This is an optimization exercise on Yosys and OpenROAD, whose aim is small area, a short achievable clock period and few clock cycles, not a production implementation.
In this exercise RTL edits were held to simulation tests only and were not proved equivalent to the original.
The series may have gaps, and a smaller design here may also do less where the tests do not look.
Power figures rest on the tool's default switching activity, not on a simulated workload.

<file path="run.sh">
#!/bin/bash
# synth_recipe.tcl (not shown) runs the flow's synth.tcl, then flattens the netlist and writes it again
# the make line also repeats each setting of config.mk as NAME=value (left out here)
make -C /OpenROAD-flow-scripts/flow DESIGN_CONFIG=/design/flow/config.mk WORK_HOME=/design/flow/orfs CLKGATE_MAP_FILE= SYNTH_SCRIPT=/design/flow/synth_recipe.tcl finish
</file>
<file path="config.mk">
export PLATFORM = sky130hd
export DESIGN_NAME = arm
export DESIGN_NICKNAME = arm
export VERILOG_FILES = /design/flow/design.v
export SDC_FILE = /design/flow/constraint.sdc
export NUM_CORES = 4
export LEC_CHECK = 0
export CAP_MARGIN = 20
export CORE_MARGIN = 2
export CORE_UTILIZATION = 40
export SLEW_MARGIN = 20
</file>
<file path="constraint.sdc">
create_clock -name core_clock -period 11.0 [get_ports {clk}]
set_input_delay 2.2000 -clock core_clock [delete_from_list [all_inputs] [get_ports {clk}]]
set_output_delay 2.2000 -clock core_clock [all_outputs]
set_load 0.01 [all_outputs]
</file>
<file path="design.v">
module ff_res #(parameter N = 8)
              (input clk, reset,
               input [N-1:0] d, 
               output reg [N-1:0] q);
always @(posedge clk, posedge reset)
    if (reset) q <= 0;
    else       q <= d;
endmodule
module ff_resen #(parameter N = 8)
                (input clk, reset, en,
                 input [N-1:0] d, 
                 output reg [N-1:0] q);
always @(posedge clk, posedge reset)
    if (reset)   
        q <= 0;
    else 
        if(en) 
            q <= d;
endmodule
module mux2 #(parameter N = 8)
             (input[N-1:0] a, b, 
              input sel, 
              output[N-1:0] y);
assign y = sel ? b : a; 
endmodule
module mux3 #(parameter WIDTH = 8)
             (input  [WIDTH-1:0] d0, d1, d2,
              input  [1:0]       sel, 
              output [WIDTH-1:0] y);
  assign y = sel[1] ? d2 : (sel[0] ? d1 : d0); 
endmodule
module alu(
    input [31:0] a, b,
    input [3:0] ctrl,
    output [31:0] res,
    output [3:0] flags  
);
wire [31:0] ares, lres;
wire [31:0] sumres, sb;
wire cout;
assign res = ctrl[2] ? lres : ares;
assign o1 = ~(ctrl[1] ^ (a[31] ^ b[31]));
assign o2 = (ares[31] ^ a[31]);
assign o3 = ~ctrl[2];
assign flags[0] = o1 & o2 & o3;
assign flags[1] = (~ctrl[2]) & cout;
assign flags[2] = ~(|res);
assign flags[3] = res[31];
assign sb = ctrl[1] ? ~b : b;
assign {cout, sumres} = a + sb + ctrl[1];
assign ares = ctrl[3] ? {31'b0, sumres[31]} : sumres;
assign lres = (ctrl[2:0] == 3'b100) ? a & b    :
              (ctrl[2:0] == 3'b101) ? a | b    :
              (ctrl[2:0] == 3'b110) ? a ^ b    :
              (ctrl[2:0] == 3'b111) ? ~(a | b) :
                                      32'b0    ;
endmodule
module extender(input  [23:0] x,
                input  [1:0]  src,
                output reg [31:0] y);
always @(*)
    case(src) 
        2'b00:   y = {24'b0, x[7:0]};  
        2'b01:   y = {20'b0, x[11:0]}; 
        2'b10:   y = {{6{x[23]}}, x[23:0], 2'b00}; 
        default: y = 32'bx;  
    endcase             
endmodule
module regs(input clk, reset, 
            input we3, 
            input  [3:0] ra1, ra2, wa3, 
            input  [31:0] wd3, r15,
            output [31:0] rd1, rd2);
reg [31:0] rf[14:0];
integer i;
always @(posedge clk, posedge reset)
  if (reset)   
    begin
      for(i = 0; i < 15; i=i+1) 
        begin
          rf[i] = 0;
        end
    end
  else if (we3) rf[wa3] <= wd3;	
assign rd1 = (ra1 == 4'b1111) ? r15 : rf[ra1];
assign rd2 = (ra2 == 4'b1111) ? r15 : rf[ra2];
endmodule
module datapath(input         clk, reset,
                output [31:0] Adr, WriteData,
                input  [31:0] ReadData,
                output [31:0] Instr,
                output [3:0]  ALUFlags,
                input         PCWrite, RegWrite,
                input         IRWrite,
                input         AdrSrc, 
                input  [1:0]  RegSrc, 
                input  [1:0]  ALUSrcA, ALUSrcB, ResultSrc,
                input  [1:0]  ImmSrc, 
                input  [3:0]  ALUControl);
    wire [31:0] PCNext, PC;
    wire [31:0] ExtImm, SrcA, SrcB, Result;
    wire [31:0] Data, RD1, RD2, A, ALUResult, ALUOut;
    wire [3:0]  RA1, RA2;
    ff_resen #(32) pcreg(.clk(clk), .reset(reset), .en(PCWrite), .d(Result), .q(PC));
    mux2 #(32)  pcmux(.a(PC), .b(Result), .sel(AdrSrc), .y(Adr));
    ff_resen #(32) instreg(.clk(clk), .reset(reset), .en(IRWrite), .d(ReadData), .q(Instr));
    ff_res #(32) datareg(.clk(clk), .reset(reset), .d(ReadData), .q(Data));
    mux2 #(4) ra1mux(.a(Instr[19:16]), .b(4'b1111), .sel(RegSrc[0]), .y(RA1));
    mux2 #(4) ra2mux(.a(Instr[3:0]), .b(Instr[15:12]), .sel(RegSrc[1]), .y(RA2));
    regs register_file(.clk(clk),
                       .reset(reset),
                       .we3(RegWrite),
                       .ra1(RA1),
                       .ra2(RA2),
                       .wa3(Instr[15:12]),
                       .wd3(Result),
                       .r15(Result),
                       .rd1(RD1),
                       .rd2(RD2));
    ff_res #(32) rd1reg(.clk(clk), .reset(reset), .d(RD1), .q(A));
    ff_res #(32) rd2reg(.clk(clk), .reset(reset), .d(RD2), .q(WriteData));
    extender ext(.x(Instr[23:0]), 
                 .src(ImmSrc), 
                 .y(ExtImm));
    mux3 #(32) alusrc1mux(.d0(A), 
                          .d1(PC), 
                          .d2(ALUOut), 
                          .sel(ALUSrcA), 
                          .y(SrcA));
    mux3 #(32) alusrc2mux(.d0(WriteData), 
                          .d1(ExtImm), 
                          .d2(32'd4), 
                          .sel(ALUSrcB), 
                          .y(SrcB));
    alu alu(.a(SrcA),  
            .b(SrcB),  
            .ctrl(ALUControl),  
            .res(ALUResult),  
            .flags(ALUFlags));  
    ff_res #(32) alureg(.clk(clk), .reset(reset), .d(ALUResult), .q(ALUOut));
    mux3 #(32) resmux(.d0(ALUOut), 
                          .d1(Data), 
                          .d2(ALUResult), 
                          .sel(ResultSrc), 
                          .y(Result));
endmodule
module condlogic(input        clk, reset,
                 input  [3:0] Cond,
                 input  [3:0] ALUFlags,
                 input  [1:0] FlagW,
                 input        PCS, NextPC, RegW, MemW,
                 output       PCWrite, RegWrite, MemWrite);
  wire [1:0] FlagWrite;
  wire [3:0] Flags;
  wire       CondEx, CondExR;
  assign FlagWrite = FlagW&{2{CondEx}};
  ff_resen #(2)flagreg1(.clk(clk), 
                       .reset(reset), 
                       .en(FlagWrite[1]), 
                       .d(ALUFlags[3:2]), 
                       .q(Flags[3:2]));
  ff_resen #(2)flagreg0(.clk(clk),
                       .reset(reset),
                       .en(FlagWrite[0]),
                       .d(ALUFlags[1:0]),
                       .q(Flags[1:0]));
  condcheck cc(Cond, Flags, CondEx);
  ff_res #(1)condexreg(clk, reset, CondEx, CondExR);
  assign RegWrite  = RegW   & CondExR;
  assign MemWrite  = MemW   & CondExR;
  assign PCWrite   = (PCS   & CondExR) | NextPC;
endmodule    
module condcheck(input  [3:0] Cond,
                 input  [3:0] Flags,
                 output reg   CondEx);
  wire neg, zero, carry, overflow, ge;
  assign {neg, zero, carry, overflow} = Flags;
  assign ge = (neg == overflow);
  always @(*)
    case(Cond)
      4'b0000: CondEx = zero;              
      4'b0001: CondEx = ~zero;             
      4'b0010: CondEx = carry;             
      4'b0011: CondEx = ~carry;            
      4'b0100: CondEx = neg;               
      4'b0101: CondEx = ~neg;              
      4'b0110: CondEx = overflow;          
      4'b0111: CondEx = ~overflow;         
      4'b1000: CondEx = carry & ~zero;     
      4'b1001: CondEx = ~(carry & ~zero);  
      4'b1010: CondEx = ge;                
      4'b1011: CondEx = ~ge;               
      4'b1100: CondEx = ~zero & ge;        
      4'b1101: CondEx = ~(~zero & ge);     
      4'b1110: CondEx = 1'b1;              
      default: CondEx = 1'bx;              
    endcase
endmodule
module mainfsm(input          clk,
               input          reset,
               input  [1:0]   Op,
               input  [5:0]   Funct,
               output         IRWrite,
               output         AdrSrc,
               output [1:0]   ALUSrcA, ALUSrcB, ResultSrc,
               output         NextPC, RegW, MemW, Branch, ALUOp);  
  localparam [3:0] FETCH = 4'd0,
                   DECODE = 4'd1,
                   MEMADR = 4'd2,
                   MEMRD = 4'd3,
                   MEMWB = 4'd4,
                   MEMWR = 4'd5,
                   EXECUTER = 4'd6,
                   EXECUTEI = 4'd7,
                   ALUWB = 4'd8,
                   BRANCH = 4'd9,
				   UNKNOWN = 4'd10;
  reg [3:0] state, nextstate;
  reg [12:0] controls;
  always @(posedge clk or posedge reset)
    if (reset) state <= FETCH;
    else state <= nextstate;
  always @(*)
    casex(state)
      FETCH:                    nextstate = DECODE;
      DECODE: case(Op)
                2'b00: 
                  if (Funct[5]) nextstate = EXECUTEI;
                  else          nextstate = EXECUTER;
                2'b01:          nextstate = MEMADR;
                2'b10:          nextstate = BRANCH;
                default:        nextstate = UNKNOWN;
              endcase
      EXECUTER:
                                nextstate = ALUWB;                  
      EXECUTEI:
                                nextstate = ALUWB;                  
      MEMADR: 
                if (Funct[0] == 1) 
                                nextstate = MEMRD;
                else
                                nextstate = MEMWR;
      MEMRD:
                                nextstate = MEMWB;                     
      default:                  nextstate = FETCH; 
    endcase
  always @(*)
    case(state)
      FETCH: 	controls = 13'b10001_010_01100; 
      DECODE:  	controls = 13'b00000_010_01100;      
      MEMADR:   controls = 13'b00000_000_00010;      
      MEMRD:    controls = 13'h0080;
      MEMWB:    controls = 13'h0220;
      MEMWR:    controls = 13'h0480;
      EXECUTER: controls = 13'h0001;
      EXECUTEI: controls = 13'h0003;
      ALUWB:    controls = 13'h0200;
      BRANCH:   controls = 13'h0852;
      default: 	controls = 13'bxxxxx_xxx_xxxxx;
    endcase
  assign {NextPC, Branch, MemW, RegW, IRWrite,
          AdrSrc, ResultSrc,   
          ALUSrcA, ALUSrcB, ALUOp} = controls;
endmodule
module decode(input        clk, reset,
              input  [1:0] Op,
              input  [5:0] Funct,
              input  [3:0] Rd,
              output reg [1:0] FlagW,
              output       PCS, NextPC, RegW, MemW,
              output       IRWrite, AdrSrc,
              output [1:0] ResultSrc, ALUSrcA, ALUSrcB, 
              output [1:0] ImmSrc, RegSrc, 
              output reg [3:0] ALUControl);
  wire Branch, ALUOp;
  mainfsm fsm(clk, reset, Op, Funct, 
              IRWrite, AdrSrc, 
              ALUSrcA, ALUSrcB, ResultSrc,
              NextPC, RegW, MemW, Branch, ALUOp);
  always @(*)
    if (ALUOp) begin                  
      case(Funct[4:1]) 
  	    4'b0100: ALUControl = 4'b0000;  
  	    4'b0010: ALUControl = 4'b0010;  
        4'b0000: ALUControl = 4'b0100;  
  	    4'b1100: ALUControl = 4'b0101;  
        4'b0001: ALUControl = 4'b0110;  
  	    default: ALUControl = 4'bx;   
      endcase
      FlagW[1] = Funct[0];  
      FlagW[0] = Funct[0] & 
                 (ALUControl == 4'b0000 | ALUControl == 4'b0010); 
    end else begin
      ALUControl = 4'b0000;  
      FlagW      = 2'b00;  
    end
  assign PCS = ((Rd == 4'b1111) & RegW) | Branch; 
  assign ImmSrc = Op;
  assign RegSrc = (Op == 2'b01) ? 2'b10 :
                  (Op == 2'b00) ? 2'b00 :
                                  2'b01 ;
endmodule
module controller(input          clk,
                  input          reset,
                  input  [31:12] Instr,
                  input  [3:0]   ALUFlags,
                  output         PCWrite,
                  output         MemWrite,
                  output         RegWrite,
                  output         IRWrite,
                  output         AdrSrc,
                  output [1:0]   RegSrc,
                  output [1:0]   ALUSrcA,
                  output [1:0]   ALUSrcB,
                  output [1:0]   ResultSrc,
                  output [1:0]   ImmSrc,
                  output [3:0]   ALUControl);
  wire [1:0] FlagW;
  wire       PCS, NextPC, RegW, MemW;
  decode dec(clk, reset, Instr[27:26], Instr[25:20], Instr[15:12],
             FlagW, PCS, NextPC, RegW, MemW,
             IRWrite, AdrSrc, ResultSrc, 
             ALUSrcA, ALUSrcB, ImmSrc, RegSrc, ALUControl);
  condlogic cl(clk, reset, Instr[31:28], ALUFlags,
               FlagW, PCS, NextPC, RegW, MemW,
               PCWrite, RegWrite, MemWrite);
endmodule
module arm(input         clk, reset,
           output        MemWrite,
           output [31:0] Adr, WriteData,
           input  [31:0] ReadData);
  wire [31:0] Instr;
  wire [3:0]  ALUFlags, ALUControl;
  wire        PCWrite, RegWrite, IRWrite;
  wire        AdrSrc;
  wire [1:0]  RegSrc, ALUSrcA, ALUSrcB, ImmSrc, ResultSrc;
  controller c(.clk(clk), 
               .reset(reset), 
               .Instr(Instr[31:12]), 
               .ALUFlags(ALUFlags), 
               .PCWrite(PCWrite), 
               .MemWrite(MemWrite), 
               .RegWrite(RegWrite), 
               .IRWrite(IRWrite), 
               .AdrSrc(AdrSrc), 
               .RegSrc(RegSrc), 
               .ALUSrcA(ALUSrcA), 
               .ALUSrcB(ALUSrcB), 
               .ResultSrc(ResultSrc), 
               .ImmSrc(ImmSrc), 
               .ALUControl(ALUControl));
  datapath dp(.clk(clk), 
              .reset(reset), 
              .Adr(Adr), 
              .WriteData(WriteData), 
              .ReadData(ReadData), 
              .Instr(Instr), 
              .ALUFlags(ALUFlags), 
              .PCWrite(PCWrite), 
              .RegWrite(RegWrite), 
              .IRWrite(IRWrite), 
              .AdrSrc(AdrSrc), 
              .RegSrc(RegSrc), 
              .ALUSrcA(ALUSrcA), 
              .ALUSrcB(ALUSrcB), 
              .ResultSrc(ResultSrc), 
              .ImmSrc(ImmSrc), 
              .ALUControl(ALUControl));
endmodule
</file>
Run 1, placed cells, one color a class:
The bar under the picture is 100 um long. Fill, decap, tap and diode cells in gray.
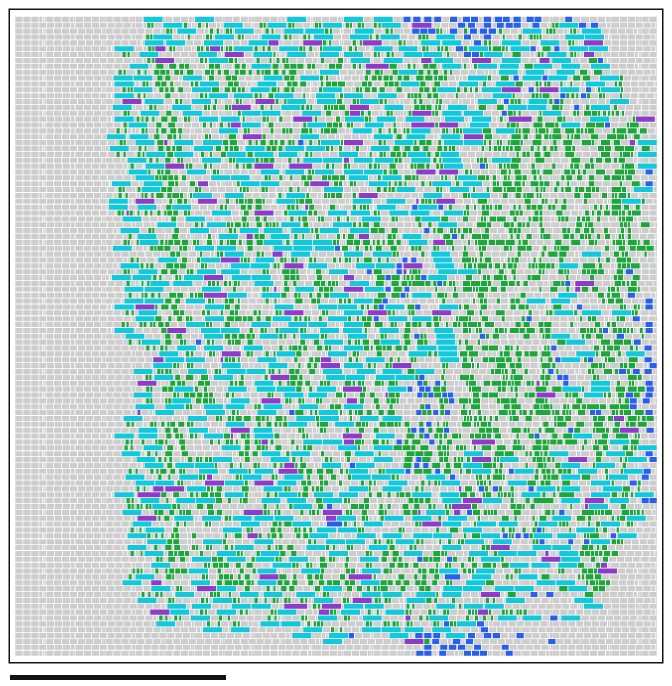
[purple] clock drivers and dummy loads | cells: 133 | share of their area: 6.7%
[green] all other logic | cells: 2,922 | share of their area: 45%
[blue] other buffers and delay cells | cells: 203 | share of their area: 4.6%
[cyan] flip-flops | cells: 681 | share of their area: 44%
Row Count: 109
utilization after layout: 45.89%
core area: 88,240 um2
sequential cell area share: 42.08%

Run 1, the worst timing path:
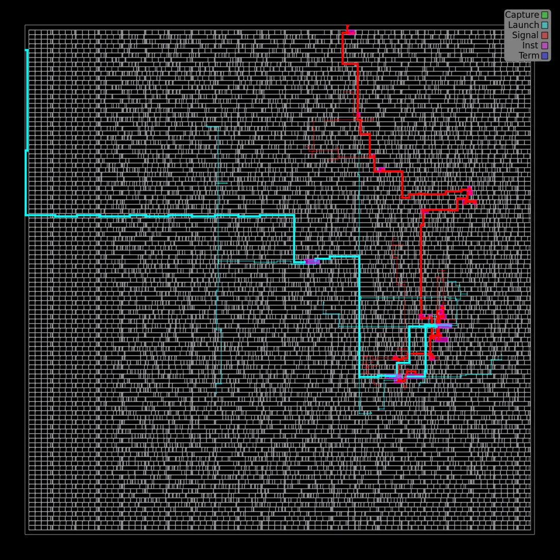
Layout Cells excl Fill: 5,105
minimum clock period: 9.561 ns
final setup TNS: 0 ns

Run 1, sizing map:
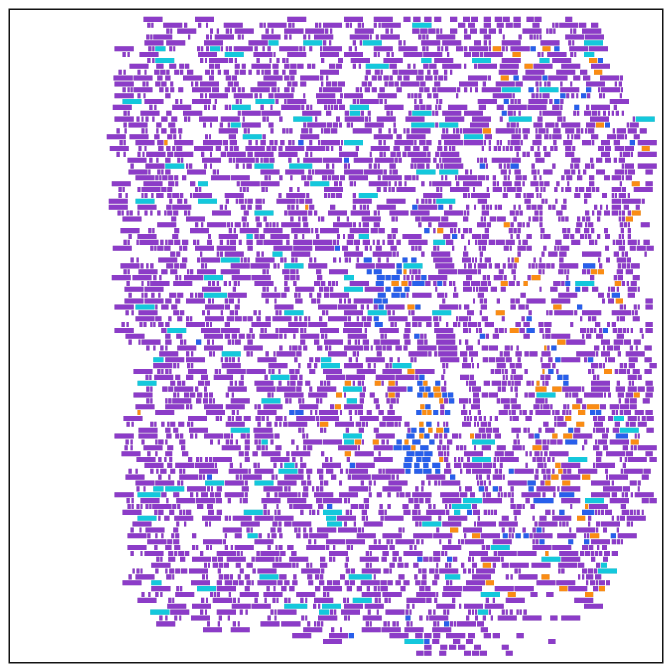
[purple] drive 1 or less | cells: 3,583
[cyan] drive 6 and up | cells: 115
[orange] drive 2 | cells: 96
[blue] drive 3 to 4 | cells: 145
crit path setup slack, layout: 1.439 ns
fin area: 40,500 um2

## run 1: how the worst max path moves through the flow
stage / endpoint / startpoint / slack (ns) / cells past startpoint
6_report: Adr[24] / dp.instreg.q[27]$_DFFE_PP0P_ / 1.44 / 22
5_1_grt: Adr[24] / dp.instreg.q[27]$_DFFE_PP0P_ / 1.09 / 22
4_1_cts: Adr[24] / dp.instreg.q[27]$_DFFE_PP0P_ / 1.62 / 22
3_5_place_dp: Adr[24] / dp.instreg.q[27]$_DFFE_PP0P_ / 2.35 / 22
3_3_place_gp: Adr[24] / dp.instreg.q[27]$_DFFE_PP0P_ / 2.47 / 22
2_1_floorplan: c.cl.condexreg.q$_DFF_PP0_ / reset / -0.52 / 1
## run 1: synthesized netlist by cell type, types with 42 or more instances
| master | number |
|---|---|
| o21ai_0 | 646 |
| a22oi_1 | 265 |
| ha_1 | 102 |
| nand3_1 | 98 |
| mux2i_1 | 68 |
| a221oi_1 | 54 |
| xnor2_1 | 42 |
| nand4_1 | 77 |
| inv_1 | 85 |
| o22ai_1 | 47 |
| nand2_1 | 725 |
| dfrtp_1 | 681 |
| a21oi_1 | 126 |
| nor2_1 | 106 |
| clkbuf_1 | 287 |
| a222oi_1 | 42 |
## run 1: power groups by stage
stage	sequential (mW)	clock (mW)	combinational (mW)
after floorplan	4.05	0	4.78
after global placement	4.39	0	7.78
after detailed placement	4.40	0	7.84
after CTS	4.36	2.73	7.87
after global routing	4.50	2.83	8.65
final	4.39	2.71	8.15
## run 1: layout make-up
cell class                      instances  area [um2]
Multi-Input combinational cell       2835       17240
Clock inverter                         26       394.1
Fill cell                            8374       47740
Clock buffer                          107        2237
Inverter                               87       330.3
Timing Repair Buffer                  203        1794
Sequential cell                       681       17040
Antenna cell                            1       2.502
Tap cell                             1165        1458
## run 1: state kept, by name, indices dropped and copies added (netlist names)
signal               count
c.cl.condexreg.q         1
c.dec.fsm.state          4
c.cl.flagreg1.q          2
dp.alureg.q             32
dp.pcreg.q              32
dp.rd2reg.q             32
c.cl.flagreg0.q          2
dp.datareg.q            32
dp.rd1reg.q             32
dp.instreg.q            32
dp.register_file.rf    480
## run 1: per-layer routing
metal  vias to the layer above  share of wire (%)
met5                         -              0.023
met3                       501                 11
met1                     15671                 40
met4                         6                5.2
met2                      1948                 44
li1                      14180                  -
## run 1: logic make-up (layout without fill, tap and decap cells)
| group | count (synthesis) | in the layout | share of synthesized area (%) |
|---|---|---|---|
| buffers and inverters | 414 | 423 | 4.507 |
| adder cells (fa/ha/maj) | 103 | 103 | 3.645 |
| flip-flops | 681 | 681 | 47.92 |
| other | 0 | 1 | 0 |
| multiplexers | 97 | 97 | 2.832 |
| AND/OR/NAND/NOR | 1133 | 1133 | 13.93 |
| XOR/XNOR | 54 | 54 | 1.330 |
| AO/OA/AOI/OAI | 1448 | 1448 | 25.84 |
## run 1: critical path, stage by stage (launching register included)
cell and delay (ns):
dfrtp_1 0.42, inv_1 0.16, ha_1 0.71, nand2b_1 0.39
a21boi_0 0.20, nor2_1 0.34, or2_1 0.24, inv_2 0.09
nor2_1 0.10, a21oi_1 0.08, fa_1 0.50, nand2b_1 0.18
a211o_1 0.36, a2111o_1 0.50, and3_1 0.21, nor2_1 0.14
a311oi_1 0.11, o21ai_1 0.38, nor2_1 0.07, a31oi_1 0.19
inv_1 0.27, o21ai_0 0.46, clkdlybuf4s50_1 0.63
==> run notes, run 1 <==
* Status: complete, no violations
* First-pass GRT wire length at 215,300 um
* GR peak layer: met2
* MaxCap Viol Count at 0
* I/O pin cnt at 99
* RSZ-0062 raised after global routing: false
* Htree depth at 3
* Area share of the largest cell type after synthesis at 47.92%
* Slew headroom at a little under a quarter
* Critical Path Fanout Max at 22
* Commonest cells after routing, fill and taps aside: nand2_1 (716), dfrtp_1 (681), o21ai_0 (645)
* Placed inst area at 37,860 um2
* Syn Nets at roughly 4k
* Routed WL per cell at 28.84 um
* Post-route ant nets at 0
* DR iter-0 viols at 4,316
* Routed WL at ~150,000 um
* Final-stage net count at 4,018
* F_max at 104.6 MHz
* Combinational share of power at 53.4%
* Vias/cell at 6.328
* Initial core utilization at just over 40%
* Flop2flop setup slack at 4.31 ns
* Tot GR Track Use at a little under a third
* Synth area leader: dfrtp_1
* Sequential power share at 28.8%
* Slew @ Worst Pin at 1.130 ns
* Layout cells sized above 1 at 9.038%
* Detailed-placement wirelength estimate at 87,700 um
* Pin count of the biggest net entering global routing at 170
* GR Overflow Total at 0
* Post-Place Cells at between 4k and 5k
* Hold crit path type: register to register
* Sw Ratio at 50.62%
* Port bufs at 98
* GR Layer Usage met1 at 42.16%
* Post-synth ARST share at 100.0%
* Switch Pwr at slightly below 8 mW
* Worst r2r src: dp.instreg.q[27]$_DFFE_PP0P_
* CTS tree: built
* CTS Buf Count at 73
* Seq/Total Area, Yosys at 47.92%
* DRC violations left at 0
* Final setup vio count at 0
* Die area at 91,320 um2
* Yosys warns at 13
* Clock sinks at 681
* DR pass1 iterations at 6
* P_leak at 17.17 nW
* Power, Total at 15.24 mW
* # hold bufs at CTS at 0
Testbench counts for the RTL of run 1, summed over its fixed seeds: cycles 87,193.
Run 1, M4 wires:
The bar under the picture is 100 um long. Cells faint in the background.
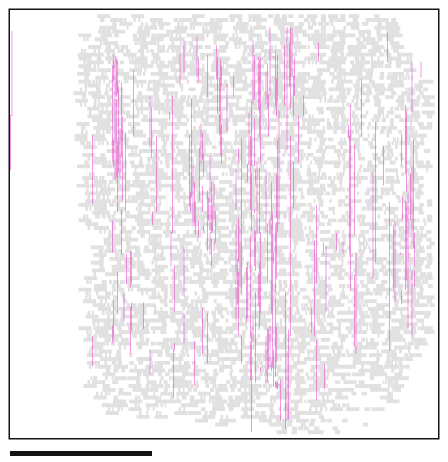

--- run 2 (changed files replaced; the others as in run 1) ---
==> design.v <==
module arm(input         clk, reset,
           output        MemWrite,
           output [31:0] Adr, WriteData,
           input  [31:0] ReadData);
  reg  [31:2] pc;         
  reg  [31:0] ir;         
  reg         irv;        
  reg         mem;        
  reg         mst;        
  reg  [31:0] madr;       
  reg  [3:0]  mrd;        
  reg  [3:0]  flags;      
  wire [3:0] cond = ir[31:28];
  wire       n = flags[3], z = flags[2], c = flags[1], v = flags[0];
  wire       ge = (n == v);
  reg        condpass;
  always @(*)
    case (cond)
      4'b0000: condpass = z;
      4'b0001: condpass = ~z;
      4'b0010: condpass = c;
      4'b0011: condpass = ~c;
      4'b0100: condpass = n;
      4'b0101: condpass = ~n;
      4'b0110: condpass = v;
      4'b0111: condpass = ~v;
      4'b1000: condpass = c & ~z;
      4'b1001: condpass = ~(c & ~z);
      4'b1010: condpass = ge;
      4'b1011: condpass = ~ge;
      4'b1100: condpass = ~z & ge;
      4'b1101: condpass = ~(~z & ge);
      default: condpass = 1'b1;
    endcase
  wire ex    = irv & ~mem & condpass;
  wire isdp  = ~ir[27] & ~ir[26];
  wire ismem = ~ir[27] &  ir[26];
  wire isb   =  ir[27];
  wire [3:0] cmd = ir[24:21];
  wire       setf = ir[20];
  wire       ld   = ir[20];
  wire [3:0] rn = ir[19:16];
  wire [3:0] rd = ir[15:12];
  reg  [31:0] rf [0:14];
  wire [3:0]  ra1 = rn;
  wire [3:0]  ra2 = mem ? mrd : ir[3:0];
  wire [31:0] pc4 = {pc + 30'd1, 2'b00};    
  reg  [14:0] rv;
  wire [15:0] rv16 = {1'b0, rv};
  wire [31:0] rd1 = (ra1 == 4'd15) ? pc4 : rf[ra1] & {32{rv16[ra1]}};
  wire [31:0] rd2 = (ra2 == 4'd15) ? (mem ? {pc, 2'b00} : pc4) : rf[ra2] & {32{rv16[ra2]}};
  wire        useimm = ir[25] | ir[26];
  wire [31:0] b     = useimm ? {20'b0, ir[11:0]} : rd2;
  wire        sub   = ~ir[26] & cmd[1];
  wire        arith = ir[26] | (cmd[2] & ~cmd[3]) | cmd[1];
  wire [31:0] bx    = sub ? ~b : b;
  wire [32:0] sum   = {1'b0, rd1} + {1'b0, bx} + {32'b0, sub};
  wire [31:0] lres = cmd[3] ? (rd1 | b) : cmd[0] ? (rd1 ^ b) : (rd1 & b);
  wire [31:0] res   = arith ? sum[31:0] : lres;
  wire        fz    = ~|res;
  wire        fv    = (rd1[31] ^ b[31] ^ ~sub) & (sum[31] ^ rd1[31]);
  wire dpwr   = ex & isdp;
  wire jump   = dpwr & (rd == 4'd15);
  wire br     = ex & isb;
  wire memgo  = ex & ismem;
  wire ldpc   = mem & ~mst & (mrd == 4'd15);
  wire [31:2] brt = pc + 30'd1 + {{6{ir[23]}}, ir[23:0]};
  wire        we  = (mem & ~mst) | dpwr;
  wire [3:0]  wa  = mem ? mrd : rd;
  wire [31:0] wd  = mem ? ReadData : res;
  integer i;
  always @(posedge clk)
    for (i = 0; i < 15; i = i + 1)
      if (we && wa == i) rf[i] <= wd;
  always @(posedge clk, posedge reset)
    if (reset) rv <= 15'b0;
    else
      for (i = 0; i < 15; i = i + 1)
        if (we && wa == i) rv[i] <= 1'b1;
  always @(posedge clk, posedge reset)
    if (reset) flags <= 4'b0;
    else if (dpwr & setf) begin
      flags[3] <= res[31];
      flags[2] <= fz;
      if (arith) begin
        flags[1] <= sum[32];
        flags[0] <= fv;
      end
    end
  always @(posedge clk, posedge reset)
    if (reset) begin
      pc  <= 30'b0;
      irv <= 1'b0;
    end else if (mem) begin
      if (ldpc) begin
        pc  <= ReadData[31:2];
        irv <= 1'b0;
      end
    end else if (jump) begin
      pc  <= res[31:2];
      irv <= 1'b0;
    end else if (br) begin
      pc  <= brt;
      irv <= 1'b0;
    end else begin
      pc  <= pc + 30'd1;
      irv <= 1'b1;
    end
  always @(posedge clk)
    if (~mem) ir <= ReadData;
  always @(posedge clk, posedge reset)
    if (reset) begin
      mem <= 1'b0;
      mst <= 1'b0;
    end else begin
      mem <= memgo;
      mst <= memgo & ~ld;
    end
  always @(posedge clk)
    if (memgo) begin
      madr <= sum[31:0];
      mrd  <= rd;
    end
  assign Adr       = mem ? madr : {pc, 2'b00};
  assign MemWrite  = mst;
  assign WriteData = rd2;
endmodule
Run 2, M4 wires:
The bar under the picture is 100 um long. Cells faint in the background.
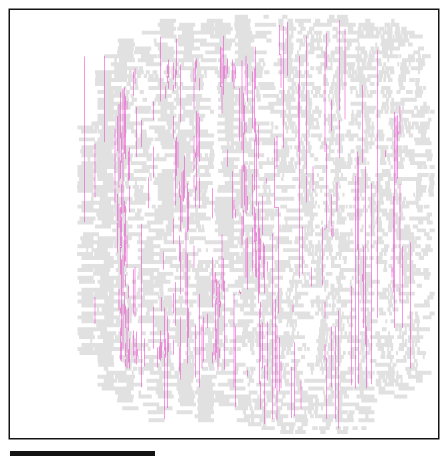
share of all routed wire: 6.2%
longest straight run: 184 um
nets with wire on the layer: 147
vias: 28.81k
Routed WL: 134,800 um

==> run notes, run 2 <==
* Utilization after layout at 46.09% (+0.19 points)
* GR Overflow Total at 0 (unchanged)
* DR pass1 iterations at 10 (+4)
* Worst r2r src: mem$_DFF_PP0_
* GR Layer Usage met1 at 38.89% (-3.3 points)
* Tot GR Track Use at 30.33% (-1.6 points)
* Routed WL per cell at 31.94 um (+11%)
* Critical Path Fanout Max at 37 (+68%)
* Clock sinks at 600 (-12%)
* DR iter-0 viols at 5,199 (+20%)
* MaxCap Viol Count at 0 (unchanged)
* Hold crit path type: register to register
* Post-Place Cells at 4,106 (-17%)
* Critical path's slowest cell: o311ai_1
* Layout Cells excl Fill at 4,222 (-17%)
* Final setup TNS at 0 ns (unchanged)
* CP Launch Point: mem$_DFF_PP0_
* Critical Path Max Stage Delay at 0.96 ns (+0.25 ns)
* Biggest register: rf
* Post-synth ARST share at 8.667% (-91 points)
* GR peak layer: met2
* Status: complete, no violations
* Slew headroom at 21.42% (-2.4 points)
* Seq/Total Area, Yosys at 52.66% (+4.7 points)
* Detailed-placement wirelength estimate at 85,450 um (-2.6%)
* DRC violations left at 0 (unchanged)
* CP Cell Sequence: buf_4, and3_1, a31oi_2, or2_2, nand2_1, buf_4, a2111oi_0, a31oi_1, a21oi_1, nor2_1, a21oi_1, xor2_1, ha_1, nand2_1, o21ai_0, nor2_1, nor3_1, nand3_1, o21a_1, o311ai_1, o2111ai_1, nor4_2, nand4_1, o31ai_2
* Synth area leader: edfxtp_1
Testbench counts for the RTL of run 2, summed over its fixed seeds: cycles 28,710.
Run 2, sizing map:
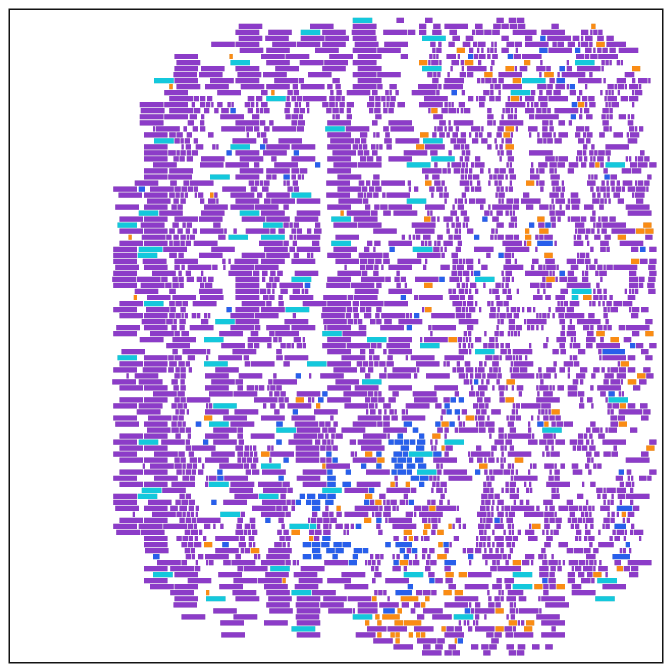
[orange] drive 2 | cells: 130
[blue] drive 3 to 4 | cells: 153
[cyan] drive 6 and up | cells: 77
[purple] drive 1 or less | cells: 2,782
fin area: 38,510 um2
Non-clock buffers: 187
crit path setup slack, layout: 1.850 ns
area growth from synthesis to layout: 14.20%

[run 2: changes by cell type after synthesis, moves of 35 or more]
| cell | previous run | this run |
|---|---|---|
| o22ai_1 | 47 | 3 |
| edfxtp_1 | 0 | 548 |
| nor2_1 | 106 | 221 |
| inv_1 | 85 | 147 |
| xor2_1 | 12 | 54 |
| a211oi_1 | 8 | 65 |
| dfrtp_1 | 681 | 52 |
| clkbuf_1 | 287 | 169 |
| nor3_1 | 26 | 61 |
| a21o_1 | 15 | 52 |
| a21oi_1 | 126 | 178 |
| o21ai_0 | 646 | 83 |
| nand2_1 | 725 | 175 |
[run 2: per-stage QoR]
step / setup WS, ns / total power, mW
4_1_cts: 1.866 / 11.47
3_5_place_dp: 1.860 / 9.215
6_report: 1.850 / 11.66
5_1_grt: 1.680 / 12.14
3_3_place_gp: 1.964 / 9.133
2_1_floorplan: 5.005 / 7.014
[run 2: power by group]
group / total [mW] / switching, mW / internal (mW)
logic: 5.65 / 3.75 / 1.89
registers: 3.77 / 0.307 / 3.46
clock network: 2.25 / 0.962 / 1.28
total: 11.7 / 5.02 / 6.64
[run 2: logic make-up (layout without fill, tap and decap cells)]
group	after synthesis	in the layout	synth area share, %
AO/OA/AOI/OAI	956	956	20.50
AND/OR/NAND/NOR	769	769	11.07
flip-flops	600	600	52.66
buffers and inverters	353	452	4.004
adder cells (fa/ha/maj)	127	127	4.757
XOR/XNOR	121	121	3.143
multiplexers	117	117	3.863
[run 2: critical path: cells and delay by family (launching register included)]
kind,cells,cell delay (ns)
fa+ha+maj,1,0.41
compound gates,10,4.03
flops,1,0.67
buf+inv,2,0.81
simple gates,10,2.98
xor+xnor,1,0.14
[run 2: path summary, 6_finish.rpt]
path                                        end
setup / recovery           flags[2]$_DFFE_PP0P_
hold / removal                rv[6]$_DFFE_PP0P_
setup reg to reg           flags[2]$_DFFE_PP0P_
hold reg to reg               rv[6]$_DFFE_PP0P_
max in group asynchronous         mem$_DFF_PP0_
min in group asynchronous     rv[9]$_DFFE_PP0P_
[run 2: layer usage]
metal | routed length [um] | part of all wire (%)
met2 | 59150 | 44
met4 | 8408 | 6.2
met1 | 49780 | 37
met5 | 10 | 0.0074
met3 | 17490 | 13
[run 2: area by class of cell]
type / count / area [um2] / area share [%]
Tap cell: 1080 / 1351 / 3.509
Inverter: 149 / 563.0 / 1.462
Sequential cell: 600 / 17760 / 46.12
Clock inverter: 47 / 555.5 / 1.443
Multi-Input combinational cell: 2090 / 15010 / 38.97
Timing Repair Buffer: 187 / 1649 / 4.282
Clock buffer: 69 / 1620 / 4.208
Run 2, placed cells, one color a class:
The bar under the picture is 100 um long. Fill, decap, tap and diode cells in gray.
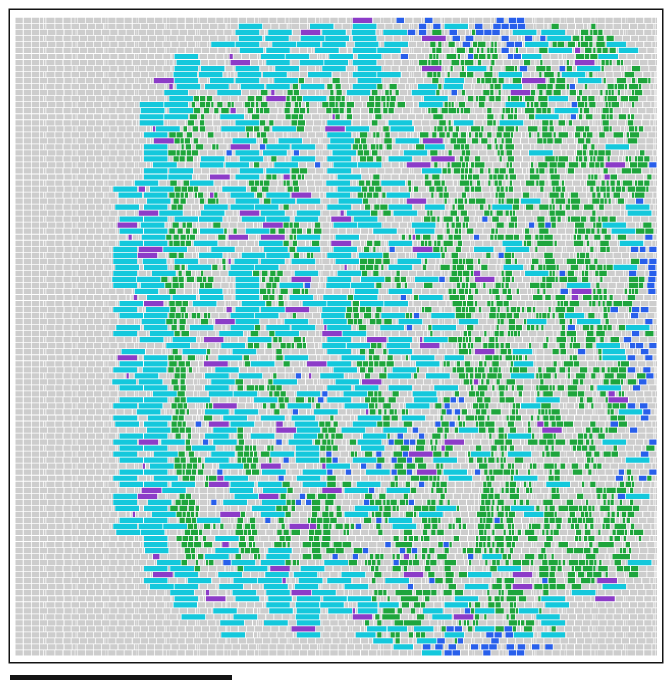

==> inputs of run 3 (changes only) <==
--- a/design.v
+++ b/design.v
@@ -10,6 +10,7 @@
   reg  [31:0] madr;       
   reg  [3:0]  mrd;        
   reg  [3:0]  flags;      
+  reg  [3:0]  ra2;        
   wire [3:0] cond = ir[31:28];
   wire       n = flags[3], z = flags[2], c = flags[1], v = flags[0];
   wire       ge = (n == v);
@@ -43,28 +44,28 @@
   wire [3:0] rd = ir[15:12];
   reg  [31:0] rf [0:14];
   wire [3:0]  ra1 = rn;
-  wire [3:0]  ra2 = mem ? mrd : ir[3:0];
   wire [31:0] pc4 = {pc + 30'd1, 2'b00};    
   reg  [14:0] rv;
   wire [15:0] rv16 = {1'b0, rv};
-  wire [31:0] rd1 = (ra1 == 4'd15) ? pc4 : rf[ra1] & {32{rv16[ra1]}};
+  wire [31:0] rd1 = (ra1 == 4'd15 || isb) ? pc4 : rf[ra1] & {32{rv16[ra1]}};
   wire [31:0] rd2 = (ra2 == 4'd15) ? (mem ? {pc, 2'b00} : pc4) : rf[ra2] & {32{rv16[ra2]}};
   wire        useimm = ir[25] | ir[26];
-  wire [31:0] b     = useimm ? {20'b0, ir[11:0]} : rd2;
-  wire        sub   = ~ir[26] & cmd[1];
-  wire        arith = ir[26] | (cmd[2] & ~cmd[3]) | cmd[1];
+  wire [31:0] b     = isb ? {{6{ir[23]}}, ir[23:0], 2'b00} :
+                      useimm ? {20'b0, ir[11:0]} : rd2;
+  wire        sub   = isdp & cmd[1];
+  wire        arith = ~isdp | (cmd[2] & ~cmd[3]) | cmd[1];
   wire [31:0] bx    = sub ? ~b : b;
   wire [32:0] sum   = {1'b0, rd1} + {1'b0, bx} + {32'b0, sub};
   wire [31:0] lres = cmd[3] ? (rd1 | b) : cmd[0] ? (rd1 ^ b) : (rd1 & b);
   wire [31:0] res   = arith ? sum[31:0] : lres;
-  wire        fz    = ~|res;
+  wire [31:0] zk    = {rd1[30:0] | bx[30:0], sub};
+  wire        fz    = arith ? &(~(rd1 ^ bx ^ zk)) : ~|lres;
   wire        fv    = (rd1[31] ^ b[31] ^ ~sub) & (sum[31] ^ rd1[31]);
   wire dpwr   = ex & isdp;
   wire jump   = dpwr & (rd == 4'd15);
   wire br     = ex & isb;
   wire memgo  = ex & ismem;
   wire ldpc   = mem & ~mst & (mrd == 4'd15);
-  wire [31:2] brt = pc + 30'd1 + {{6{ir[23]}}, ir[23:0]};
   wire        we  = (mem & ~mst) | dpwr;
   wire [3:0]  wa  = mem ? mrd : rd;
   wire [31:0] wd  = mem ? ReadData : res;
@@ -96,11 +97,8 @@
         pc  <= ReadData[31:2];
         irv <= 1'b0;
       end
-    end else if (jump) begin
+    end else if (jump | br) begin
       pc  <= res[31:2];
-      irv <= 1'b0;
-    end else if (br) begin
-      pc  <= brt;
       irv <= 1'b0;
     end else begin
       pc  <= pc + 30'd1;
@@ -116,11 +114,11 @@
       mem <= memgo;
       mst <= memgo & ~ld;
     end
-  always @(posedge clk)
-    if (memgo) begin
-      madr <= sum[31:0];
-      mrd  <= rd;
-    end
+  always @(posedge clk) begin
+    madr <= sum[31:0];
+    mrd  <= rd;
+    ra2  <= memgo ? rd : mem ? ir[3:0] : ReadData[3:0];
+  end
   assign Adr       = mem ? madr : {pc, 2'b00};
   assign MemWrite  = mst;
   assign WriteData = rd2;
--- a/config.mk
+++ b/config.mk
@@ -5,7 +5,9 @@
 export SDC_FILE = /design/flow/constraint.sdc
 export NUM_CORES = 4
 export LEC_CHECK = 0
+export ABC_CLOCK_PERIOD_IN_PS = 5000
 export CAP_MARGIN = 20
 export CORE_MARGIN = 2
 export CORE_UTILIZATION = 40
+export SETUP_SLACK_MARGIN = 5
 export SLEW_MARGIN = 20
Run 3, placed cells, one color a class:
The bar under the picture is 100 um long. Fill, decap, tap and diode cells in gray.
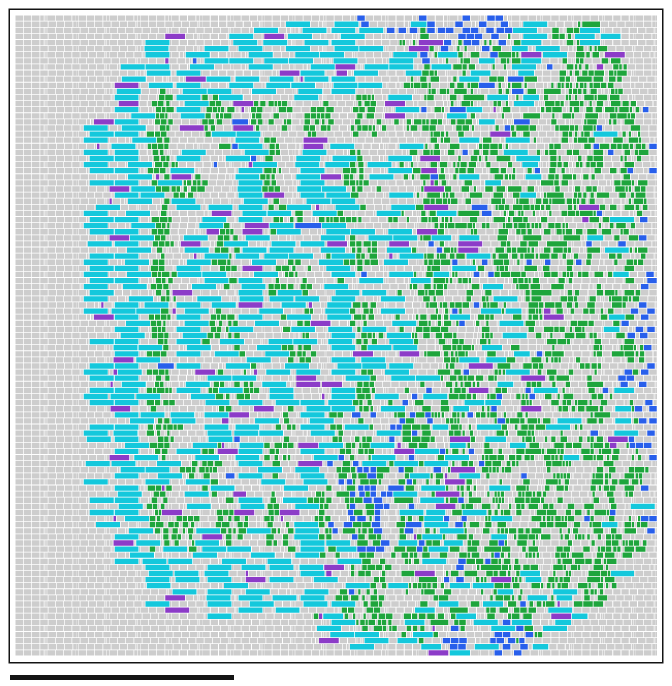
[cyan] flip-flops | cells: 604 | share of their area: 47%
[purple] clock drivers and dummy loads | cells: 123 | share of their area: 6.4%
[green] all other logic | cells: 2,105 | share of their area: 41%
[blue] other buffers and delay cells | cells: 224 | share of their area: 5.7%
sequential cell area share: 45.21%
utilization after layout: 47.38%
Row Count: 105
core area: 81,720 um2
fin area: 38,720 um2

==> run notes, run 3 <==
* Synth area leader: edfxtp_1
* Post-synth ARST share at 8.609% (-0.057 points)
* Post-Syn Instances at just under 3k
* First-pass GRT wire length at 194,500 um
* Hold crit path type: register to register
* Clk network pwr share at 18.4% (-0.9 points)
* Area growth from synthesis to layout at 17.84%
* Startpoint types: register
* GR Overflow Total at 0 (unchanged)
* DR iter-0 viols at 5,341 (+2.7%)
* Clock sinks at 604 (+0.67%)
* Biggest register: rf
* Post-route ant nets at 0
* Most numerous cell in the Yosys netlist: edfxtp_1
* Tot GR Track Use at 31.68% (+1.4 points)
* Top cell by count, worst path: o21ai_0
* Vias/cell at 6.753
* Critical Path Max Stage Delay at 0.77 ns (-0.19 ns)
* Final Max Tran Viols at 0
* Slew headroom at 22.27% (+0.85 points)
* RSZ-0062 raised after global routing: true
* CP Buf/Inv Count at 3 (+1)
* Ranking of synthesized cells by area: edfxtp_1 (47%), a22oi_1 (7.4%), ha_1 (4.8%), dfrtp_1 (4.0%), a21oi_1 (2.8%)
* F_max at 163.3 MHz
* Final setup TNS at 0 ns (unchanged)
* Routed WL per cell at 33.76 um (+5.7%)
* Switch Pwr at 5.880 mW (+17%)
* Status: complete, no violations
* Pin count of the biggest net entering global routing at 53
* MaxCap Viol Count at 0 (unchanged)
* CP Cell Sequence: buf_4, nand2b_1, nor3_4, buf_6, a22oi_1, nand4_1, nor2_1, o32ai_1, inv_1, ha_1, mux2_2, o21ai_0, nor4b_1, nand2_1, nor3_1, a31oi_1, o21ai_0
* Most instantiated cells after synthesis: edfxtp_1 (512), a22oi_1 (323), nor2_1 (190)
* DRC violations left at 0 (unchanged)
* CTS tree: built
* Pwr/cell area at approximately 340 nW/um2
* Sequential power share at 29.9% (-2.4 points)
* Combinational share of power at 51.7% (+3.3 points)
* Detailed-placement wirelength estimate at 86,410 um (+1.1%)
* Internal power at 7.443 mW (+12%)
* Seq/Total Area, Yosys at 53.20% (+0.54 points)
* Placed inst area at approximately 35,000 um2
* Syn Nets at about 3.1k
* Biggest regs: rf (480), ir (32), madr (32)
* Critical Path Fanout Max at 26 (-30%)
* Sw Ratio at 44.13% (+1.1 points)
* Initial antenna violation count at 6
* CTS Buf Count at 67
* CP delay by family, top: simple AND/OR/NAND/NOR gates
* Critical path's slowest cell: nor4b_1
* Die area at 84,440 um2
* Vias in the first global route at 26.59k
* DR pass1 iterations at 11 (+1)
Testbench counts for the RTL of run 3, summed over its fixed seeds: cycles 28,710.
Run 3, M4 wires:
The bar under the picture is 100 um long. Cells faint in the background.
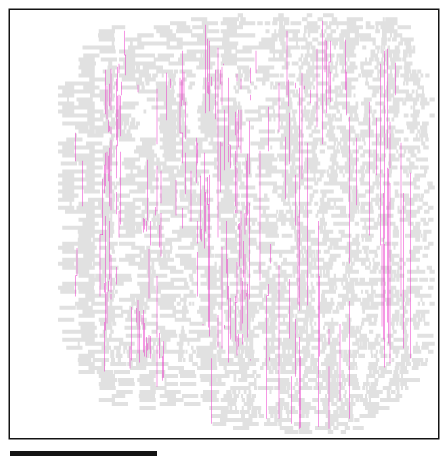
wire length on this layer: 7,250 um
nets with wire on the layer: 124
longest straight run: 151 um
share of all routed wire: 5.2%
vias: 27.89k
Routed WL: 139,400 um

[run 3: path summary, 6_finish.rpt]
kind,startpoint,endpoint,cells after the start
min,rv[1]$_DFFE_PP0P_,rv[1]$_DFFE_PP0P_,1
min in group asynchronous,reset,pc[6]$_DFFE_PP0P_,3
min reg2reg,rv[1]$_DFFE_PP0P_,rv[1]$_DFFE_PP0P_,1
max reg2reg,ir[16]$_DFFE_PN_,flags[2]$_DFFE_PP0P_,17
max in group asynchronous,reset,pc[17]$_DFFE_PP0P_,3
max,ir[16]$_DFFE_PN_,flags[2]$_DFFE_PP0P_,17
[run 3: kinds of logic after synthesis]
group | count (synthesis) | synth area share, %
AO/OA/AOI/OAI | 897 | 19.54
XOR/XNOR | 157 | 4.231
adder cells (fa/ha/maj) | 128 | 4.898
buffers and inverters | 354 | 4.387
flip-flops | 604 | 53.20
multiplexers | 85 | 2.925
AND/OR/NAND/NOR | 714 | 10.82
[run 3: layout make-up]
type,count,area (um2)
inverter,123,466.7
fill,7217,43000
clock buffer,79,1753
sequential,604,17500
multi-input combinational,1982,14870
tap,1070,1339
antenna,3,7.507
clock inverter,44,644.4
timing repair buffer,224,2128
[run 3: timing repair]
item                                    in CTS  in global routing
endpoints found under the setup margin     465                346
pin swaps                                   13                 19
gates cloned                                 2                  2
gates resized for setup                     83                 90
hold buffers                                 0                  0
buffers inserted                            23                 19
[run 3: power by group through the flow]
| stage | Clock (mW) | Sequential (mW) | Combinational [mW] |
|---|---|---|---|
| after floorplan | 0 | 3.83 | 3.58 |
| after global placement | 0 | 4.02 | 5.93 |
| after detailed placement | 0 | 4.02 | 6.02 |
| after CTS | 2.46 | 3.97 | 6.30 |
| after global routing | 2.56 | 4.00 | 7.20 |
| final | 2.45 | 3.98 | 6.89 |
[run 3: layer usage]
metal	up-vias	global-route usage (%)	wire (um)
met2	2265	47.87	60740
li1	11473	-	-
met4	10	15.87	7248
met1	13674	41.96	53320
met5	-	0	64
met3	463	8.535	18030
[run 3: metrics by stage]
| step | hold WS, ns | worst slack, ns | std cells | power (mW) |
|---|---|---|---|---|
| 5_1_grt | 0.5189 | 4.963 | 4126 | 13.76 |
| 2_1_floorplan | 0.4295 | 5.428 | 2939 | 7.416 |
| 4_1_cts | 0.5022 | 4.934 | 4105 | 12.73 |
| 3_3_place_gp | 0.4877 | 2.921 | 3957 | 9.951 |
| 6_report | 0.5099 | 4.877 | 4129 | 13.32 |
| 3_5_place_dp | 0.4900 | 2.822 | 3957 | 10.04 |
==> inputs of run 4 (changes only) <==
--- a/config.mk
+++ b/config.mk
@@ -5,7 +5,6 @@
 export SDC_FILE = /design/flow/constraint.sdc
 export NUM_CORES = 4
 export LEC_CHECK = 0
-export ABC_CLOCK_PERIOD_IN_PS = 5000
 export CAP_MARGIN = 20
 export CORE_MARGIN = 2
 export CORE_UTILIZATION = 40
Run 4, the worst timing path:
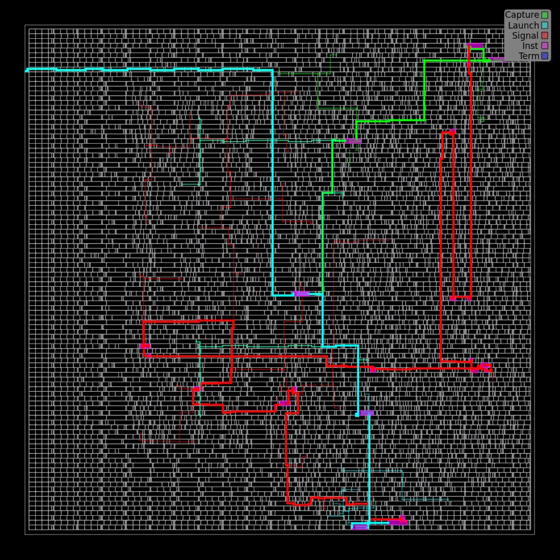
Layout Cells excl Fill: 4,129
crit path setup slack, layout: 4.877 ns
minimum clock period: 6.123 ns

Run 4, selected gate families:
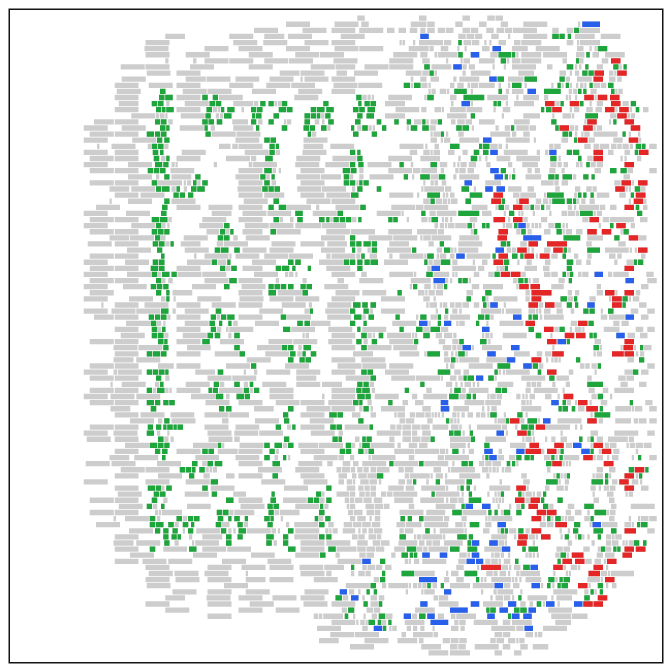
[blue] multiplexers | cells: 85 | most used: mux2_2 | where: a column on the right
[green] inverting AOI/OAI gates | cells: 823 | most used: a22oi_1 | where: spread over the die
[red] adder and majority cells | cells: 128 | most used: ha_1 | where: a column on the right
most common cell after layout, fill and taps aside: edfxtp_1
fraction of area in multi-input gates: 38.42%

==> run notes, run 4 <==
* Status: complete, no violations
* Row Count at 105 (unchanged)
* Seq/Total Area, Yosys at 53.20% (unchanged)
* Post-synth ARST share at 8.609% (unchanged)
* Detailed-placement wirelength estimate at 86,410 um (unchanged)
* Vias in the first global route at 26.59k (unchanged)
* Final Max Tran Viols at 0 (unchanged)
* MaxCap Viol Count at 0 (unchanged)
* Most numerous cell in the Yosys netlist: edfxtp_1
* Post-route ant nets at 0 (unchanged)
* Hold crit path type: register to register
* Biggest register: rf
* Hold Path Origin: rv[1]$_DFFE_PP0P_
* RSZ-0062 raised after global routing: true
* Pwr/cell area at 344.1 nW/um2 (unchanged)
* Slew headroom at 22.27% (unchanged)
* CTS tree: built
* Power, Total at 13.32 mW (unchanged)
* Routed WL per cell at 33.76 um (unchanged)
* Die area at 84,440 um2 (unchanged)
* Tot GR Track Use at 31.68% (unchanged)
* Critical Path Max Stage Delay at 0.77 ns (about the same)
* CP Cell Sequence: buf_4, nand2b_1, nor3_4, buf_6, a22oi_1, nand4_1, nor2_1, o32ai_1, inv_1, ha_1, mux2_2, o21ai_0, nor4b_1, nand2_1, nor3_1, a31oi_1, o21ai_0
* CP delay by family, top: simple AND/OR/NAND/NOR gates
* F_max at 163.3 MHz (unchanged)
* Synth area leader: edfxtp_1
* Syn Nets at 3,101 (unchanged)
* Critical path's slowest cell: nor4b_1
* Core area at 81,720 um2 (unchanged)
* DR iter-0 viols at 5,341 (unchanged)
* Pre-CTS WS at 2.822 ns (unchanged)
* GR Overflow Total at 0 (unchanged)
* Final hold slack at 0.5099 ns (unchanged)
* Biggest regs: rf (480), ir (32), madr (32)
* Layout filler cell count at 7,217 (unchanged)
* Pin count of the biggest net entering global routing at 53 (unchanged)
* CP Launch Point: ir[16]$_DFFE_PN_
* DR pass1 iterations at 11 (unchanged)
* Area growth from synthesis to layout at 17.84% (unchanged)
* Vias/cell at 6.753 (unchanged)
* Worst r2r src: ir[16]$_DFFE_PN_
* Routed WL at 139,400 um (unchanged)
* Placed inst area at 35,100 um2 (unchanged)
* Most instantiated cells after synthesis: edfxtp_1 (512), a22oi_1 (323), nor2_1 (190)
* Critical Path Fanout Max at 26 (unchanged)
* Startpoint types: register
* Clock sinks at 604 (unchanged)
* Fin area at 38,720 um2 (unchanged)
* Initial antenna violation count at 6 (unchanged)
==> run 4: cell counts in the layout (fill, tap and decap cells not counted) <==
No cell type changed its count.
==> run 4: worst paths after layout <==
check / endpoint / slack [ns] / depth (start not counted)
worst max-delay path: flags[2]$_DFFE_PP0P_ / 4.88 / 17
worst min-delay path: rv[1]$_DFFE_PP0P_ / 0.51 / 1
worst max register to register: flags[2]$_DFFE_PP0P_ / 4.88 / 17
worst min register to register: rv[1]$_DFFE_PP0P_ / 0.51 / 1
max in group asynchronous: pc[17]$_DFFE_PP0P_ / 8.16 / 3
min in group asynchronous: pc[6]$_DFFE_PP0P_ / 2.16 / 3
==> run 4: power by group <==
part | internal (mW) | switching (mW)
Combinational | 2.32 | 4.57
Clock | 1.45 | 0.999
Sequential | 3.67 | 0.312
==> run 4: kinds of logic after synthesis <==
kind of cell               count (synthesis)  share of synthesized area, %
AOI/OAI and AO/OA                        897                         19.54
muxes                                     85                         2.925
and+or+nand+nor                          714                         10.82
buffers and inverters                    354                         4.387
xor gates and xnor gates                 157                         4.231
adders and majority gates                128                         4.898
DFF                                      604                         53.20
==> run 4: final cells by class <==
type	count	area [um2]	share of cell area, %
clock inverters	44	644.4	1.664
flip-flops and latches	604	17500	45.21
clock buffers	79	1753	4.528
inverters	123	466.7	1.205
well taps	1070	1339	3.458
repair buffers	224	2128	5.497
multi-input cells	1982	14870	38.42
diodes	3	7.507	0.01939
==> run 4: repair_timing <==
item                       in CTS  in global routing
setup endpoints to repair     465                346
hold buffers                    0                  0
cloned                          2                  2
setup buffers                  23                 19
pin swaps                      13                 19
hold endpoints to repair        0                  0
resized for setup              83                 90
==> run 4: metal layers <==
layer	share of wire (%)	vias up	GRT usage, %	wire length, um
li1	-	11473	-	-
met1	38	13674	41.96	53320
met2	44	2265	47.87	60740
met3	13	463	8.535	18030
met4	5.2	10	15.87	7248
met5	0.046	-	0	64
Run 4, sizing map:
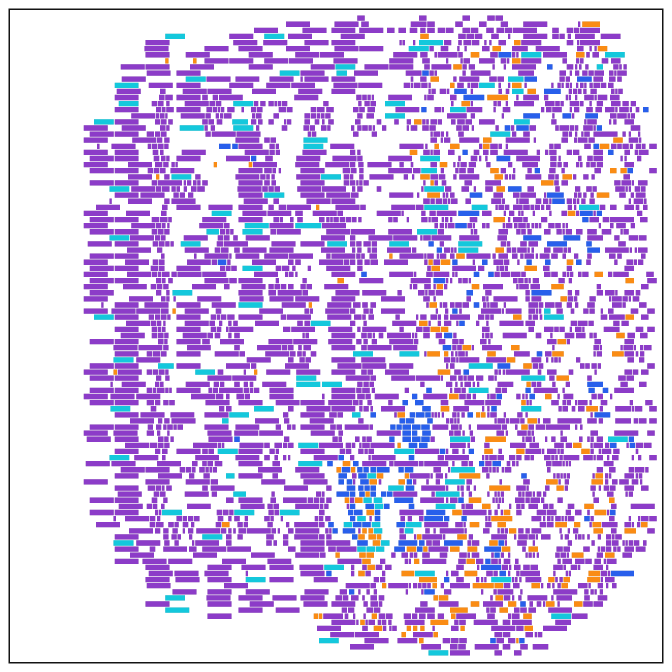

## Run 5: files that changed since run 4, shown whole
removed: run.sh
==> design.v <==
module arm(input         clk, reset,
           output        MemWrite,
           output [31:0] Adr, WriteData,
           input  [31:0] ReadData);
  reg  [31:2] pc;         
  reg  [31:0] ir;         
  reg         irv;        
  reg  [31:0] ra, rb;     
  reg         mem;        
  reg         mst;        
  reg  [31:0] madr;       
  reg  [3:0]  mrd;        
  reg  [3:0]  flags;      
  wire [3:0] cond = ir[31:28];
  wire       n = flags[3], z = flags[2], c = flags[1], v = flags[0];
  wire       ge = (n == v);
  reg        condpass;
  always @(*)
    case (cond)
      4'b0000: condpass = z;
      4'b0001: condpass = ~z;
      4'b0010: condpass = c;
      4'b0011: condpass = ~c;
      4'b0100: condpass = n;
      4'b0101: condpass = ~n;
      4'b0110: condpass = v;
      4'b0111: condpass = ~v;
      4'b1000: condpass = c & ~z;
      4'b1001: condpass = ~(c & ~z);
      4'b1010: condpass = ge;
      4'b1011: condpass = ~ge;
      4'b1100: condpass = ~z & ge;
      4'b1101: condpass = ~(~z & ge);
      default: condpass = 1'b1;
    endcase
  wire ex    = irv & ~mem & condpass;
  wire isdp  = ~ir[27] & ~ir[26];
  wire ismem = ~ir[27] &  ir[26];
  wire isb   =  ir[27];
  wire [3:0] cmd = ir[24:21];
  wire       setf = ir[20];
  wire       ld   = ir[20];
  wire [3:0] rd = ir[15:12];
  wire        useimm = ir[25] | ir[26];
  wire [31:0] b     = isb ? {{6{ir[23]}}, ir[23:0], 2'b00} :
                      useimm ? {20'b0, ir[11:0]} : rb;
  wire        sub   = isdp & cmd[1];
  wire        arith = ~isdp | (cmd[2] & ~cmd[3]) | cmd[1];
  wire [31:0] bx    = sub ? ~b : b;
  wire [32:0] sum   = {1'b0, ra} + {1'b0, bx} + {32'b0, sub};
  wire        sor   = ~arith & cmd[3];
  wire        sxor  = ~arith & ~cmd[3] & cmd[0];
  wire        sand  = ~arith & ~cmd[3] & ~cmd[0];
  wire [31:0] lres  = ({32{sor}} & (ra | b)) | ({32{sxor}} & (ra ^ b)) |
                      ({32{sand}} & (ra & b));
  wire [31:0] res   = ({32{arith}} & sum[31:0]) | lres;
  wire [31:0] zk    = {ra[30:0] | bx[30:0], sub};
  wire        fz    = arith ? &(~(ra ^ bx ^ zk)) : ~|lres;
  wire        fv    = (ra[31] ^ b[31] ^ ~sub) & (sum[31] ^ ra[31]);
  wire dpwr   = ex & isdp;
  wire rdpc   = (rd == 4'd15);
  wire jump   = dpwr & rdpc;
  wire br     = ex & isb;
  wire memgo  = ex & ismem;
  wire ldw    = mem & ~mst;             
  wire ldpc   = ldw & (mrd == 4'd15);
  reg  [31:0] rf [0:14];
  reg  [14:0] rv;
  wire [15:0] rv16 = {1'b0, rv};
  wire        we  = ldw | dpwr;
  wire [3:0]  wa  = mem ? mrd : rd;
  wire [31:0] wd  = mem ? ReadData : res;
  integer i;
  always @(posedge clk)
    for (i = 0; i < 15; i = i + 1)
      if (we && wa == i) rf[i] <= wd;
  always @(posedge clk, posedge reset)
    if (reset) rv <= 15'b0;
    else
      for (i = 0; i < 15; i = i + 1)
        if (we && wa == i) rv[i] <= 1'b1;
  wire [31:0] fi  = mem ? ir : ReadData;
  wire        fb  = fi[27];
  wire [3:0]  ra1 = fi[19:16];
  wire [3:0]  ra2 = fi[26] ? fi[15:12] : fi[3:0];
  wire [31:2] r15 = pc + (mem ? 30'd1 : 30'd2);    
  wire [31:0] rd1 = (ra1 == 4'd15 || fb) ? {r15, 2'b00} : rf[ra1] & {32{rv16[ra1]}};
  wire [31:0] rd2 = (ra2 == 4'd15) ? {r15, 2'b00} : rf[ra2] & {32{rv16[ra2]}};
  wire        wf  = mem ? ldw : (dpwr & ~rdpc);
  wire        f1  = wf & (ra1 == wa) & ~fb;
  wire        f2  = wf & (ra2 == wa);
  always @(posedge clk) begin
    ra <= f1 ? wd : rd1;
    if (~memgo) rb <= f2 ? wd : rd2;
  end
  always @(posedge clk, posedge reset)
    if (reset) flags <= 4'b0;
    else if (dpwr & setf) begin
      flags[3] <= res[31];
      flags[2] <= fz;
      if (arith) begin
        flags[1] <= sum[32];
        flags[0] <= fv;
      end
    end
  always @(posedge clk, posedge reset)
    if (reset) begin
      pc  <= 30'b0;
      irv <= 1'b0;
    end else if (mem) begin
      if (ldpc) begin
        pc  <= ReadData[31:2];
        irv <= 1'b0;
      end
    end else if (jump | br) begin
      pc  <= res[31:2];
      irv <= 1'b0;
    end else begin
      pc  <= pc + 30'd1;
      irv <= 1'b1;
    end
  always @(posedge clk)
    if (~mem) ir <= ReadData;
  always @(posedge clk, posedge reset)
    if (reset) begin
      mem <= 1'b0;
      mst <= 1'b0;
    end else begin
      mem <= memgo;
      mst <= memgo & ~ld;
    end
  always @(posedge clk) begin
    madr <= sum[31:0];
    mrd  <= rd;
  end
  assign Adr       = mem ? madr : {pc, 2'b00};
  assign MemWrite  = mst;
  assign WriteData = rb;
endmodule
==> flow/run.sh <==
#!/bin/bash
set -euo pipefail
export SETUP_SLACK_MARGIN=${REPAIR_MARGIN:-7}
export TNS_END_PERCENT=0
bash standard.sh > standard_make.log 2>&1
==> standard.sh <==
#!/bin/bash
# synth_recipe.tcl (not shown) runs the flow's synth.tcl, then flattens the netlist and writes it again
# the make line also repeats each setting of config.mk as NAME=value (left out here)
make -C /OpenROAD-flow-scripts/flow DESIGN_CONFIG=/design/flow/config.mk WORK_HOME=/design/flow/orfs CLKGATE_MAP_FILE= SYNTH_SCRIPT=/design/flow/synth_recipe.tcl "${@:-finish}"
==> config.mk <==
export PLATFORM = sky130hd
export DESIGN_NAME = arm
export DESIGN_NICKNAME = arm
export VERILOG_FILES = /design/flow/design.v
export SDC_FILE = /design/flow/constraint.sdc
export NUM_CORES = 4
export LEC_CHECK = 0
export CAP_MARGIN = 20
export CORE_MARGIN = 2
export CORE_UTILIZATION = 40
export SLEW_MARGIN = 20
Run 5, sizing map:
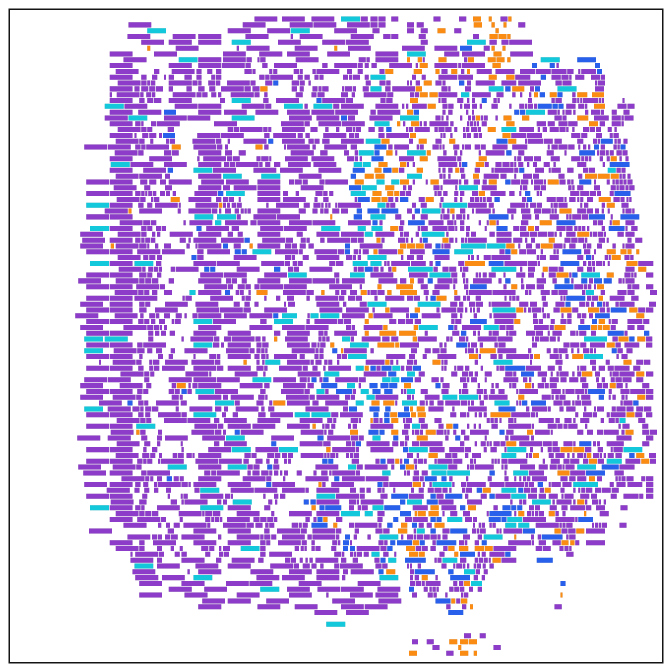
[cyan] drive 6 and up | cells: 168
[purple] drive 1 or less | cells: 2,731
[blue] drive 3 to 4 | cells: 233
[orange] drive 2 | cells: 275
area growth from synthesis to layout: 20.64%
fin area: 43,660 um2
Non-clock buffers: 294

Run 5, the worst timing path:
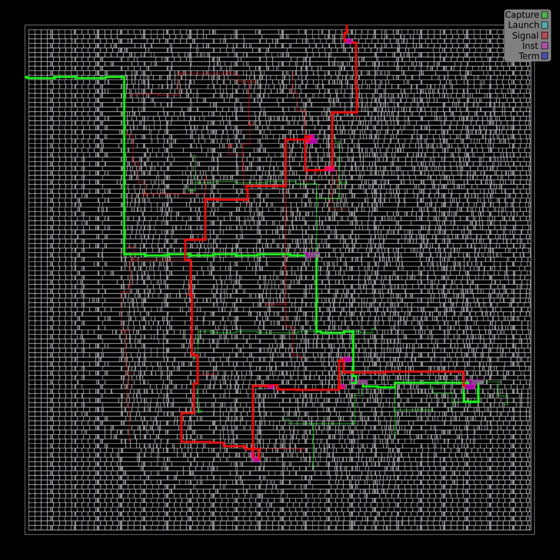
crit path setup slack, layout: 6.444 ns
Layout Cells excl Fill: 4,585
utilization after layout: 48.58%

==> run notes, run 5 <==
* Synth Area in Adders at 4.571% (-0.33 points)
* Post-route ant nets at 0 (unchanged)
* Area of the multi-input gates at 17,100 um2 (+15%)
* Number of synthesized flops with an enable pin at 530
* Row Count at 110 (+4.8%)
* Most numerous cell in the Yosys netlist: edfxtp_1
* Core area at 89,870 um2 (+10%)
* Layout filler cell count at 7,965 (+10%)
* # hold bufs at CTS at 0 (unchanged)
* Clock sinks at 664 (+9.9%)
* GR Overflow Total at 0 (unchanged)
* R2R cell count at 12 (-5)
* Pre-CTS WS at 4.592 ns (+1.770 ns)
* Final Max Tran Viols at 0 (unchanged)
* Vias in the first global route at 30.18k (+13%)
* Tot GR Track Use at 33.27% (+1.6 points)
* DR pass1 iterations at 9 (-2)
* Seq/Total Area, Yosys at 52.11% (-1.1 points)
* Synth area leader: edfxtp_1
* Die area at 92,900 um2 (+10%)
* Most instantiated cells after synthesis: edfxtp_1 (530), a22oi_1 (271), nand2_1 (193)
* Vias/cell at 6.879 (+1.9%)
* Routed WL per cell at 34.92 um (+3.4%)
* Largest family of logic cells by synthesized area: compound AO/OA/AOI/OAI gates
* Compound-gate portion of the synthesized area at 19.87% (+0.33 points)
* Storage cell area at 18,870 um2 (+7.8%)
* Minimum clock period at 4.556 ns (-1.567 ns)
* Placed inst area at 38,610 um2 (+10%)
* Startpoint types: input pin
* DR iter-0 viols at 5,937 (+11%)
* Syn Nets at 3,380 (+9.0%)
* Post-synth ARST share at 7.831% (-0.78 points)
* MaxCap Viol Count at 0 (unchanged)
* RSZ-0062 raised after global routing: true
* Initial antenna violation count at 6 (unchanged)
* Detailed-placement wirelength estimate at 98,600 um (+14%)
* Post-synthesis xor/xnor area fraction at 3.426% (-0.80 points)
* Pin count of the biggest net entering global routing at 53 (unchanged)
* Hold crit path type: register to register
* CTS tree: built
* Final hold slack at 0.4927 ns (-0.01721 ns)
* Hold path depth at 1 (unchanged)
* Most common cell after layout, fill and taps aside: edfxtp_1
* Status: complete, no violations
* Pwr/cell area at 305.7 nW/um2 (-11%)
* First-pass GRT wire length at roughly 220,000 um
* F_max at 219.5 MHz (+34%)
* Simple-Gate Fraction of Synth Area at 10.52% (-0.30 points)
Testbench counts for the RTL of run 5, summed over its fixed seeds: cycles 28,710.
-- run 5: cell types whose count changed after synthesis, sizes merged, moves of 39 or more --
cell / before / now
mux2i: 33 / 102
a22oi: 323 / 271
nor2: 191 / 142
dfxtp: 40 / 82
buf: 43 / 84
nand2: 155 / 194
-- run 5: kinds of logic after synthesis --
| kind of cell | after synthesis |
|---|---|
| AO/OA/AOI/OAI | 986 |
| AND/OR/NAND/NOR | 741 |
| flip-flops | 664 |
| buffers and inverters | 388 |
| multiplexers | 165 |
| XOR/XNOR | 140 |
| adder cells (fa/ha/maj) | 131 |
-- run 5: worst max-delay path: stages --
cell	delay, ns
clkdlybuf4s15_1	0.40
nand3b_1	0.22
and2_2	0.32
a21oi_4	0.12
buf_4	0.61
a222oi_1	0.23
nand3_1	0.17
o22a_1	0.22
a211oi_1	0.12
a221oi_2	0.41
-- run 5: repair_timing --
| action | 4_1_cts | 5_1_grt |
|---|---|---|
| endpoints found under the hold margin | 0 | 0 |
| cloned | 9 | 2 |
| endpoints found under the setup margin | 1072 | 1072 |
| gates resized for setup | 386 | 40 |
| setup buffers | 84 | 10 |
| pin swaps | 46 | 16 |
-- run 5: per-layer routing --
metal	wire, um	GRT usage (%)	up-vias
li1	-	-	12832
met3	22710	11.13	734
met4	12550	21.61	8
met5	136	0.6718	-
met1	56110	40.84	15235
met2	68620	49.99	2729
-- run 5: power by group --
group	total (mW)	internal [mW]	leakage [nW]	switching (mW)
Combinational	6.40	2.30	8.08	4.10
Clock	2.63	1.51	1.25	1.11
Sequential	4.32	3.82	6.22	0.503
-- run 5: worst paths after layout --
kind	start	to	slack [ns]
worst max-delay path	ReadData[19]	ra[31]$_DFF_P_	6.44
worst min-delay path	rv[0]$_DFFE_PP0P_	rv[0]$_DFFE_PP0P_	0.49
worst max register to register	rb[0]$_DFFE_PN_	ra[4]$_DFF_P_	6.52
worst min register to register	rv[0]$_DFFE_PP0P_	rv[0]$_DFFE_PP0P_	0.49
max in group asynchronous	reset	pc[10]$_DFFE_PP0P_	8.27
min in group asynchronous	reset	flags[2]$_DFFE_PP0P_	2.11
-- run 5: area by class of cell --
cell class,instances,share of cell area (%)
Sequential cell,664,43.21
Multi-Input combinational cell,2165,39.18
Timing Repair Buffer,294,7.047
Clock buffer,86,4.588
Clock inverter,52,1.264
Timing Repair inverter,3,0.05158
Inverter,143,1.281
Antenna cell,2,0.01146
Tap cell,1176,3.370
Run 5, placed cells, one color a class:
The bar under the picture is 100 um long. Fill, decap, tap and diode cells in gray.
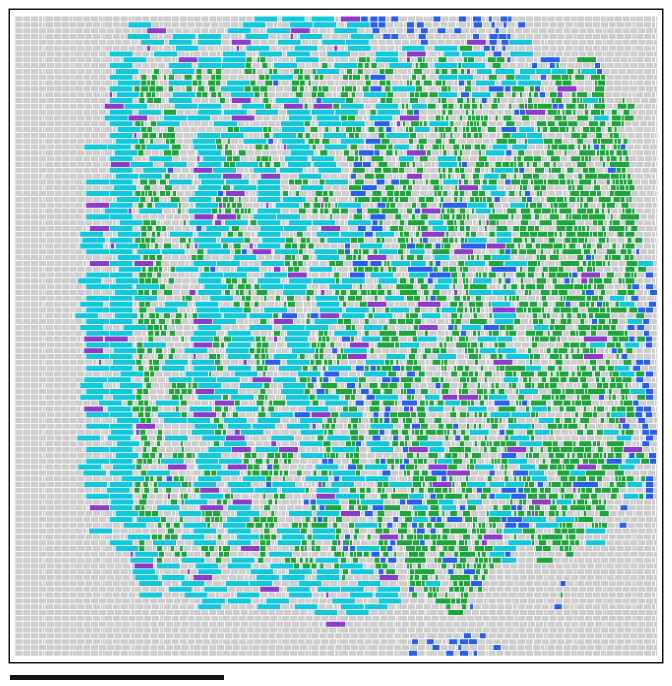

## Run 6: files that changed since run 5, shown whole
==> design.v <==
module arm(input         clk, reset,
           output        MemWrite,
           output [31:0] Adr, WriteData,
           input  [31:0] ReadData);
  reg  [31:2] pc;         
  reg  [31:0] ir;         
  reg         irv;        
  reg  [31:0] ra, rb;     
  reg         mem;        
  reg         mst;        
  reg  [31:0] adr;        
  reg  [3:0]  mrd;        
  reg  [3:0]  flags;      
  wire [3:0] cond = ir[31:28];
  wire       n = flags[3], z = flags[2], c = flags[1], v = flags[0];
  wire       ge = (n == v);
  reg        condpass;
  always @(*)
    case (cond)
      4'b0000: condpass = z;
      4'b0001: condpass = ~z;
      4'b0010: condpass = c;
      4'b0011: condpass = ~c;
      4'b0100: condpass = n;
      4'b0101: condpass = ~n;
      4'b0110: condpass = v;
      4'b0111: condpass = ~v;
      4'b1000: condpass = c & ~z;
      4'b1001: condpass = ~(c & ~z);
      4'b1010: condpass = ge;
      4'b1011: condpass = ~ge;
      4'b1100: condpass = ~z & ge;
      4'b1101: condpass = ~(~z & ge);
      default: condpass = 1'b1;
    endcase
  reg  isdp, ismem, isb, useimm, sub, arith, sor, sxor, sand;
  wire ex    = irv & ~mem & condpass;
  wire [3:0] cmd = ir[24:21];
  wire       setf = ir[20];
  wire       ld   = ir[20];
  wire [3:0] rd = ir[15:12];
  wire [31:0] b     = isb ? {{6{ir[23]}}, ir[23:0], 2'b00} :
                      useimm ? {20'b0, ir[11:0]} : rb;
  wire [31:0] bx    = sub ? ~b : b;
  wire [32:0] sum   = {1'b0, ra} + {1'b0, bx} + {32'b0, sub};
  wire [31:0] lres  = ({32{sor}} & (ra | b)) | ({32{sxor}} & (ra ^ b)) |
                      ({32{sand}} & (ra & b));
  wire [31:0] res   = ({32{arith}} & sum[31:0]) | lres;
  wire [31:0] zk    = {ra[30:0] | bx[30:0], sub};
  wire        fz    = arith ? &(~(ra ^ bx ^ zk)) : ~|lres;
  wire        fv    = (ra[31] ^ b[31] ^ ~sub) & (sum[31] ^ ra[31]);
  wire dpwr   = ex & isdp;
  wire rdpc   = (rd == 4'd15);
  wire jump   = dpwr & rdpc;
  wire br     = ex & isb;
  wire memgo  = ex & ismem;
  wire ldw    = mem & ~mst;             
  wire ldpc   = ldw & (mrd == 4'd15);
  reg  [31:0] rf [0:14];
  reg  [14:0] rv;
  wire [15:0] rv16 = {1'b0, rv};
  wire        we  = ldw | dpwr;
  wire [3:0]  wa  = mem ? mrd : rd;
  wire [31:0] wd  = mem ? ReadData : res;
  integer i;
  always @(posedge clk)
    for (i = 0; i < 15; i = i + 1)
      if (we && wa == i) rf[i] <= wd;
  always @(posedge clk, posedge reset)
    if (reset) rv <= 15'b0;
    else
      for (i = 0; i < 15; i = i + 1)
        if (we && wa == i) rv[i] <= 1'b1;
  wire [31:0] fi  = mem ? ir : ReadData;
  wire        fb  = fi[27];
  wire [3:0]  ra1 = fi[19:16];
  wire [3:0]  ra2 = memgo ? ir[15:12] : fi[3:0];
  wire [31:3] pcinc = pc[31:3] + 29'd1;
  wire [31:2] pc1   = pc[2] ? {pcinc, 1'b0} : {pc[31:3], 1'b1};
  wire [31:2] pc2   = {pcinc, pc[2]};
  wire [31:2] r15a  = mem ? pc1 : pc2;                 
  wire [31:2] r15b  = (mem | memgo) ? pc1 : pc2;
  wire [31:0] rd1 = (ra1 == 4'd15 || fb) ? {r15a, 2'b00} : rf[ra1] & {32{rv16[ra1]}};
  wire [31:0] rd2 = (ra2 == 4'd15) ? {r15b, 2'b00} : rf[ra2] & {32{rv16[ra2]}};
  wire        wf  = mem ? ldw : (dpwr & ~rdpc);
  wire        f1  = wf & (ra1 == wa) & ~fb;
  wire        f2  = wf & (ra2 == wa);
  wire        fdp = ~fi[27] & ~fi[26];
  always @(posedge clk) begin
    ra <= f1 ? wd : rd1;
    rb <= f2 ? wd : rd2;
    isdp   <= fdp;
    ismem  <= ~fi[27] & fi[26];
    isb    <= fi[27];
    useimm <= fi[25] | fi[26];
    sub    <= fdp & fi[22];
    arith  <= ~fdp | (fi[23] & ~fi[24]) | fi[22];
    sor    <= fdp & ~(fi[23] & ~fi[24]) & ~fi[22] & fi[24];
    sxor   <= fdp & ~(fi[23] & ~fi[24]) & ~fi[22] & ~fi[24] & fi[21];
    sand   <= fdp & ~(fi[23] & ~fi[24]) & ~fi[22] & ~fi[24] & ~fi[21];
  end
  always @(posedge clk, posedge reset)
    if (reset) flags <= 4'b0;
    else if (dpwr & setf) begin
      flags[3] <= res[31];
      flags[2] <= fz;
      if (arith) begin
        flags[1] <= sum[32];
        flags[0] <= fv;
      end
    end
  wire [31:2] pcnext = mem ? (ldpc ? ReadData[31:2] : pc) :
                       (jump | br) ? res[31:2] : pc1;
  always @(posedge clk, posedge reset)
    if (reset) begin
      pc  <= 30'b0;
      adr <= 32'b0;
      irv <= 1'b0;
    end else begin
      pc  <= pcnext;
      adr <= memgo ? sum[31:0] : {pcnext, 2'b00};
      if (mem) begin
        if (ldpc) irv <= 1'b0;
      end else
        irv <= ~(jump | br);
    end
  always @(posedge clk)
    if (~mem) ir <= ReadData;
  always @(posedge clk, posedge reset)
    if (reset) begin
      mem <= 1'b0;
      mst <= 1'b0;
    end else begin
      mem <= memgo;
      mst <= memgo & ~ld;
    end
  always @(posedge clk) begin
    mrd  <= rd;
  end
  assign Adr       = adr;
  assign MemWrite  = mst;
  assign WriteData = rb;
endmodule
==> flow/run.sh <==
#!/bin/bash
set -euo pipefail
export SETUP_SLACK_MARGIN=${REPAIR_MARGIN:-8}
export TNS_END_PERCENT=0
bash standard.sh > standard_make.log 2>&1
==> config.mk <==
export PLATFORM = sky130hd
export DESIGN_NAME = arm
export DESIGN_NICKNAME = arm
export VERILOG_FILES = /design/flow/design.v
export SDC_FILE = /design/flow/constraint.sdc
export NUM_CORES = 4
export LEC_CHECK = 0
export CAP_MARGIN = 20
export CORE_MARGIN = 2
export CORE_UTILIZATION = 60
export SLEW_MARGIN = 20
Run 6, placed cells, one color a class:
The bar under the picture is 50 um long. Fill, decap, tap and diode cells in gray.
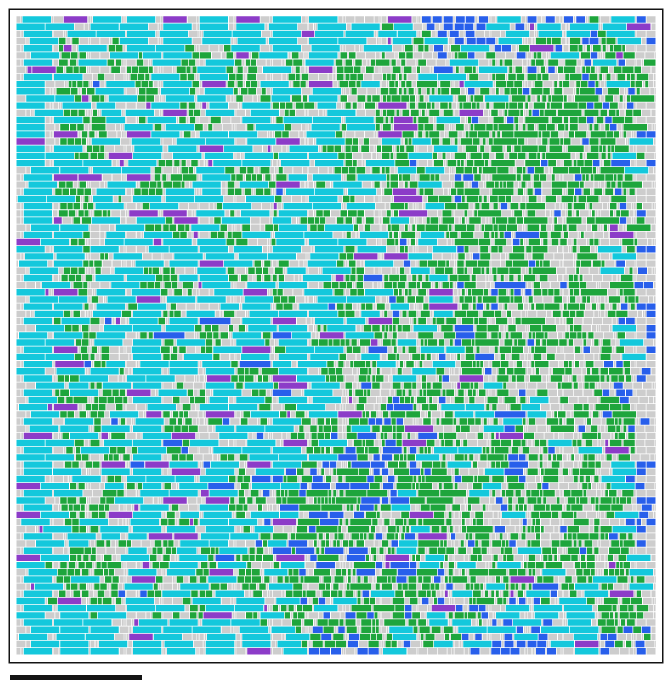
[blue] other buffers and delay cells | cells: 325 | share of their area: 8.1%
[cyan] flip-flops | cells: 672 | share of their area: 44%
[purple] clock drivers and dummy loads | cells: 134 | share of their area: 6.1%
[green] all other logic | cells: 2,268 | share of their area: 41%
Row Count: 89
sequential cell area share: 43.43%
fin area: 43,440 um2
utilization after layout: 74.03%
core area: 58,690 um2

==> run notes, run 6 <==
* Status: complete, no violations
* Clock sinks at 672 (+1.2%)
* Minimum clock period at 4.122 ns (-0.4333 ns)
* CP Cell Sequence: dlygate4sd2_1, mux2i_4, inv_1, nor2_2, nand2_1, mux2i_4, buf_6, a211oi_1, nand4_1, o22ai_1, o211ai_2
* Most numerous cell in the Yosys netlist: edfxtp_1
* Switch Pwr at 5.733 mW (+0.26%)
* Critical Path Max Stage Delay at 0.44 ns (-0.17 ns)
* Combinational share of power at 48.4% (+0.5 points)
* Sequential power share at 32.0% (-0.4 points)
* Syn Nets at 3,337 (-1.3%)
* Worst r2r src: useimm$_DFF_P_
* Tot GR Track Use at 50.04% (+17 points)
* # hold bufs at CTS at 0 (unchanged)
* Most common cell after layout, fill and taps aside: edfxtp_1
* CP Buf/Inv Count at 3 (+1)
* Number of synthesized flops with an enable pin at 497 (-6.2%)
* Seq/Total Area, Yosys at 53.18% (+1.1 points)
* Hold path depth at 1 (unchanged)
* Sw Ratio at 42.29% (-0.56 points)
* Pwr/cell area at 312.1 nW/um2 (+2.1%)
* Vias/cell at 7.669 (+11%)
* Critical path's slowest cell: buf_6
* Clk network pwr share at 19.6% (about the same)
* Synth area leader: edfxtp_1
* First-pass GRT wire length at 216,800 um (-2.9%)
* Most instantiated cells after synthesis: edfxtp_1 (497), a22oi_1 (372), nand2_1 (187)
* R2R Path End: ra[27]$_DFF_P_
* Post-synth ARST share at 12.50% (+4.7 points)
* Hold Path Origin: ir[25]$_DFF_P_
* Internal power at 7.824 mW (+2.6%)
* Post-route ant nets at 0 (unchanged)
* Pin count of the biggest net entering global routing at 52 (-1.9%)
* Placed inst area at 37,700 um2 (-2.3%)
* Flop2flop setup slack at 6.89 ns (+0.37 ns)
* RSZ-0062 raised after global routing: true
* DR iter-0 viols at 6,955 (+17%)
* Final Max Tran Viols at 0 (unchanged)
* Routed WL per cell at 36.85 um (+5.5%)
* Die area at 61,030 um2 (-34%)
* Hold crit path type: register to register
* Top cell by count, worst path: mux2i_4
* Vias in the first global route at 30.90k (+2.4%)
* GR Overflow Total at 0 (unchanged)
Testbench counts for the RTL of run 6, summed over its fixed seeds: cycles 28,710.
Run 6, sizing map:
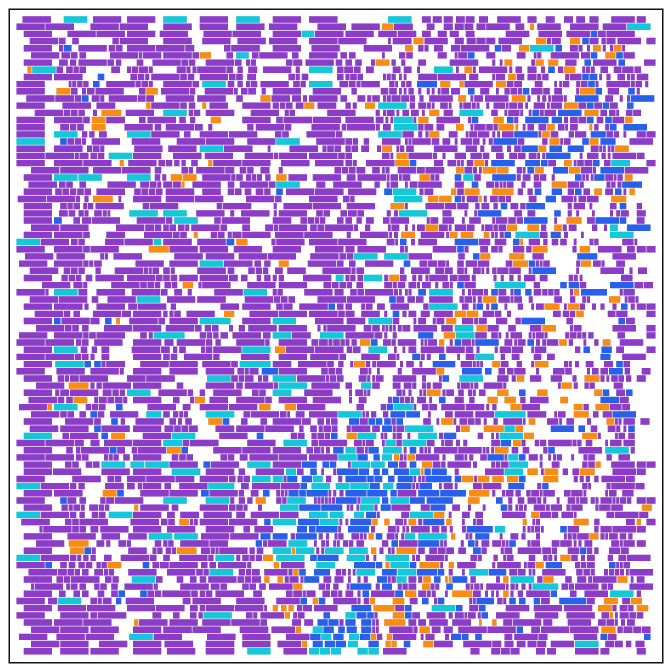
[orange] drive 2 | cells: 249
[blue] drive 3 to 4 | cells: 312
[purple] drive 1 or less | cells: 2,664
[cyan] drive 6 and up | cells: 174
crit path setup slack, layout: 6.878 ns
area growth from synthesis to layout: 22.57%

[run 6: cell count changes after synthesis, sizes merged, moves of 22 or more]
| cell | change |
|---|---|
| a22oi | +101 |
| mux2i | -27 |
| xnor2 | +43 |
| o22ai | -49 |
| nand3 | +27 |
| a22o | -26 |
| o221ai | +41 |
| nor3 | -22 |
| edfxtp | -33 |
| dfrtp | +32 |
| o21ai | +27 |
| a32oi | -27 |
[run 6: how the worst max path moves through the flow]
stage / slack, ns / end / startpoint / cells past startpoint
CTS: 6.98 / rf[2][29]$_DFFE_PP_ / useimm$_DFF_P_ / 16
detailed placement: 4.94 / rb[17]$_DFF_P_ / ReadData[0] / 11
finish: 6.88 / rb[29]$_DFF_P_ / ReadData[3] / 11
global placement: 5.00 / rb[17]$_DFF_P_ / ReadData[0] / 11
global route: 6.82 / ra[27]$_DFF_P_ / useimm$_DFF_P_ / 17
floorplan: 7.05 / ra[11]$_DFF_P_ / ReadData[17] / 11
[run 6: repair_timing]
action	CTS	global route
endpoints found under the setup margin	1228	1225
gates resized for setup	308	84
setup buffers	112	23
pin swaps	65	38
gates cloned	13	3
[run 6: metal layers]
| metal | GRT usage [%] | vias up | part of all wire (%) |
|---|---|---|---|
| li1 | - | 12593 | - |
| met1 | 61.77 | 15159 | 33 |
| met2 | 69.43 | 3293 | 40 |
| met3 | 24.20 | 967 | 18 |
| met4 | 32.81 | 4 | 8.5 |
| met5 | 0 | - | 0.015 |
[run 6: cells by family (layout without fill, tap and decap cells)]
logic type | after synthesis | count (layout) | share of synthesized area, %
flops | 672 | 672 | 53.18
simple gates | 686 | 688 | 9.319
xor+xnor | 185 | 185 | 4.571
other cells | 0 | 3 | 0
buf+inv | 389 | 610 | 4.331
mux | 129 | 129 | 3.897
compound gates | 986 | 987 | 20.16
fa+ha+maj | 128 | 128 | 4.540
[run 6: power groups by stage]
stage	Clock, mW	Combinational [mW]	Sequential [mW]
after floorplan	0	3.25	4.06
after global placement	0	4.99	4.35
after detailed placement	0	5.11	4.36
after CTS	2.64	6.00	4.26
after global routing	2.75	6.78	4.33
final	2.66	6.56	4.33
[run 6: final cells by class]
cell class	instances	area [um2]	area share [%]
flip-flops and latches	672	18870	43.43
multi-input cells	2117	16940	39.00
repair buffers	325	3445	7.929
clock buffers	80	1873	4.311
well taps	773	967.2	2.226
clock inverters	54	720.7	1.659
inverters	145	573.1	1.319
repair inverters	6	45.04	0.1037
diodes	3	7.507	0.01728
[run 6: through the flow]
stage                     cells  setup WS [ns]  hold WS (ns)  power (mW)
after global routing       4172          6.823        0.4982       13.86
after detailed placement   3887          4.940        0.4647       9.471
after floorplan            3175          7.051        0.3674       7.308
after CTS                  4146          6.984        0.4794       12.90
after global placement     3887          5.003        0.4522       9.345
final                      4175          6.878        0.4794       13.56
[run 6: worst reg2reg max path, cell delays in order, from the launching register on]
cell	delay, ns
dfxtp_4	0.45
buf_12	0.14
nor2_4	0.04
bufbuf_16	0.28
a22oi_2	0.36
xnor2_1	0.20
inv_1	0.11
ha_4	0.30
nand2_1	0.09
or3_4	0.41
nor3_4	0.18
o21a_1	0.22
nand2b_1	0.17
xor2_2	0.13
a211o_1	0.37
and2_4	0.26
mux2_2	0.29
Run 6, M4 wires:
The bar under the picture is 50 um long. Cells faint in the background.
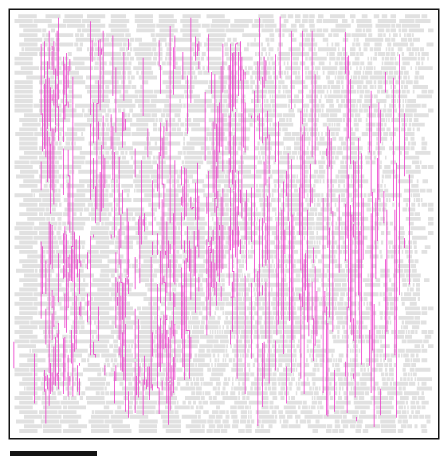

==> inputs of run 7 (changes only) <==
--- a/design.v
+++ b/design.v
@@ -43,11 +43,13 @@
                       useimm ? {20'b0, ir[11:0]} : rb;
   wire [31:0] bx    = sub ? ~b : b;
   wire [32:0] sum   = {1'b0, ra} + {1'b0, bx} + {32'b0, sub};
-  wire [31:0] lres  = ({32{sor}} & (ra | b)) | ({32{sxor}} & (ra ^ b)) |
-                      ({32{sand}} & (ra & b));
+  wire [31:0] pg    = ra ^ bx;
+  wire [31:0] gg    = ra & bx;
+  wire [31:0] lres  = ({32{sor}} & (pg | gg)) | ({32{sxor}} & pg) |
+                      ({32{sand}} & gg);
   wire [31:0] res   = ({32{arith}} & sum[31:0]) | lres;
-  wire [31:0] zk    = {ra[30:0] | bx[30:0], sub};
-  wire        fz    = arith ? &(~(ra ^ bx ^ zk)) : ~|lres;
+  wire [31:0] zk    = {pg[30:0] | gg[30:0], sub};
+  wire        fz    = arith ? &(~(pg ^ zk)) : ~|lres;
   wire        fv    = (ra[31] ^ b[31] ^ ~sub) & (sum[31] ^ ra[31]);
   wire dpwr   = ex & isdp;
   wire rdpc   = (rd == 4'd15);
Run 7, M4 wires:
The bar under the picture is 50 um long. Cells faint in the background.
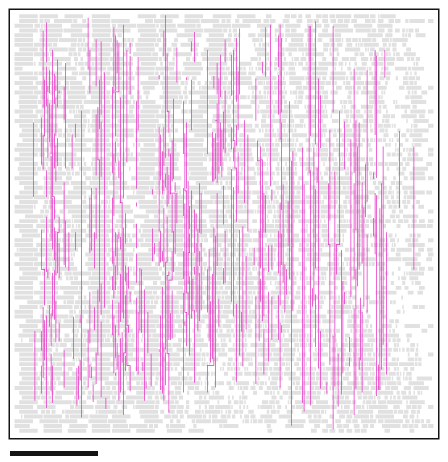
longest straight run: 175 um
wire length on this layer: 12,500 um
share of all routed wire: 8.5%
nets with wire on the layer: 189
vias: 31.14k
Routed WL: 146,900 um

==> run notes, run 7 <==
* Max FFs per register at 480
* Final setup TNS at 0 ns
* Area growth from synthesis to layout at 19.75%
* Die area at 59,660 um2 (-2.2%)
* WS Path Type: input pin to register
* Pwr/cell area at 332.5 nW/um2 (+6.5%)
* Final Skew at 0.03299 ns
* Vias in the first global route at 29.85k (-3.4%)
* VDD IR max at ~0.2 mV
* First-pass GRT wire length at 207,000 um (-4.5%)
* Vias/cell at 7.642 (-0.35%)
* Hold Path Origin: ir[25]$_DFF_P_
* Hold crit path type: register to register
* Die width at 244.3 um
* RSZ-0062 raised after global routing: true
* Final Max Tran Viols at 0 (unchanged)
* DR iter-0 viols at 5,899 (-15%)
* Number of synthesized flops with an enable pin at 497 (unchanged)
* Power, Total at 13.79 mW (+1.7%)
* Status: complete, no violations
* Most numerous cell in the Yosys netlist: edfxtp_1
* Critical path's slowest cell: o22ai_1
* Most instantiated cells after synthesis: edfxtp_1 (497), a22oi_1 (371), nand2_1 (191)
* Tot GR Track Use at 48.29% (-1.7 points)
* Worst r2r src: ir[2]$_DFF_P_
* CTS tree: built
* Syn Nets at 3,221 (-3.5%)
* Biggest register: rf
* CP Launch Point: ReadData[0]
* Initial core utilization at 60.37%
* Critical Path Max Stage Delay at 0.47 ns (+0.03 ns)
* Row Count at 88 (-1.1%)
* Post-route ant nets at 0 (unchanged)
* Top cell by count, worst path: a21oi_1
* CP Cell Sequence: dlygate4sd2_1, inv_1, o22ai_2, and2_1, a21oi_1, mux2i_4, buf_6, a21oi_1, nand4_1, o22ai_1, o221ai_2
* Slew headroom at 21.12%
* Post-synth ARST share at 12.50% (unchanged)
* Flops & latches, synth at 672
* Critical Path Fanout Max at 32
* Pin count of the biggest net entering global routing at 69 (+33%)
* Seq/Total Area, Yosys at 54.42% (+1.2 points)
* Synth area leader: edfxtp_1
* GR Overflow Total at 0 (unchanged)
* MaxCap Viol Count at 0
* # hold bufs at CTS at 0 (unchanged)
* Clock sinks at 672 (unchanged)
* Routed WL per cell at 36.06 um (-2.1%)
* CP Buf/Inv Count at 3 (unchanged)
* Most common cell after layout, fill and taps aside: edfxtp_1
* Core area at 57,370 um2 (-2.2%)
Testbench counts for the RTL of run 7, summed over its fixed seeds: cycles 28,710.
Run 7, the worst timing path:
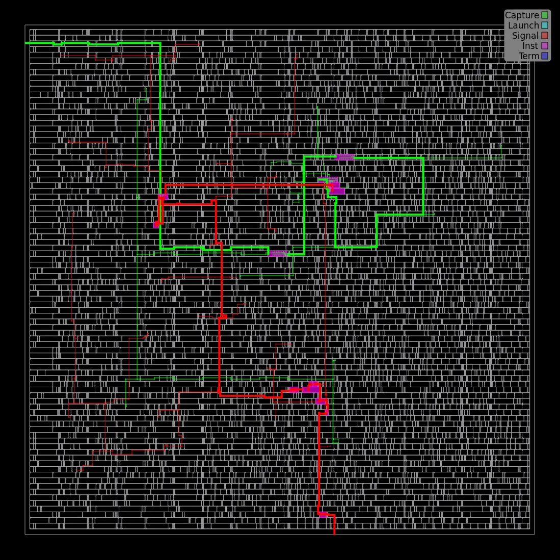
Layout Cells excl Fill: 4,075
crit path setup slack, layout: 6.694 ns
minimum clock period: 4.306 ns
utilization after layout: 72.30%

-- run 7: report_power, final --
| part | total (mW) | internal [mW] | switching, mW |
|---|---|---|---|
| Combinational | 6.90 | 2.39 | 4.51 |
| Clock | 2.49 | 1.44 | 1.04 |
| Sequential | 4.40 | 3.93 | 0.478 |
-- run 7: cell type report --
type,count,area [um2],share of cell area [%]
timing repair buffer,284,2798,6.746
sequential,672,18860,45.48
clock inverter,34,364.1,0.8779
timing repair inverter,6,45.04,0.1086
inverter,126,535.5,1.291
clock buffer,99,2058,4.963
antenna,6,15.01,0.03620
multi-input combinational,2083,15840,38.19
tap,765,957.2,2.308
-- run 7: metal layers --
metal  part of all wire [%]  wire length (um)  up-vias  global-route usage [%]
met5                   0.14               201        -                   2.533
met4                    8.5             12500        4                   32.66
met3                     17             24800      819                   20.54
met2                     41             60840     3094                   69.01
met1                     33             48600    14876                   59.26
li1                       -                 -    12348                       -
-- run 7: logic make-up (layout without fill, tap and decap cells) --
| kind of cell | after synthesis | in the layout | share of synthesized area (%) |
|---|---|---|---|
| flops | 672 | 672 | 54.42 |
| fa+ha+maj | 66 | 66 | 2.406 |
| mux | 121 | 121 | 3.667 |
| buf+inv | 371 | 549 | 4.238 |
| xor+xnor | 185 | 185 | 4.678 |
| other cells | 0 | 6 | 0 |
| simple gates | 687 | 692 | 9.473 |
| compound gates | 1019 | 1019 | 21.12 |
-- run 7: path summary, 6_finish.rpt --
check                           cells past startpoint  slack, ns              endpoint
worst max-delay path                               11       6.69         rb[2]$_DFF_P_
worst min-delay path                                1       0.47        ir[25]$_DFF_P_
worst max register to register                     17       6.77  rf[14][24]$_DFFE_PP_
worst min register to register                      1       0.47        ir[25]$_DFF_P_
max in group asynchronous                           3       7.67         mem$_DFF_PP0_
min in group asynchronous                           2       2.09     adr[30]$_DFF_PP0_
-- run 7: timing repair --
item	4_1_cts	5_1_grt
gates cloned	14	3
buffers inserted	74	19
resized for setup	272	34
setup endpoints to repair	1223	1217
pin swaps	41	21
-- run 7: stage by stage --
stage,hold slack [ns],std cells,instance area [um2],utilization (%),setup slack [ns]
2_1_floorplan,0.3854,3121,34690,-,6.780
3_3_place_gp,0.4504,3826,36710,64.00,4.862
3_5_place_dp,0.4625,3826,36710,64.00,4.813
4_1_cts,0.4762,4047,41080,71.61,6.902
5_1_grt,0.5049,4069,41460,72.27,6.687
6_report,0.4727,4075,41470,72.30,6.694
-- run 7: worst register-to-register path, stage by stage (launching register included) --
cell	delay (ns)
dfxtp_1	0.73
mux2i_1	0.18
nor2_1	0.12
a21oi_1	0.06
xnor2_1	0.22
inv_1	0.12
ha_4	0.33
nor2b_1	0.15
o21a_1	0.20
o21ai_4	0.09
a21bo_2	0.27
a21oi_2	0.29
a21oi_2	0.13
xnor2_1	0.18
a21oi_1	0.26
a21o_2	0.32
clkinvlp_4	0.13
buf_4	0.19
Run 7, placed cells, one color a class:
The bar under the picture is 50 um long. Fill, decap, tap and diode cells in gray.
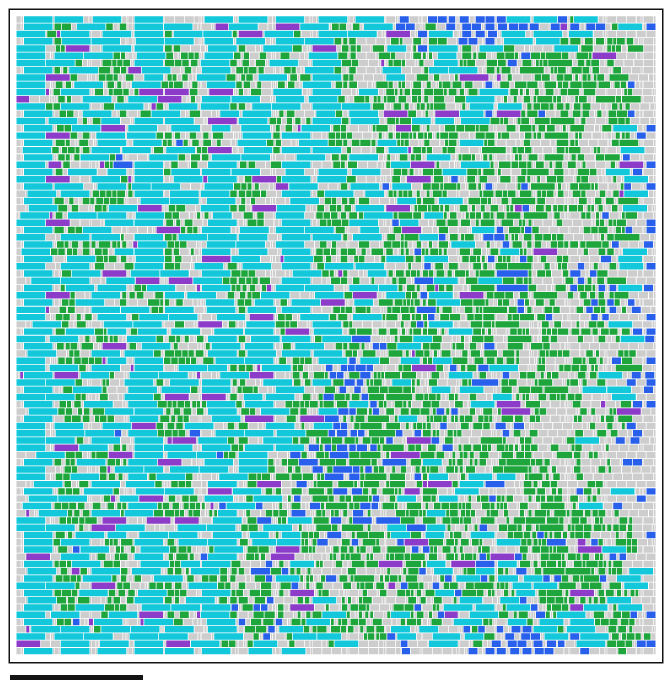

==> inputs of run 8 (changes only) <==
==> flow/run.sh (replaced) <==
#!/bin/bash
set -euo pipefail
export SETUP_SLACK_MARGIN=${REPAIR_MARGIN:-8}
export TNS_END_PERCENT=0
export BUFFER_PORTS_ARGS="-buffer_cell sky130_fd_sc_hd__buf_1"
bash standard.sh > standard_make.log 2>&1
--- a/config.mk
+++ b/config.mk
@@ -7,5 +7,7 @@
 export LEC_CHECK = 0
 export CAP_MARGIN = 20
 export CORE_MARGIN = 2
-export CORE_UTILIZATION = 60
+export CORE_UTILIZATION = 45
+export CTS_CLUSTER_DIAMETER = 100
+export CTS_CLUSTER_SIZE = 20
 export SLEW_MARGIN = 20
Run 8, placed cells, one color a class:
The bar under the picture is 100 um long. Fill, decap, tap and diode cells in gray.
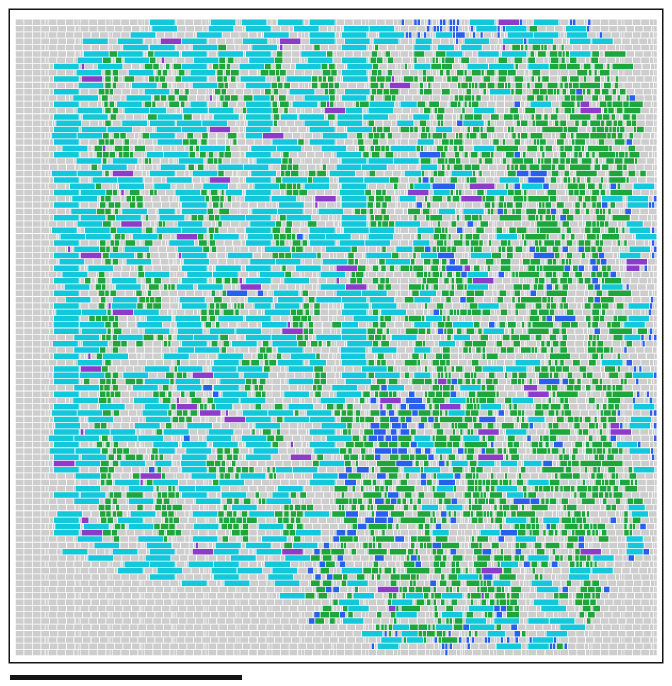
[green] all other logic | cells: 2,214 | share of their area: 43%
[blue] other buffers and delay cells | cells: 270 | share of their area: 5.3%
[cyan] flip-flops | cells: 672 | share of their area: 49%
[purple] clock drivers and dummy loads | cells: 78 | share of their area: 3.4%
Row Count: 101
core area: 76,080 um2
fin area: 40,110 um2

Run 8, sizing map:
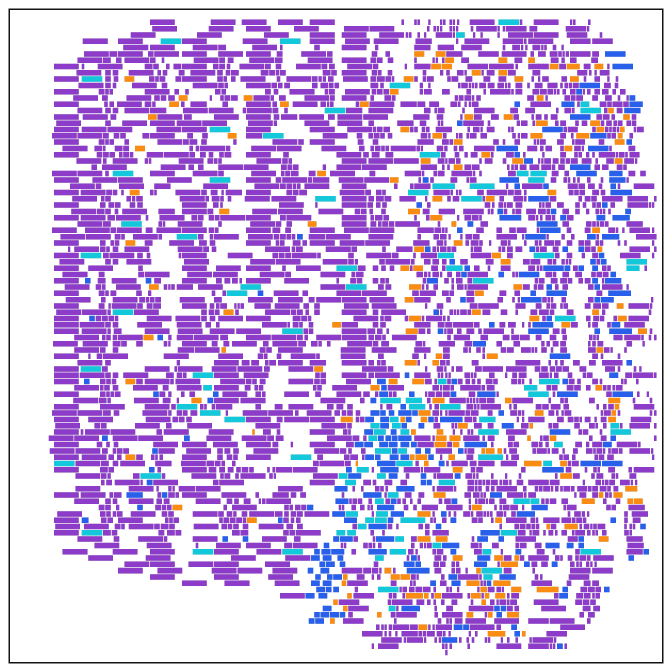
[blue] drive 3 to 4 | cells: 267
[cyan] drive 6 and up | cells: 102
[purple] drive 1 or less | cells: 2,683
[orange] drive 2 | cells: 182
crit path setup slack, layout: 6.749 ns
Non-clock buffers: 270

==> run notes, run 8 <==
* Routed WL at 151,100 um (+2.9%)
* Final Max Tran Viols at 0 (unchanged)
* Die area at 79,200 um2 (+33%)
* Final setup TNS at 0 ns (unchanged)
* Hold Path Origin: ir[25]$_DFF_P_
* GR Layer Usage met1 at 46.79% (-12 points)
* Switch Pwr at 5.902 mW (-2.2%)
* Biggest register: rf
* Tot GR Track Use at 36.71% (-12 points)
* Worst r2r src: useimm$_DFF_P_
* GR peak layer: met2
* VDD IR max at 0.1421 mV (-29%)
* WS Path Type: input pin to register
* Initial core utilization at 45.52% (-15 points)
* Final Skew at 0.04269 ns (+0.009699 ns)
* Flop2flop setup slack at 6.84 ns (+0.07 ns)
* GR Overflow Total at 0 (unchanged)
* CP Launch Point: ReadData[1]
* Flops & latches, synth at 672 (unchanged)
* Most instantiated cells after synthesis: edfxtp_1 (497), a22oi_1 (371), nand2_1 (191)
* Storage cell area at 18,860 um2 (about the same)
* Sw Ratio at 45.73% (+2.0 points)
* Vias at 30.27k (-2.8%)
* Met2 Use GR at 54.53% (-14 points)
* CTS tree: built
* First-pass GRT wire length at 208,300 um (+0.63%)
* Sequential power share at 34.1% (+2.2 points)
* Clock sinks at 672 (unchanged)
* Area growth from synthesis to layout at 15.81%
* Minimum clock period at 4.251 ns (-0.05468 ns)
* Layout Cells excl Fill at 4,266 (+4.7%)
* Status: complete, no violations
* Final hold slack at 0.4885 ns (+0.01578 ns)
* Syn Nets at 3,221 (unchanged)
* Slew headroom at 22.34% (+1.2 points)
* Hold crit path type: register to register
* Post-synth ARST share at 12.50% (unchanged)
## run 8: repair_timing
item / CTS / global route
gates cloned: 8 / 9
pin swaps: 27 / 56
endpoints found under the setup margin: 1179 / 1236
resized for setup: 157 / 157
hold buffers: 0 / 0
hold endpoints to repair: 0 / 0
setup buffers: 37 / 41
## run 8: metrics by stage
stage / cell area (um2) / total power, mW
3_5_place_dp: 36450 / 9.804
3_3_place_gp: 36440 / 9.726
6_report: 40110 / 12.91
2_1_floorplan: 34690 / 7.640
5_1_grt: 40100 / 13.30
4_1_cts: 38870 / 12.03
## run 8: final cells by class
class                   instances  share of cell area (%)
diodes                          2                 0.01248
clock buffers                  68                   2.917
clock inverters                10                  0.3775
inverters                     126                   1.363
multi-input cells            2081                   39.81
flip-flops and latches        672                   47.03
well taps                    1030                   3.213
repair buffers                270                   5.150
repair inverters                7                  0.1279
## run 8: critical path: stages
cell and delay, ns:
buf_1 0.27, nand2_1 0.23, o22ai_1 0.49, nand2_1 0.17, mux2i_4 0.17, buf_6 0.48, a22oi_1 0.20, nand3_1 0.16
o22ai_2 0.18, o221ai_2 0.21
## run 8: power by group through the flow
stage | Combinational, mW | Sequential, mW | Clock, mW
final | 6.82 | 4.40 | 1.69
after global routing | 7.10 | 4.42 | 1.78
after CTS | 5.98 | 4.35 | 1.70
after detailed placement | 5.39 | 4.41 | 0
after global placement | 5.32 | 4.41 | 0
after floorplan | 3.47 | 4.17 | 0
## run 8: metal layers
| metal | wire (um) | share of wire, % | vias up |
|---|---|---|---|
| li1 | - | - | 12228 |
| met1 | 53920 | 36 | 14719 |
| met4 | 10870 | 7.2 | 2 |
| met3 | 22070 | 15 | 639 |
| met5 | 11 | 0.0073 | - |
| met2 | 64270 | 43 | 2678 |
## run 8: worst paths after layout
kind,end,cells after the start
worst max-delay path,rb[26]$_DFF_P_,10
worst min-delay path,ir[25]$_DFF_P_,1
worst max register to register,rb[26]$_DFF_P_,19
worst min register to register,ir[25]$_DFF_P_,1
max in group asynchronous,adr[27]$_DFF_PP0_,3
min in group asynchronous,rv[9]$_DFFE_PP0P_,2
## run 8: kinds of logic (layout without fill, tap and decap cells)
family / count (synthesis) / in the layout / synth area share [%]
AND/OR/NAND/NOR: 687 / 690 / 9.473
multiplexers: 121 / 121 / 3.667
other: 0 / 2 / 0
AO/OA/AOI/OAI: 1019 / 1019 / 21.12
XOR/XNOR: 185 / 185 / 4.678
buffers and inverters: 371 / 481 / 4.238
flip-flops: 672 / 672 / 54.42
adder cells (fa/ha/maj): 66 / 66 / 2.406
Run 8, selected gate families:
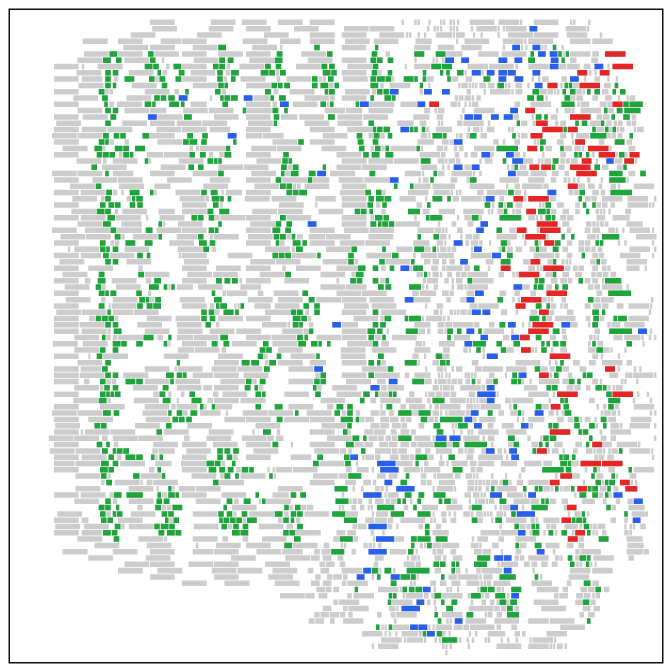

==> inputs of run 9 (changes only) <==
--- a/design.v
+++ b/design.v
@@ -6,6 +6,8 @@
   reg  [31:0] ir;         
   reg         irv;        
   reg  [31:0] ra, rb;     
+  reg         fwa, fwb;   
+  reg  [31:0] lastw;      
   reg         mem;        
   reg         mst;        
   reg  [31:0] adr;        
@@ -33,24 +35,24 @@
       4'b1101: condpass = ~(~z & ge);
       default: condpass = 1'b1;
     endcase
-  reg  isdp, ismem, isb, useimm, sub, arith, sor, sxor, sand;
+  reg  isdp, ismem, isb, sub, arith, sor, sxor, sand;
   wire ex    = irv & ~mem & condpass;
   wire [3:0] cmd = ir[24:21];
   wire       setf = ir[20];
   wire       ld   = ir[20];
   wire [3:0] rd = ir[15:12];
-  wire [31:0] b     = isb ? {{6{ir[23]}}, ir[23:0], 2'b00} :
-                      useimm ? {20'b0, ir[11:0]} : rb;
+  wire [31:0] a     = fwa ? lastw : ra;
+  wire [31:0] b     = fwb ? lastw : rb;
   wire [31:0] bx    = sub ? ~b : b;
-  wire [32:0] sum   = {1'b0, ra} + {1'b0, bx} + {32'b0, sub};
-  wire [31:0] pg    = ra ^ bx;
-  wire [31:0] gg    = ra & bx;
+  wire [32:0] sum   = {1'b0, a} + {1'b0, bx} + {32'b0, sub};
+  wire [31:0] pg    = a ^ bx;
+  wire [31:0] gg    = a & bx;
   wire [31:0] lres  = ({32{sor}} & (pg | gg)) | ({32{sxor}} & pg) |
                       ({32{sand}} & gg);
   wire [31:0] res   = ({32{arith}} & sum[31:0]) | lres;
   wire [31:0] zk    = {pg[30:0] | gg[30:0], sub};
   wire        fz    = arith ? &(~(pg ^ zk)) : ~|lres;
-  wire        fv    = (ra[31] ^ b[31] ^ ~sub) & (sum[31] ^ ra[31]);
+  wire        fv    = (a[31] ^ b[31] ^ ~sub) & (sum[31] ^ a[31]);
   wire dpwr   = ex & isdp;
   wire rdpc   = (rd == 4'd15);
   wire jump   = dpwr & rdpc;
@@ -85,16 +87,20 @@
   wire [31:0] rd1 = (ra1 == 4'd15 || fb) ? {r15a, 2'b00} : rf[ra1] & {32{rv16[ra1]}};
   wire [31:0] rd2 = (ra2 == 4'd15) ? {r15b, 2'b00} : rf[ra2] & {32{rv16[ra2]}};
   wire        wf  = mem ? ldw : (dpwr & ~rdpc);
+  wire        fuseimm = fi[25] | fi[26] | fi[27];
   wire        f1  = wf & (ra1 == wa) & ~fb;
-  wire        f2  = wf & (ra2 == wa);
+  wire        f2  = wf & (ra2 == wa) & (memgo | ~fuseimm);
+  wire [31:0] fimm = fi[27] ? {{6{fi[23]}}, fi[23:0], 2'b00} : {20'b0, fi[11:0]};
   wire        fdp = ~fi[27] & ~fi[26];
   always @(posedge clk) begin
-    ra <= f1 ? wd : rd1;
-    rb <= f2 ? wd : rd2;
+    ra <= rd1;
+    rb <= (fuseimm & ~memgo) ? fimm : rd2;
+    fwa <= f1;
+    fwb <= f2;
+    lastw <= wd;
     isdp   <= fdp;
     ismem  <= ~fi[27] & fi[26];
     isb    <= fi[27];
-    useimm <= fi[25] | fi[26];
     sub    <= fdp & fi[22];
     arith  <= ~fdp | (fi[23] & ~fi[24]) | fi[22];
     sor    <= fdp & ~(fi[23] & ~fi[24]) & ~fi[22] & fi[24];
Run 9, selected gate families:
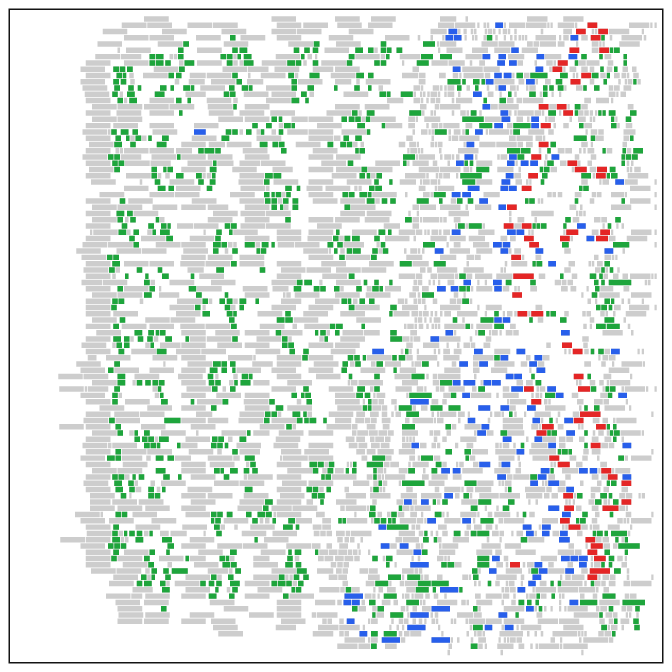
[blue] multiplexers | cells: 164 | most used: mux2i_1 | where: a column on the right
[green] inverting AOI/OAI gates | cells: 869 | most used: a22oi_1 | where: spread over the die
[red] adder and majority cells | cells: 66 | most used: ha_1 | where: a column on the right
fraction of area in multi-input gates: 38.96%
Layout Cells excl Fill: 4,178

==> run notes, run 9 <==
* WS Path Type: input pin to register
* Synth Area in Adders at 2.384% (-0.022 points)
* Tot GR Track Use at 36.37% (-0.33 points)
* Syn Nets at 3,151 (-2.2%)
* GR Overflow Total at 0 (unchanged)
* Status: complete, no violations
* Critical path's slowest cell: o32ai_2
* Pin count of the biggest net entering global routing at 67
* Tcrit/Tclk final at 37.41%
* Most instantiated cells after synthesis: edfxtp_1 (484), a22oi_1 (349), nand2_1 (200)
* Core area at 77,210 um2 (+1.5%)
* Multiplexer share of the synthesized area at 4.908% (+1.2 points)
* Worst EP required at 11.56 ns
* Die area at 79,920 um2 (+0.91%)
* Slew headroom at 21.93% (-0.42 points)
* Post-synthesis xor/xnor area fraction at 4.661% (-0.018 points)
* Routed WL at 148,700 um (-1.6%)
* Simple-Gate Fraction of Synth Area at 8.856% (-0.62 points)
* Row Count at 102 (+0.99%)
* Hold crit path type: register to register
* GR peak layer: met2
* Clock sinks at 705 (+4.9%)
* Final Max Tran Viols at 0 (unchanged)
* Largest family of logic cells by synthesized area: compound AO/OA/AOI/OAI gates
* Biggest register: rf
* GR Layer Usage met1 at 47.31% (+0.53 points)
* Final hold slack at 0.5038 ns (+0.01530 ns)
* Vias at 29.31k (-3.2%)
* Met2 Use GR at 55.48% (+0.95 points)
* CP Buf/Inv Count at 3 (+1)
* CP Cell Sequence: buf_1, inv_1, o32ai_2, nand2_1, mux2i_4, buf_8, a22oi_1, nand3_1, o22ai_1, o221ai_2
* CTS tree: built
* VDD IR max at 0.1755 mV (+24%)
* Post-synth ARST share at 11.91% (-0.59 points)
* CP delay by family, top: compound AO/OA/AOI/OAI gates
* Area growth from synthesis to layout at 13.52%
* Flop2flop setup slack at 6.94 ns (+0.10 ns)
* DRC violations left at 0
* Critical Path Max Stage Delay at 0.50 ns (about the same)
* Compound-gate portion of the synthesized area at 19.87% (-1.2 points)
* First-pass GRT wire length at 205,500 um (-1.4%)
* Flops & latches, synth at 705 (+4.9%)
Testbench counts for the RTL of run 9, summed over its fixed seeds: cycles 28,710.
Run 9, the worst timing path:
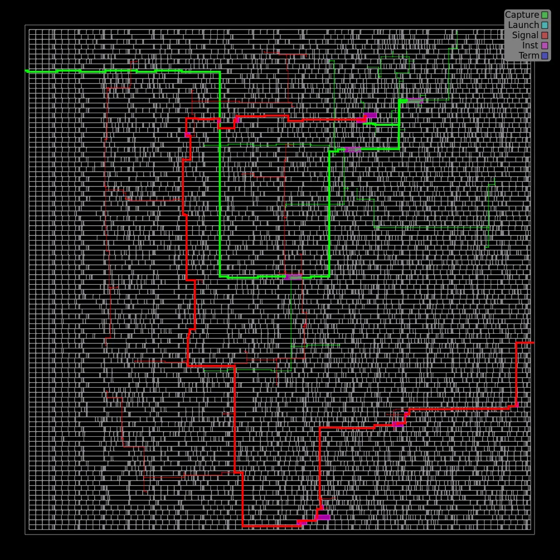
minimum clock period: 4.115 ns
utilization after layout: 51.39%
crit path setup slack, layout: 6.885 ns

[run 9: worst paths after layout]
path                                      from                    to  depth (start not counted)
worst max-delay path               ReadData[0]        rb[28]$_DFF_P_                         10
worst min-delay path            ir[11]$_DFF_P_        ir[11]$_DFF_P_                          1
worst max register to register     fwb$_DFF_P_  rf[10][25]$_DFFE_PP_                         16
worst min register to register  ir[11]$_DFF_P_        ir[11]$_DFF_P_                          1
max in group asynchronous                reset     adr[24]$_DFF_PP0_                          3
min in group asynchronous                reset         mst$_DFF_PP0_                          2
[run 9: metrics by stage]
stage / instance area, um2 / setup slack, ns / power (mW)
6_report: 39680 / 6.885 / 12.85
5_1_grt: 39670 / 6.825 / 13.22
4_1_cts: 39400 / 7.019 / 12.45
3_5_place_dp: 36830 / 5.425 / 10.15
3_3_place_gp: 36820 / 5.548 / 10.09
2_1_floorplan: 35100 / 6.990 / 7.831
[run 9: layer usage]
layer / share of wire, % / up-vias
met5: 0.026 / -
met4: 6.6 / 6
met3: 14 / 547
met2: 43 / 2510
met1: 36 / 14332
li1: - / 11911
[run 9: layout make-up]
type,instances,area [um2]
fillers,6735,37530
inverters,109,417.9
diodes,3,7.507
multi-input cells,2007,15460
flip-flops and latches,705,19390
well taps,1040,1301
clock inverters,8,112.6
repair buffers,236,1802
clock buffers,70,1187
[run 9: logic make-up after synthesis]
logic type	Yosys count
AOI/OAI and AO/OA	942
DFF	705
adders and majority gates	66
xor gates and xnor gates	186
and+or+nand+nor	648
buffers and inverters	342
muxes	162
[run 9: repair_timing]
| item | 4_1_cts | 5_1_grt |
|---|---|---|
| resized for setup | 150 | 35 |
| pin swaps | 34 | 17 |
| endpoints found under the setup margin | 1203 | 1234 |
| buffers inserted | 45 | 8 |
| gates cloned | 6 | 1 |
[run 9: power by group]
part,internal (mW),switching [mW]
clock,0.764,0.951
sequential,4.18,0.503
combinational,2.12,4.33
total,7.06,5.79
Run 9, sizing map:
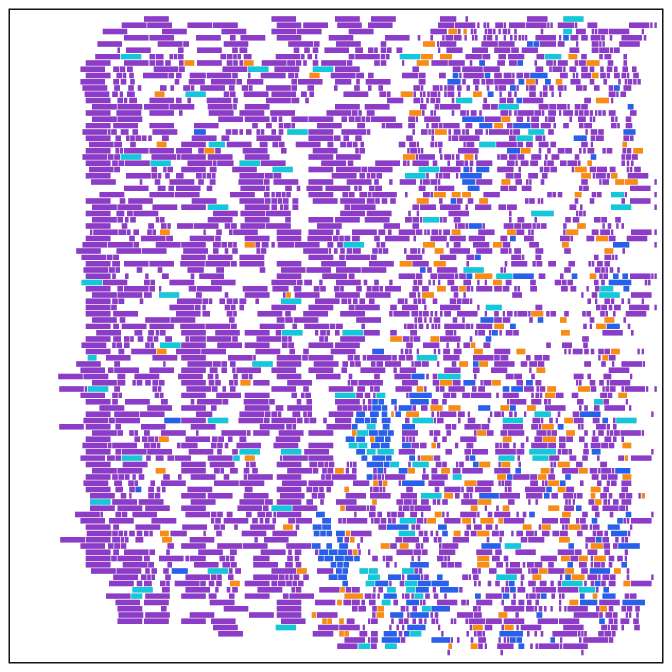

==> inputs of run 10 (changes only) <==
--- a/config.mk
+++ b/config.mk
@@ -10,4 +10,5 @@
 export CORE_UTILIZATION = 45
 export CTS_CLUSTER_DIAMETER = 100
 export CTS_CLUSTER_SIZE = 20
+export PLACE_DENSITY = 0.75
 export SLEW_MARGIN = 20
Run 10, sizing map:
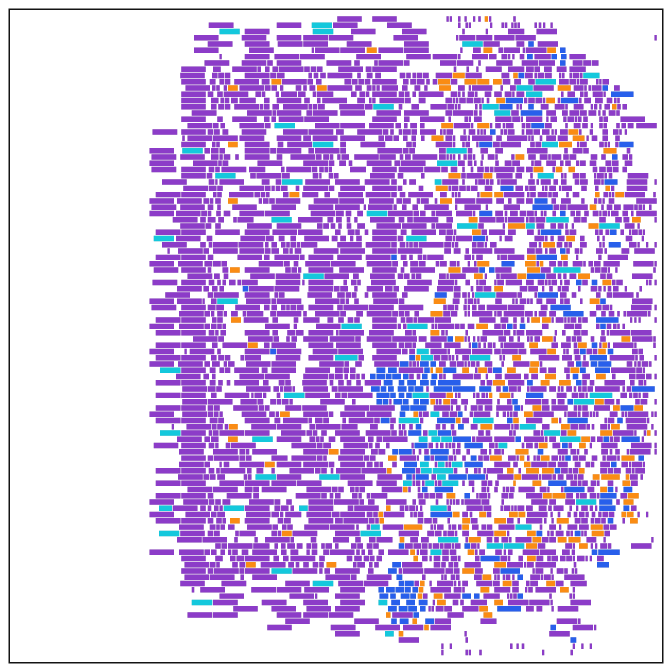
[blue] drive 3 to 4 | cells: 203
[cyan] drive 6 and up | cells: 86
[orange] drive 2 | cells: 201
[purple] drive 1 or less | cells: 2,642
area growth from synthesis to layout: 13.60%
fin area: 39,700 um2
Non-clock buffers: 239

Run 10, the worst timing path:
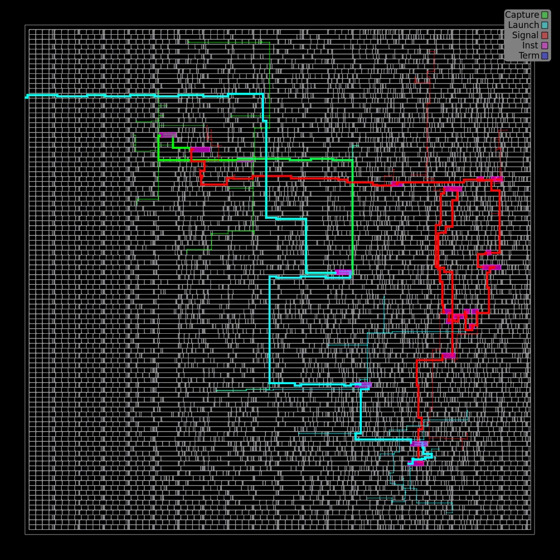
Layout Cells excl Fill: 4,181
crit path setup slack, layout: 6.892 ns

==> run notes, run 10 <==
* Status: complete, no violations
* Row Count at 102 (unchanged)
* Syn Nets at 3,151 (unchanged)
* Hold crit path type: register to register
* Startpoint types: register
* VDD IR max at 0.1828 mV (+4.1%)
* Flops & latches, synth at 705 (unchanged)
* First-pass GRT wire length at 189,300 um (-7.8%)
* Die area at 79,920 um2 (unchanged)
* Core area at 77,210 um2 (unchanged)
* Critical Path Max Stage Delay at 0.51 ns (about the same)
* Most instantiated cells after synthesis: edfxtp_1 (484), a22oi_1 (349), nand2_1 (200)
* Clk network pwr share at 12.7% (-0.6 points)
* RSZ-0062 raised after global routing: true
* Internal power at 7.069 mW (about the same)
* Pin count of the biggest net entering global routing at 56 (-16%)
* CP Buf/Inv Count at 4 (+1)
* Combinational share of power at 50.4% (+0.2 points)
* Sequential power share at 36.9% (+0.5 points)
* Final Max Tran Viols at 0 (unchanged)
* Critical path's slowest cell: a21oi_4
* Clock sinks at 705 (unchanged)
* Sw Ratio at 44.19% (-0.83 points)
* Routed WL at 135,600 um (-8.8%)
* Tcrit/Tclk final at 37.35% (-0.058 points)
* CP Cell Sequence: buf_12, buf_16, mux2i_2, xnor2_1, ha_2, buf_4, a21o_1, a221o_1, a2111oi_4, buf_4, o31ai_1, xnor2_1, a21oi_2, a21oi_4
* DRC violations left at 0 (unchanged)
* Worst EP required at 11.34 ns (-0.22 ns)
* Routed WL per cell at approximately 32 um
* Power, Total at 12.67 mW (-1.4%)
* Post-synth ARST share at 11.91% (unchanged)
* CTS tree: built
* Layout filler cell count at 6,505 (-3.4%)
* Switch Pwr at 5.598 mW (-3.3%)
* WS Path Type: register to register
* Biggest register: rf
* Vias in the first global route at 27.86k
* Utilization after layout at 51.42% (about the same)
* Pwr/cell area at 319.0 nW/um2
* Final setup vio count at 0
* Tot GR Track Use at 32.68% (-3.7 points)
* Most common cell after layout, fill and taps aside: edfxtp_1
* Vias at 29.57k (+0.91%)
* Slew headroom at 20.99% (-0.94 points)
* GR Overflow Total at 0 (unchanged)
* CP delay by family, top: compound AO/OA/AOI/OAI gates
* Storage cell area at 19,390 um2 (unchanged)
* Area of the multi-input gates at 15,550 um2 (+0.58%)
-- run 10: cell counts after synthesis --
No cell type changed its count.
-- run 10: layer usage --
layer  share of wire, %  GRT usage [%]
met1                 33          39.85
met2                 42          48.74
met3                 17          12.66
met4                7.9          20.23
met5              0.095              0
-- run 10: worst reg2reg max path, cell delays in order (launching register included) --
cell and delay (ns):
dfxtp_4 0.46, buf_12 0.15, buf_16 0.18, mux2i_2 0.25, xnor2_1 0.17, ha_2 0.32
buf_4 0.14, a21o_1 0.16, a221o_1 0.42, a2111oi_4 0.32, buf_4 0.22, o31ai_1 0.10
xnor2_1 0.26, a21oi_2 0.17, a21oi_4 0.51
-- run 10: cell type report --
class / count / share of cell area, %
diodes: 9 / 0.05672
clock buffers: 71 / 2.893
clock inverters: 3 / 0.08508
inverters: 109 / 1.046
multi-input cells: 2005 / 39.15
flip-flops and latches: 705 / 48.84
well taps: 1040 / 3.277
repair buffers: 239 / 4.648
-- run 10: worst paths after layout --
kind	startpoint	cells after the start	to	slack, ns
setup / recovery	fwb$_DFF_P_	14	rf[1][22]$_DFFE_PP_	6.89
hold / removal	ir[25]$_DFF_P_	1	ir[25]$_DFF_P_	0.48
setup reg to reg	fwb$_DFF_P_	14	rf[1][22]$_DFFE_PP_	6.89
hold reg to reg	ir[25]$_DFF_P_	1	ir[25]$_DFF_P_	0.48
max in group asynchronous	reset	3	mem$_DFF_PP0_	8.06
min in group asynchronous	reset	2	adr[4]$_DFF_PP0_	1.68
-- run 10: per-stage QoR --
step                      hold slack (ns)  worst slack (ns)  instance area (um2)
final                              0.4789             6.892                39700
after global routing               0.5021             6.848                39680
after CTS                          0.4788             6.976                38910
after detailed placement           0.4593             5.849                36830
after global placement             0.4559             5.908                36820
after floorplan                    0.3290             6.990                35100
-- run 10: power by group through the flow --
stage          Sequential, mW  Combinational, mW  Clock (mW)
2_1_floorplan            4.45               3.38           0
3_3_place_gp             4.68               5.13           0
3_5_place_dp             4.68               5.19           0
4_1_cts                  4.62               5.64        1.60
5_1_grt                  4.69               6.58        1.70
6_report                 4.68               6.38        1.61
-- run 10: repair_timing --
item,CTS,global route
setup endpoints to repair,1218,1250
endpoints found under the hold margin,0,0
resized for setup,105,92
gates cloned,4,5
pin swaps,20,29
buffers inserted,30,23
-- run 10: logic make-up (layout without fill, tap and decap cells) --
group	after synthesis	after routing	synth area share [%]
flops	705	705	55.44
fa+ha+maj	66	66	2.384
other cells	0	9	0
xor+xnor	186	186	4.661
compound gates	942	942	19.87
buf+inv	342	422	3.877
simple gates	648	648	8.856
mux	162	163	4.908

==> notes/layouts.md <==
Pictures saved along the way, in no particular order.

Selected gate families.
image #1
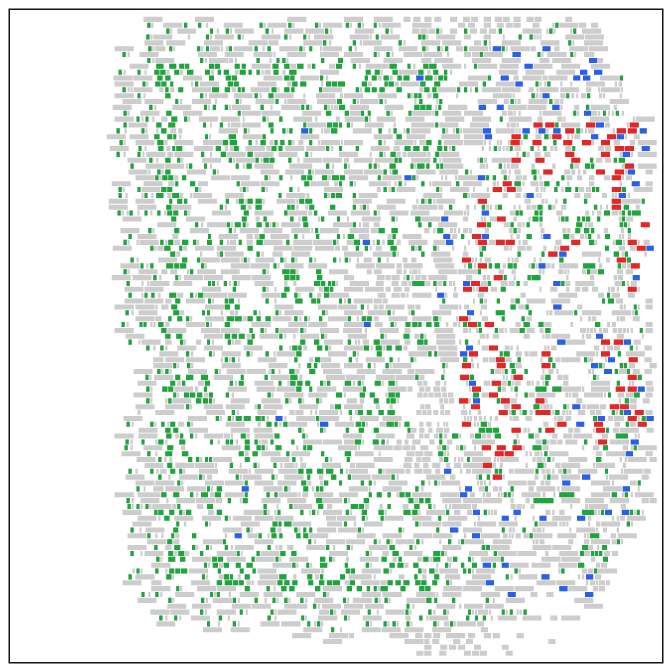
image #2
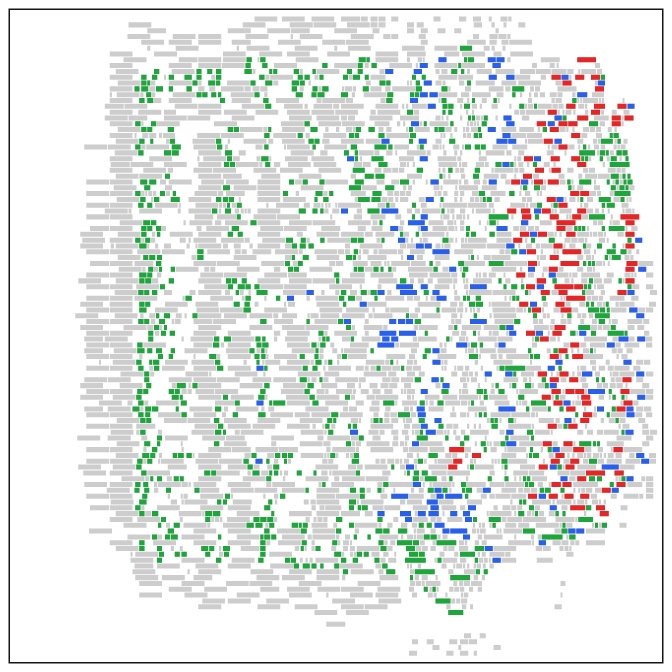
image #3
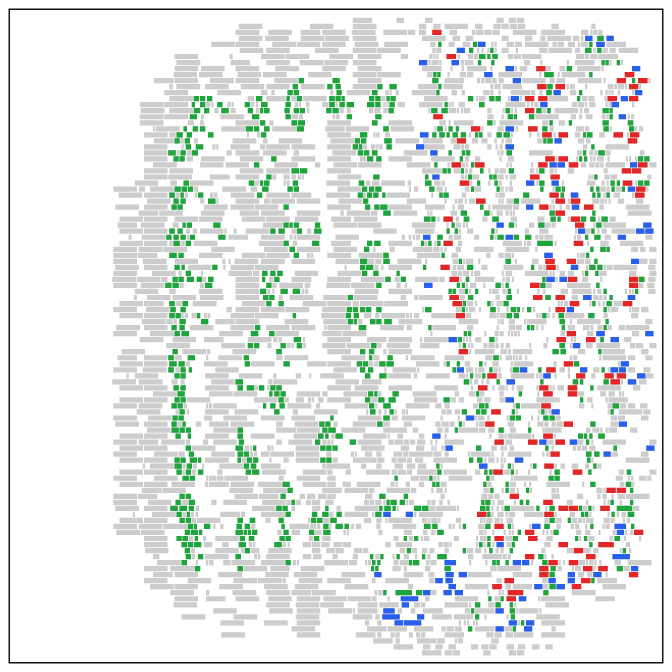
image #4
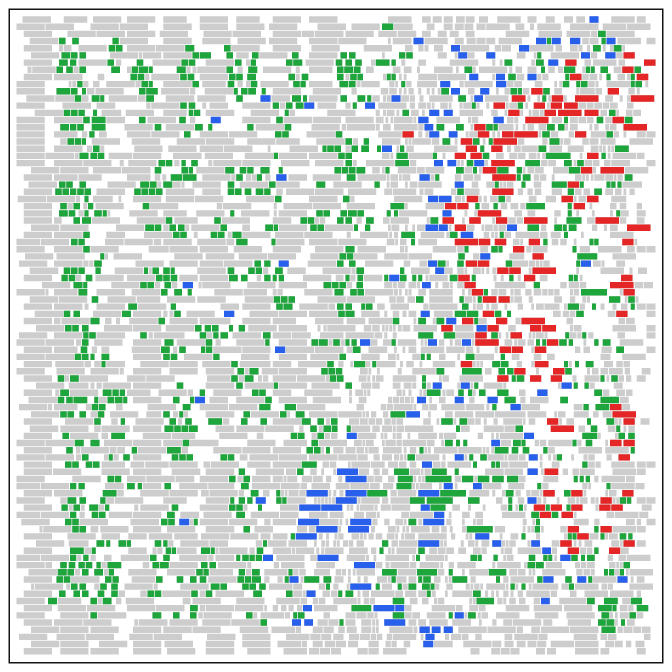
image #5
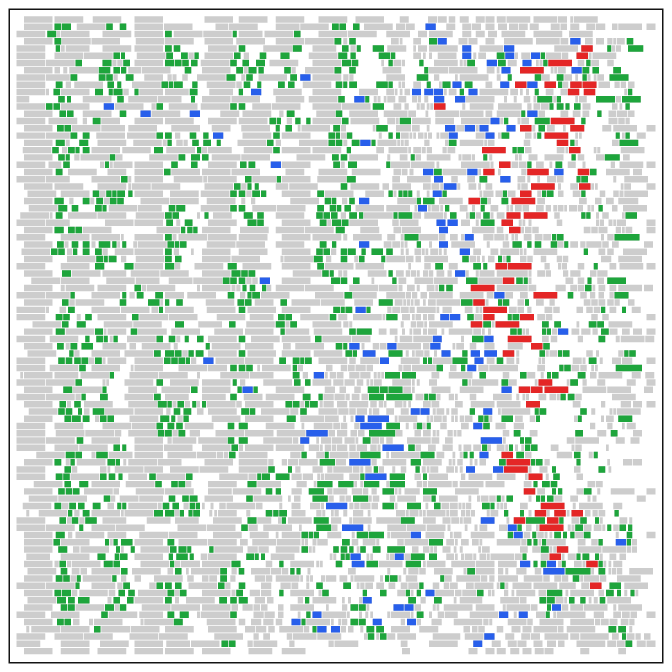
image #6
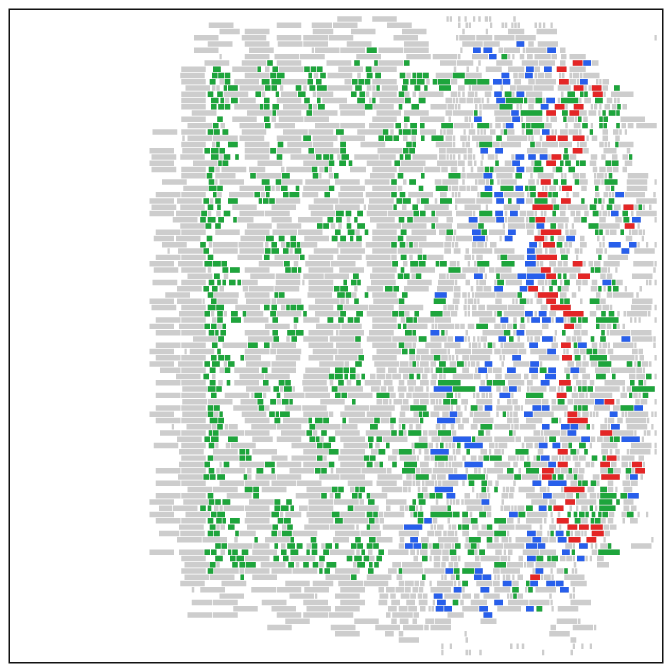
- image #6 = run 10
- image #4 = run 6
- image #1 = run 1
- image #2 = run 5
- image #3 = run 2
- image #5 = run 7

Key to image #1:
[blue] multiplexers | cells: 97 | most used: mux2i_1
[red] adder and majority cells | cells: 103 | most used: ha_1
[green] inverting AOI/OAI gates | cells: 1,322 | most used: o21ai_0

-- re-timing with driven ports --
How much do the figures lean on ideal ports? The routed layouts below were timed once more, with nothing changed but the port constraints. Step 1, drivers: a clkbuf_16 drives clk and a buf_2 each remaining input, both assumed. Step 2 also shifts input and output timing later by t, the mid clock arrival at the registers, as if the neighbouring blocks saw the same clock. a / b / c = no drivers / after step 1 / after step 2; a / b = the first two.
run | t (ns) | slack for setup (ns) | latest minus earliest clock arrival (ns) | pins driven straight from the clock port
run 1 | 0.693 | 1.439 / 1.375 / 2.067 | 0.026 / 0.027 | 1
run 2 | 0.726 | 1.850 / 1.850 / 1.850 | 0.040 / 0.040 | 1
run 3 | 0.699 | 4.877 / 4.877 / 4.877 | 0.037 / 0.037 | 1
run 4 | 0.699 | 4.877 / 4.877 / 4.877 | 0.037 / 0.037 | 1
run 5 | 0.708 | 6.444 / 6.437 / 5.728 | 0.031 / 0.031 | 1
run 6 | 0.705 | 6.878 / 6.830 / 6.211 | 0.020 / 0.020 | 1
run 7 | 0.688 | 6.694 / 6.734 / 6.047 | 0.033 / 0.033 | 1
run 8 | 0.692 | 6.749 / 6.732 / 6.040 | 0.045 / 0.045 | 1
run 9 | 0.698 | 6.885 / 6.861 / 6.163 | 0.022 / 0.022 | 1
run 10 | 0.682 | 6.892 / 6.891 / 6.208 | 0.029 / 0.029 | 1
After both steps setup and hold are still met in every run listed. For run 9, which loses most, drivers alone change the setup slack by -0.024 ns; drivers and shift together by -0.722 ns.
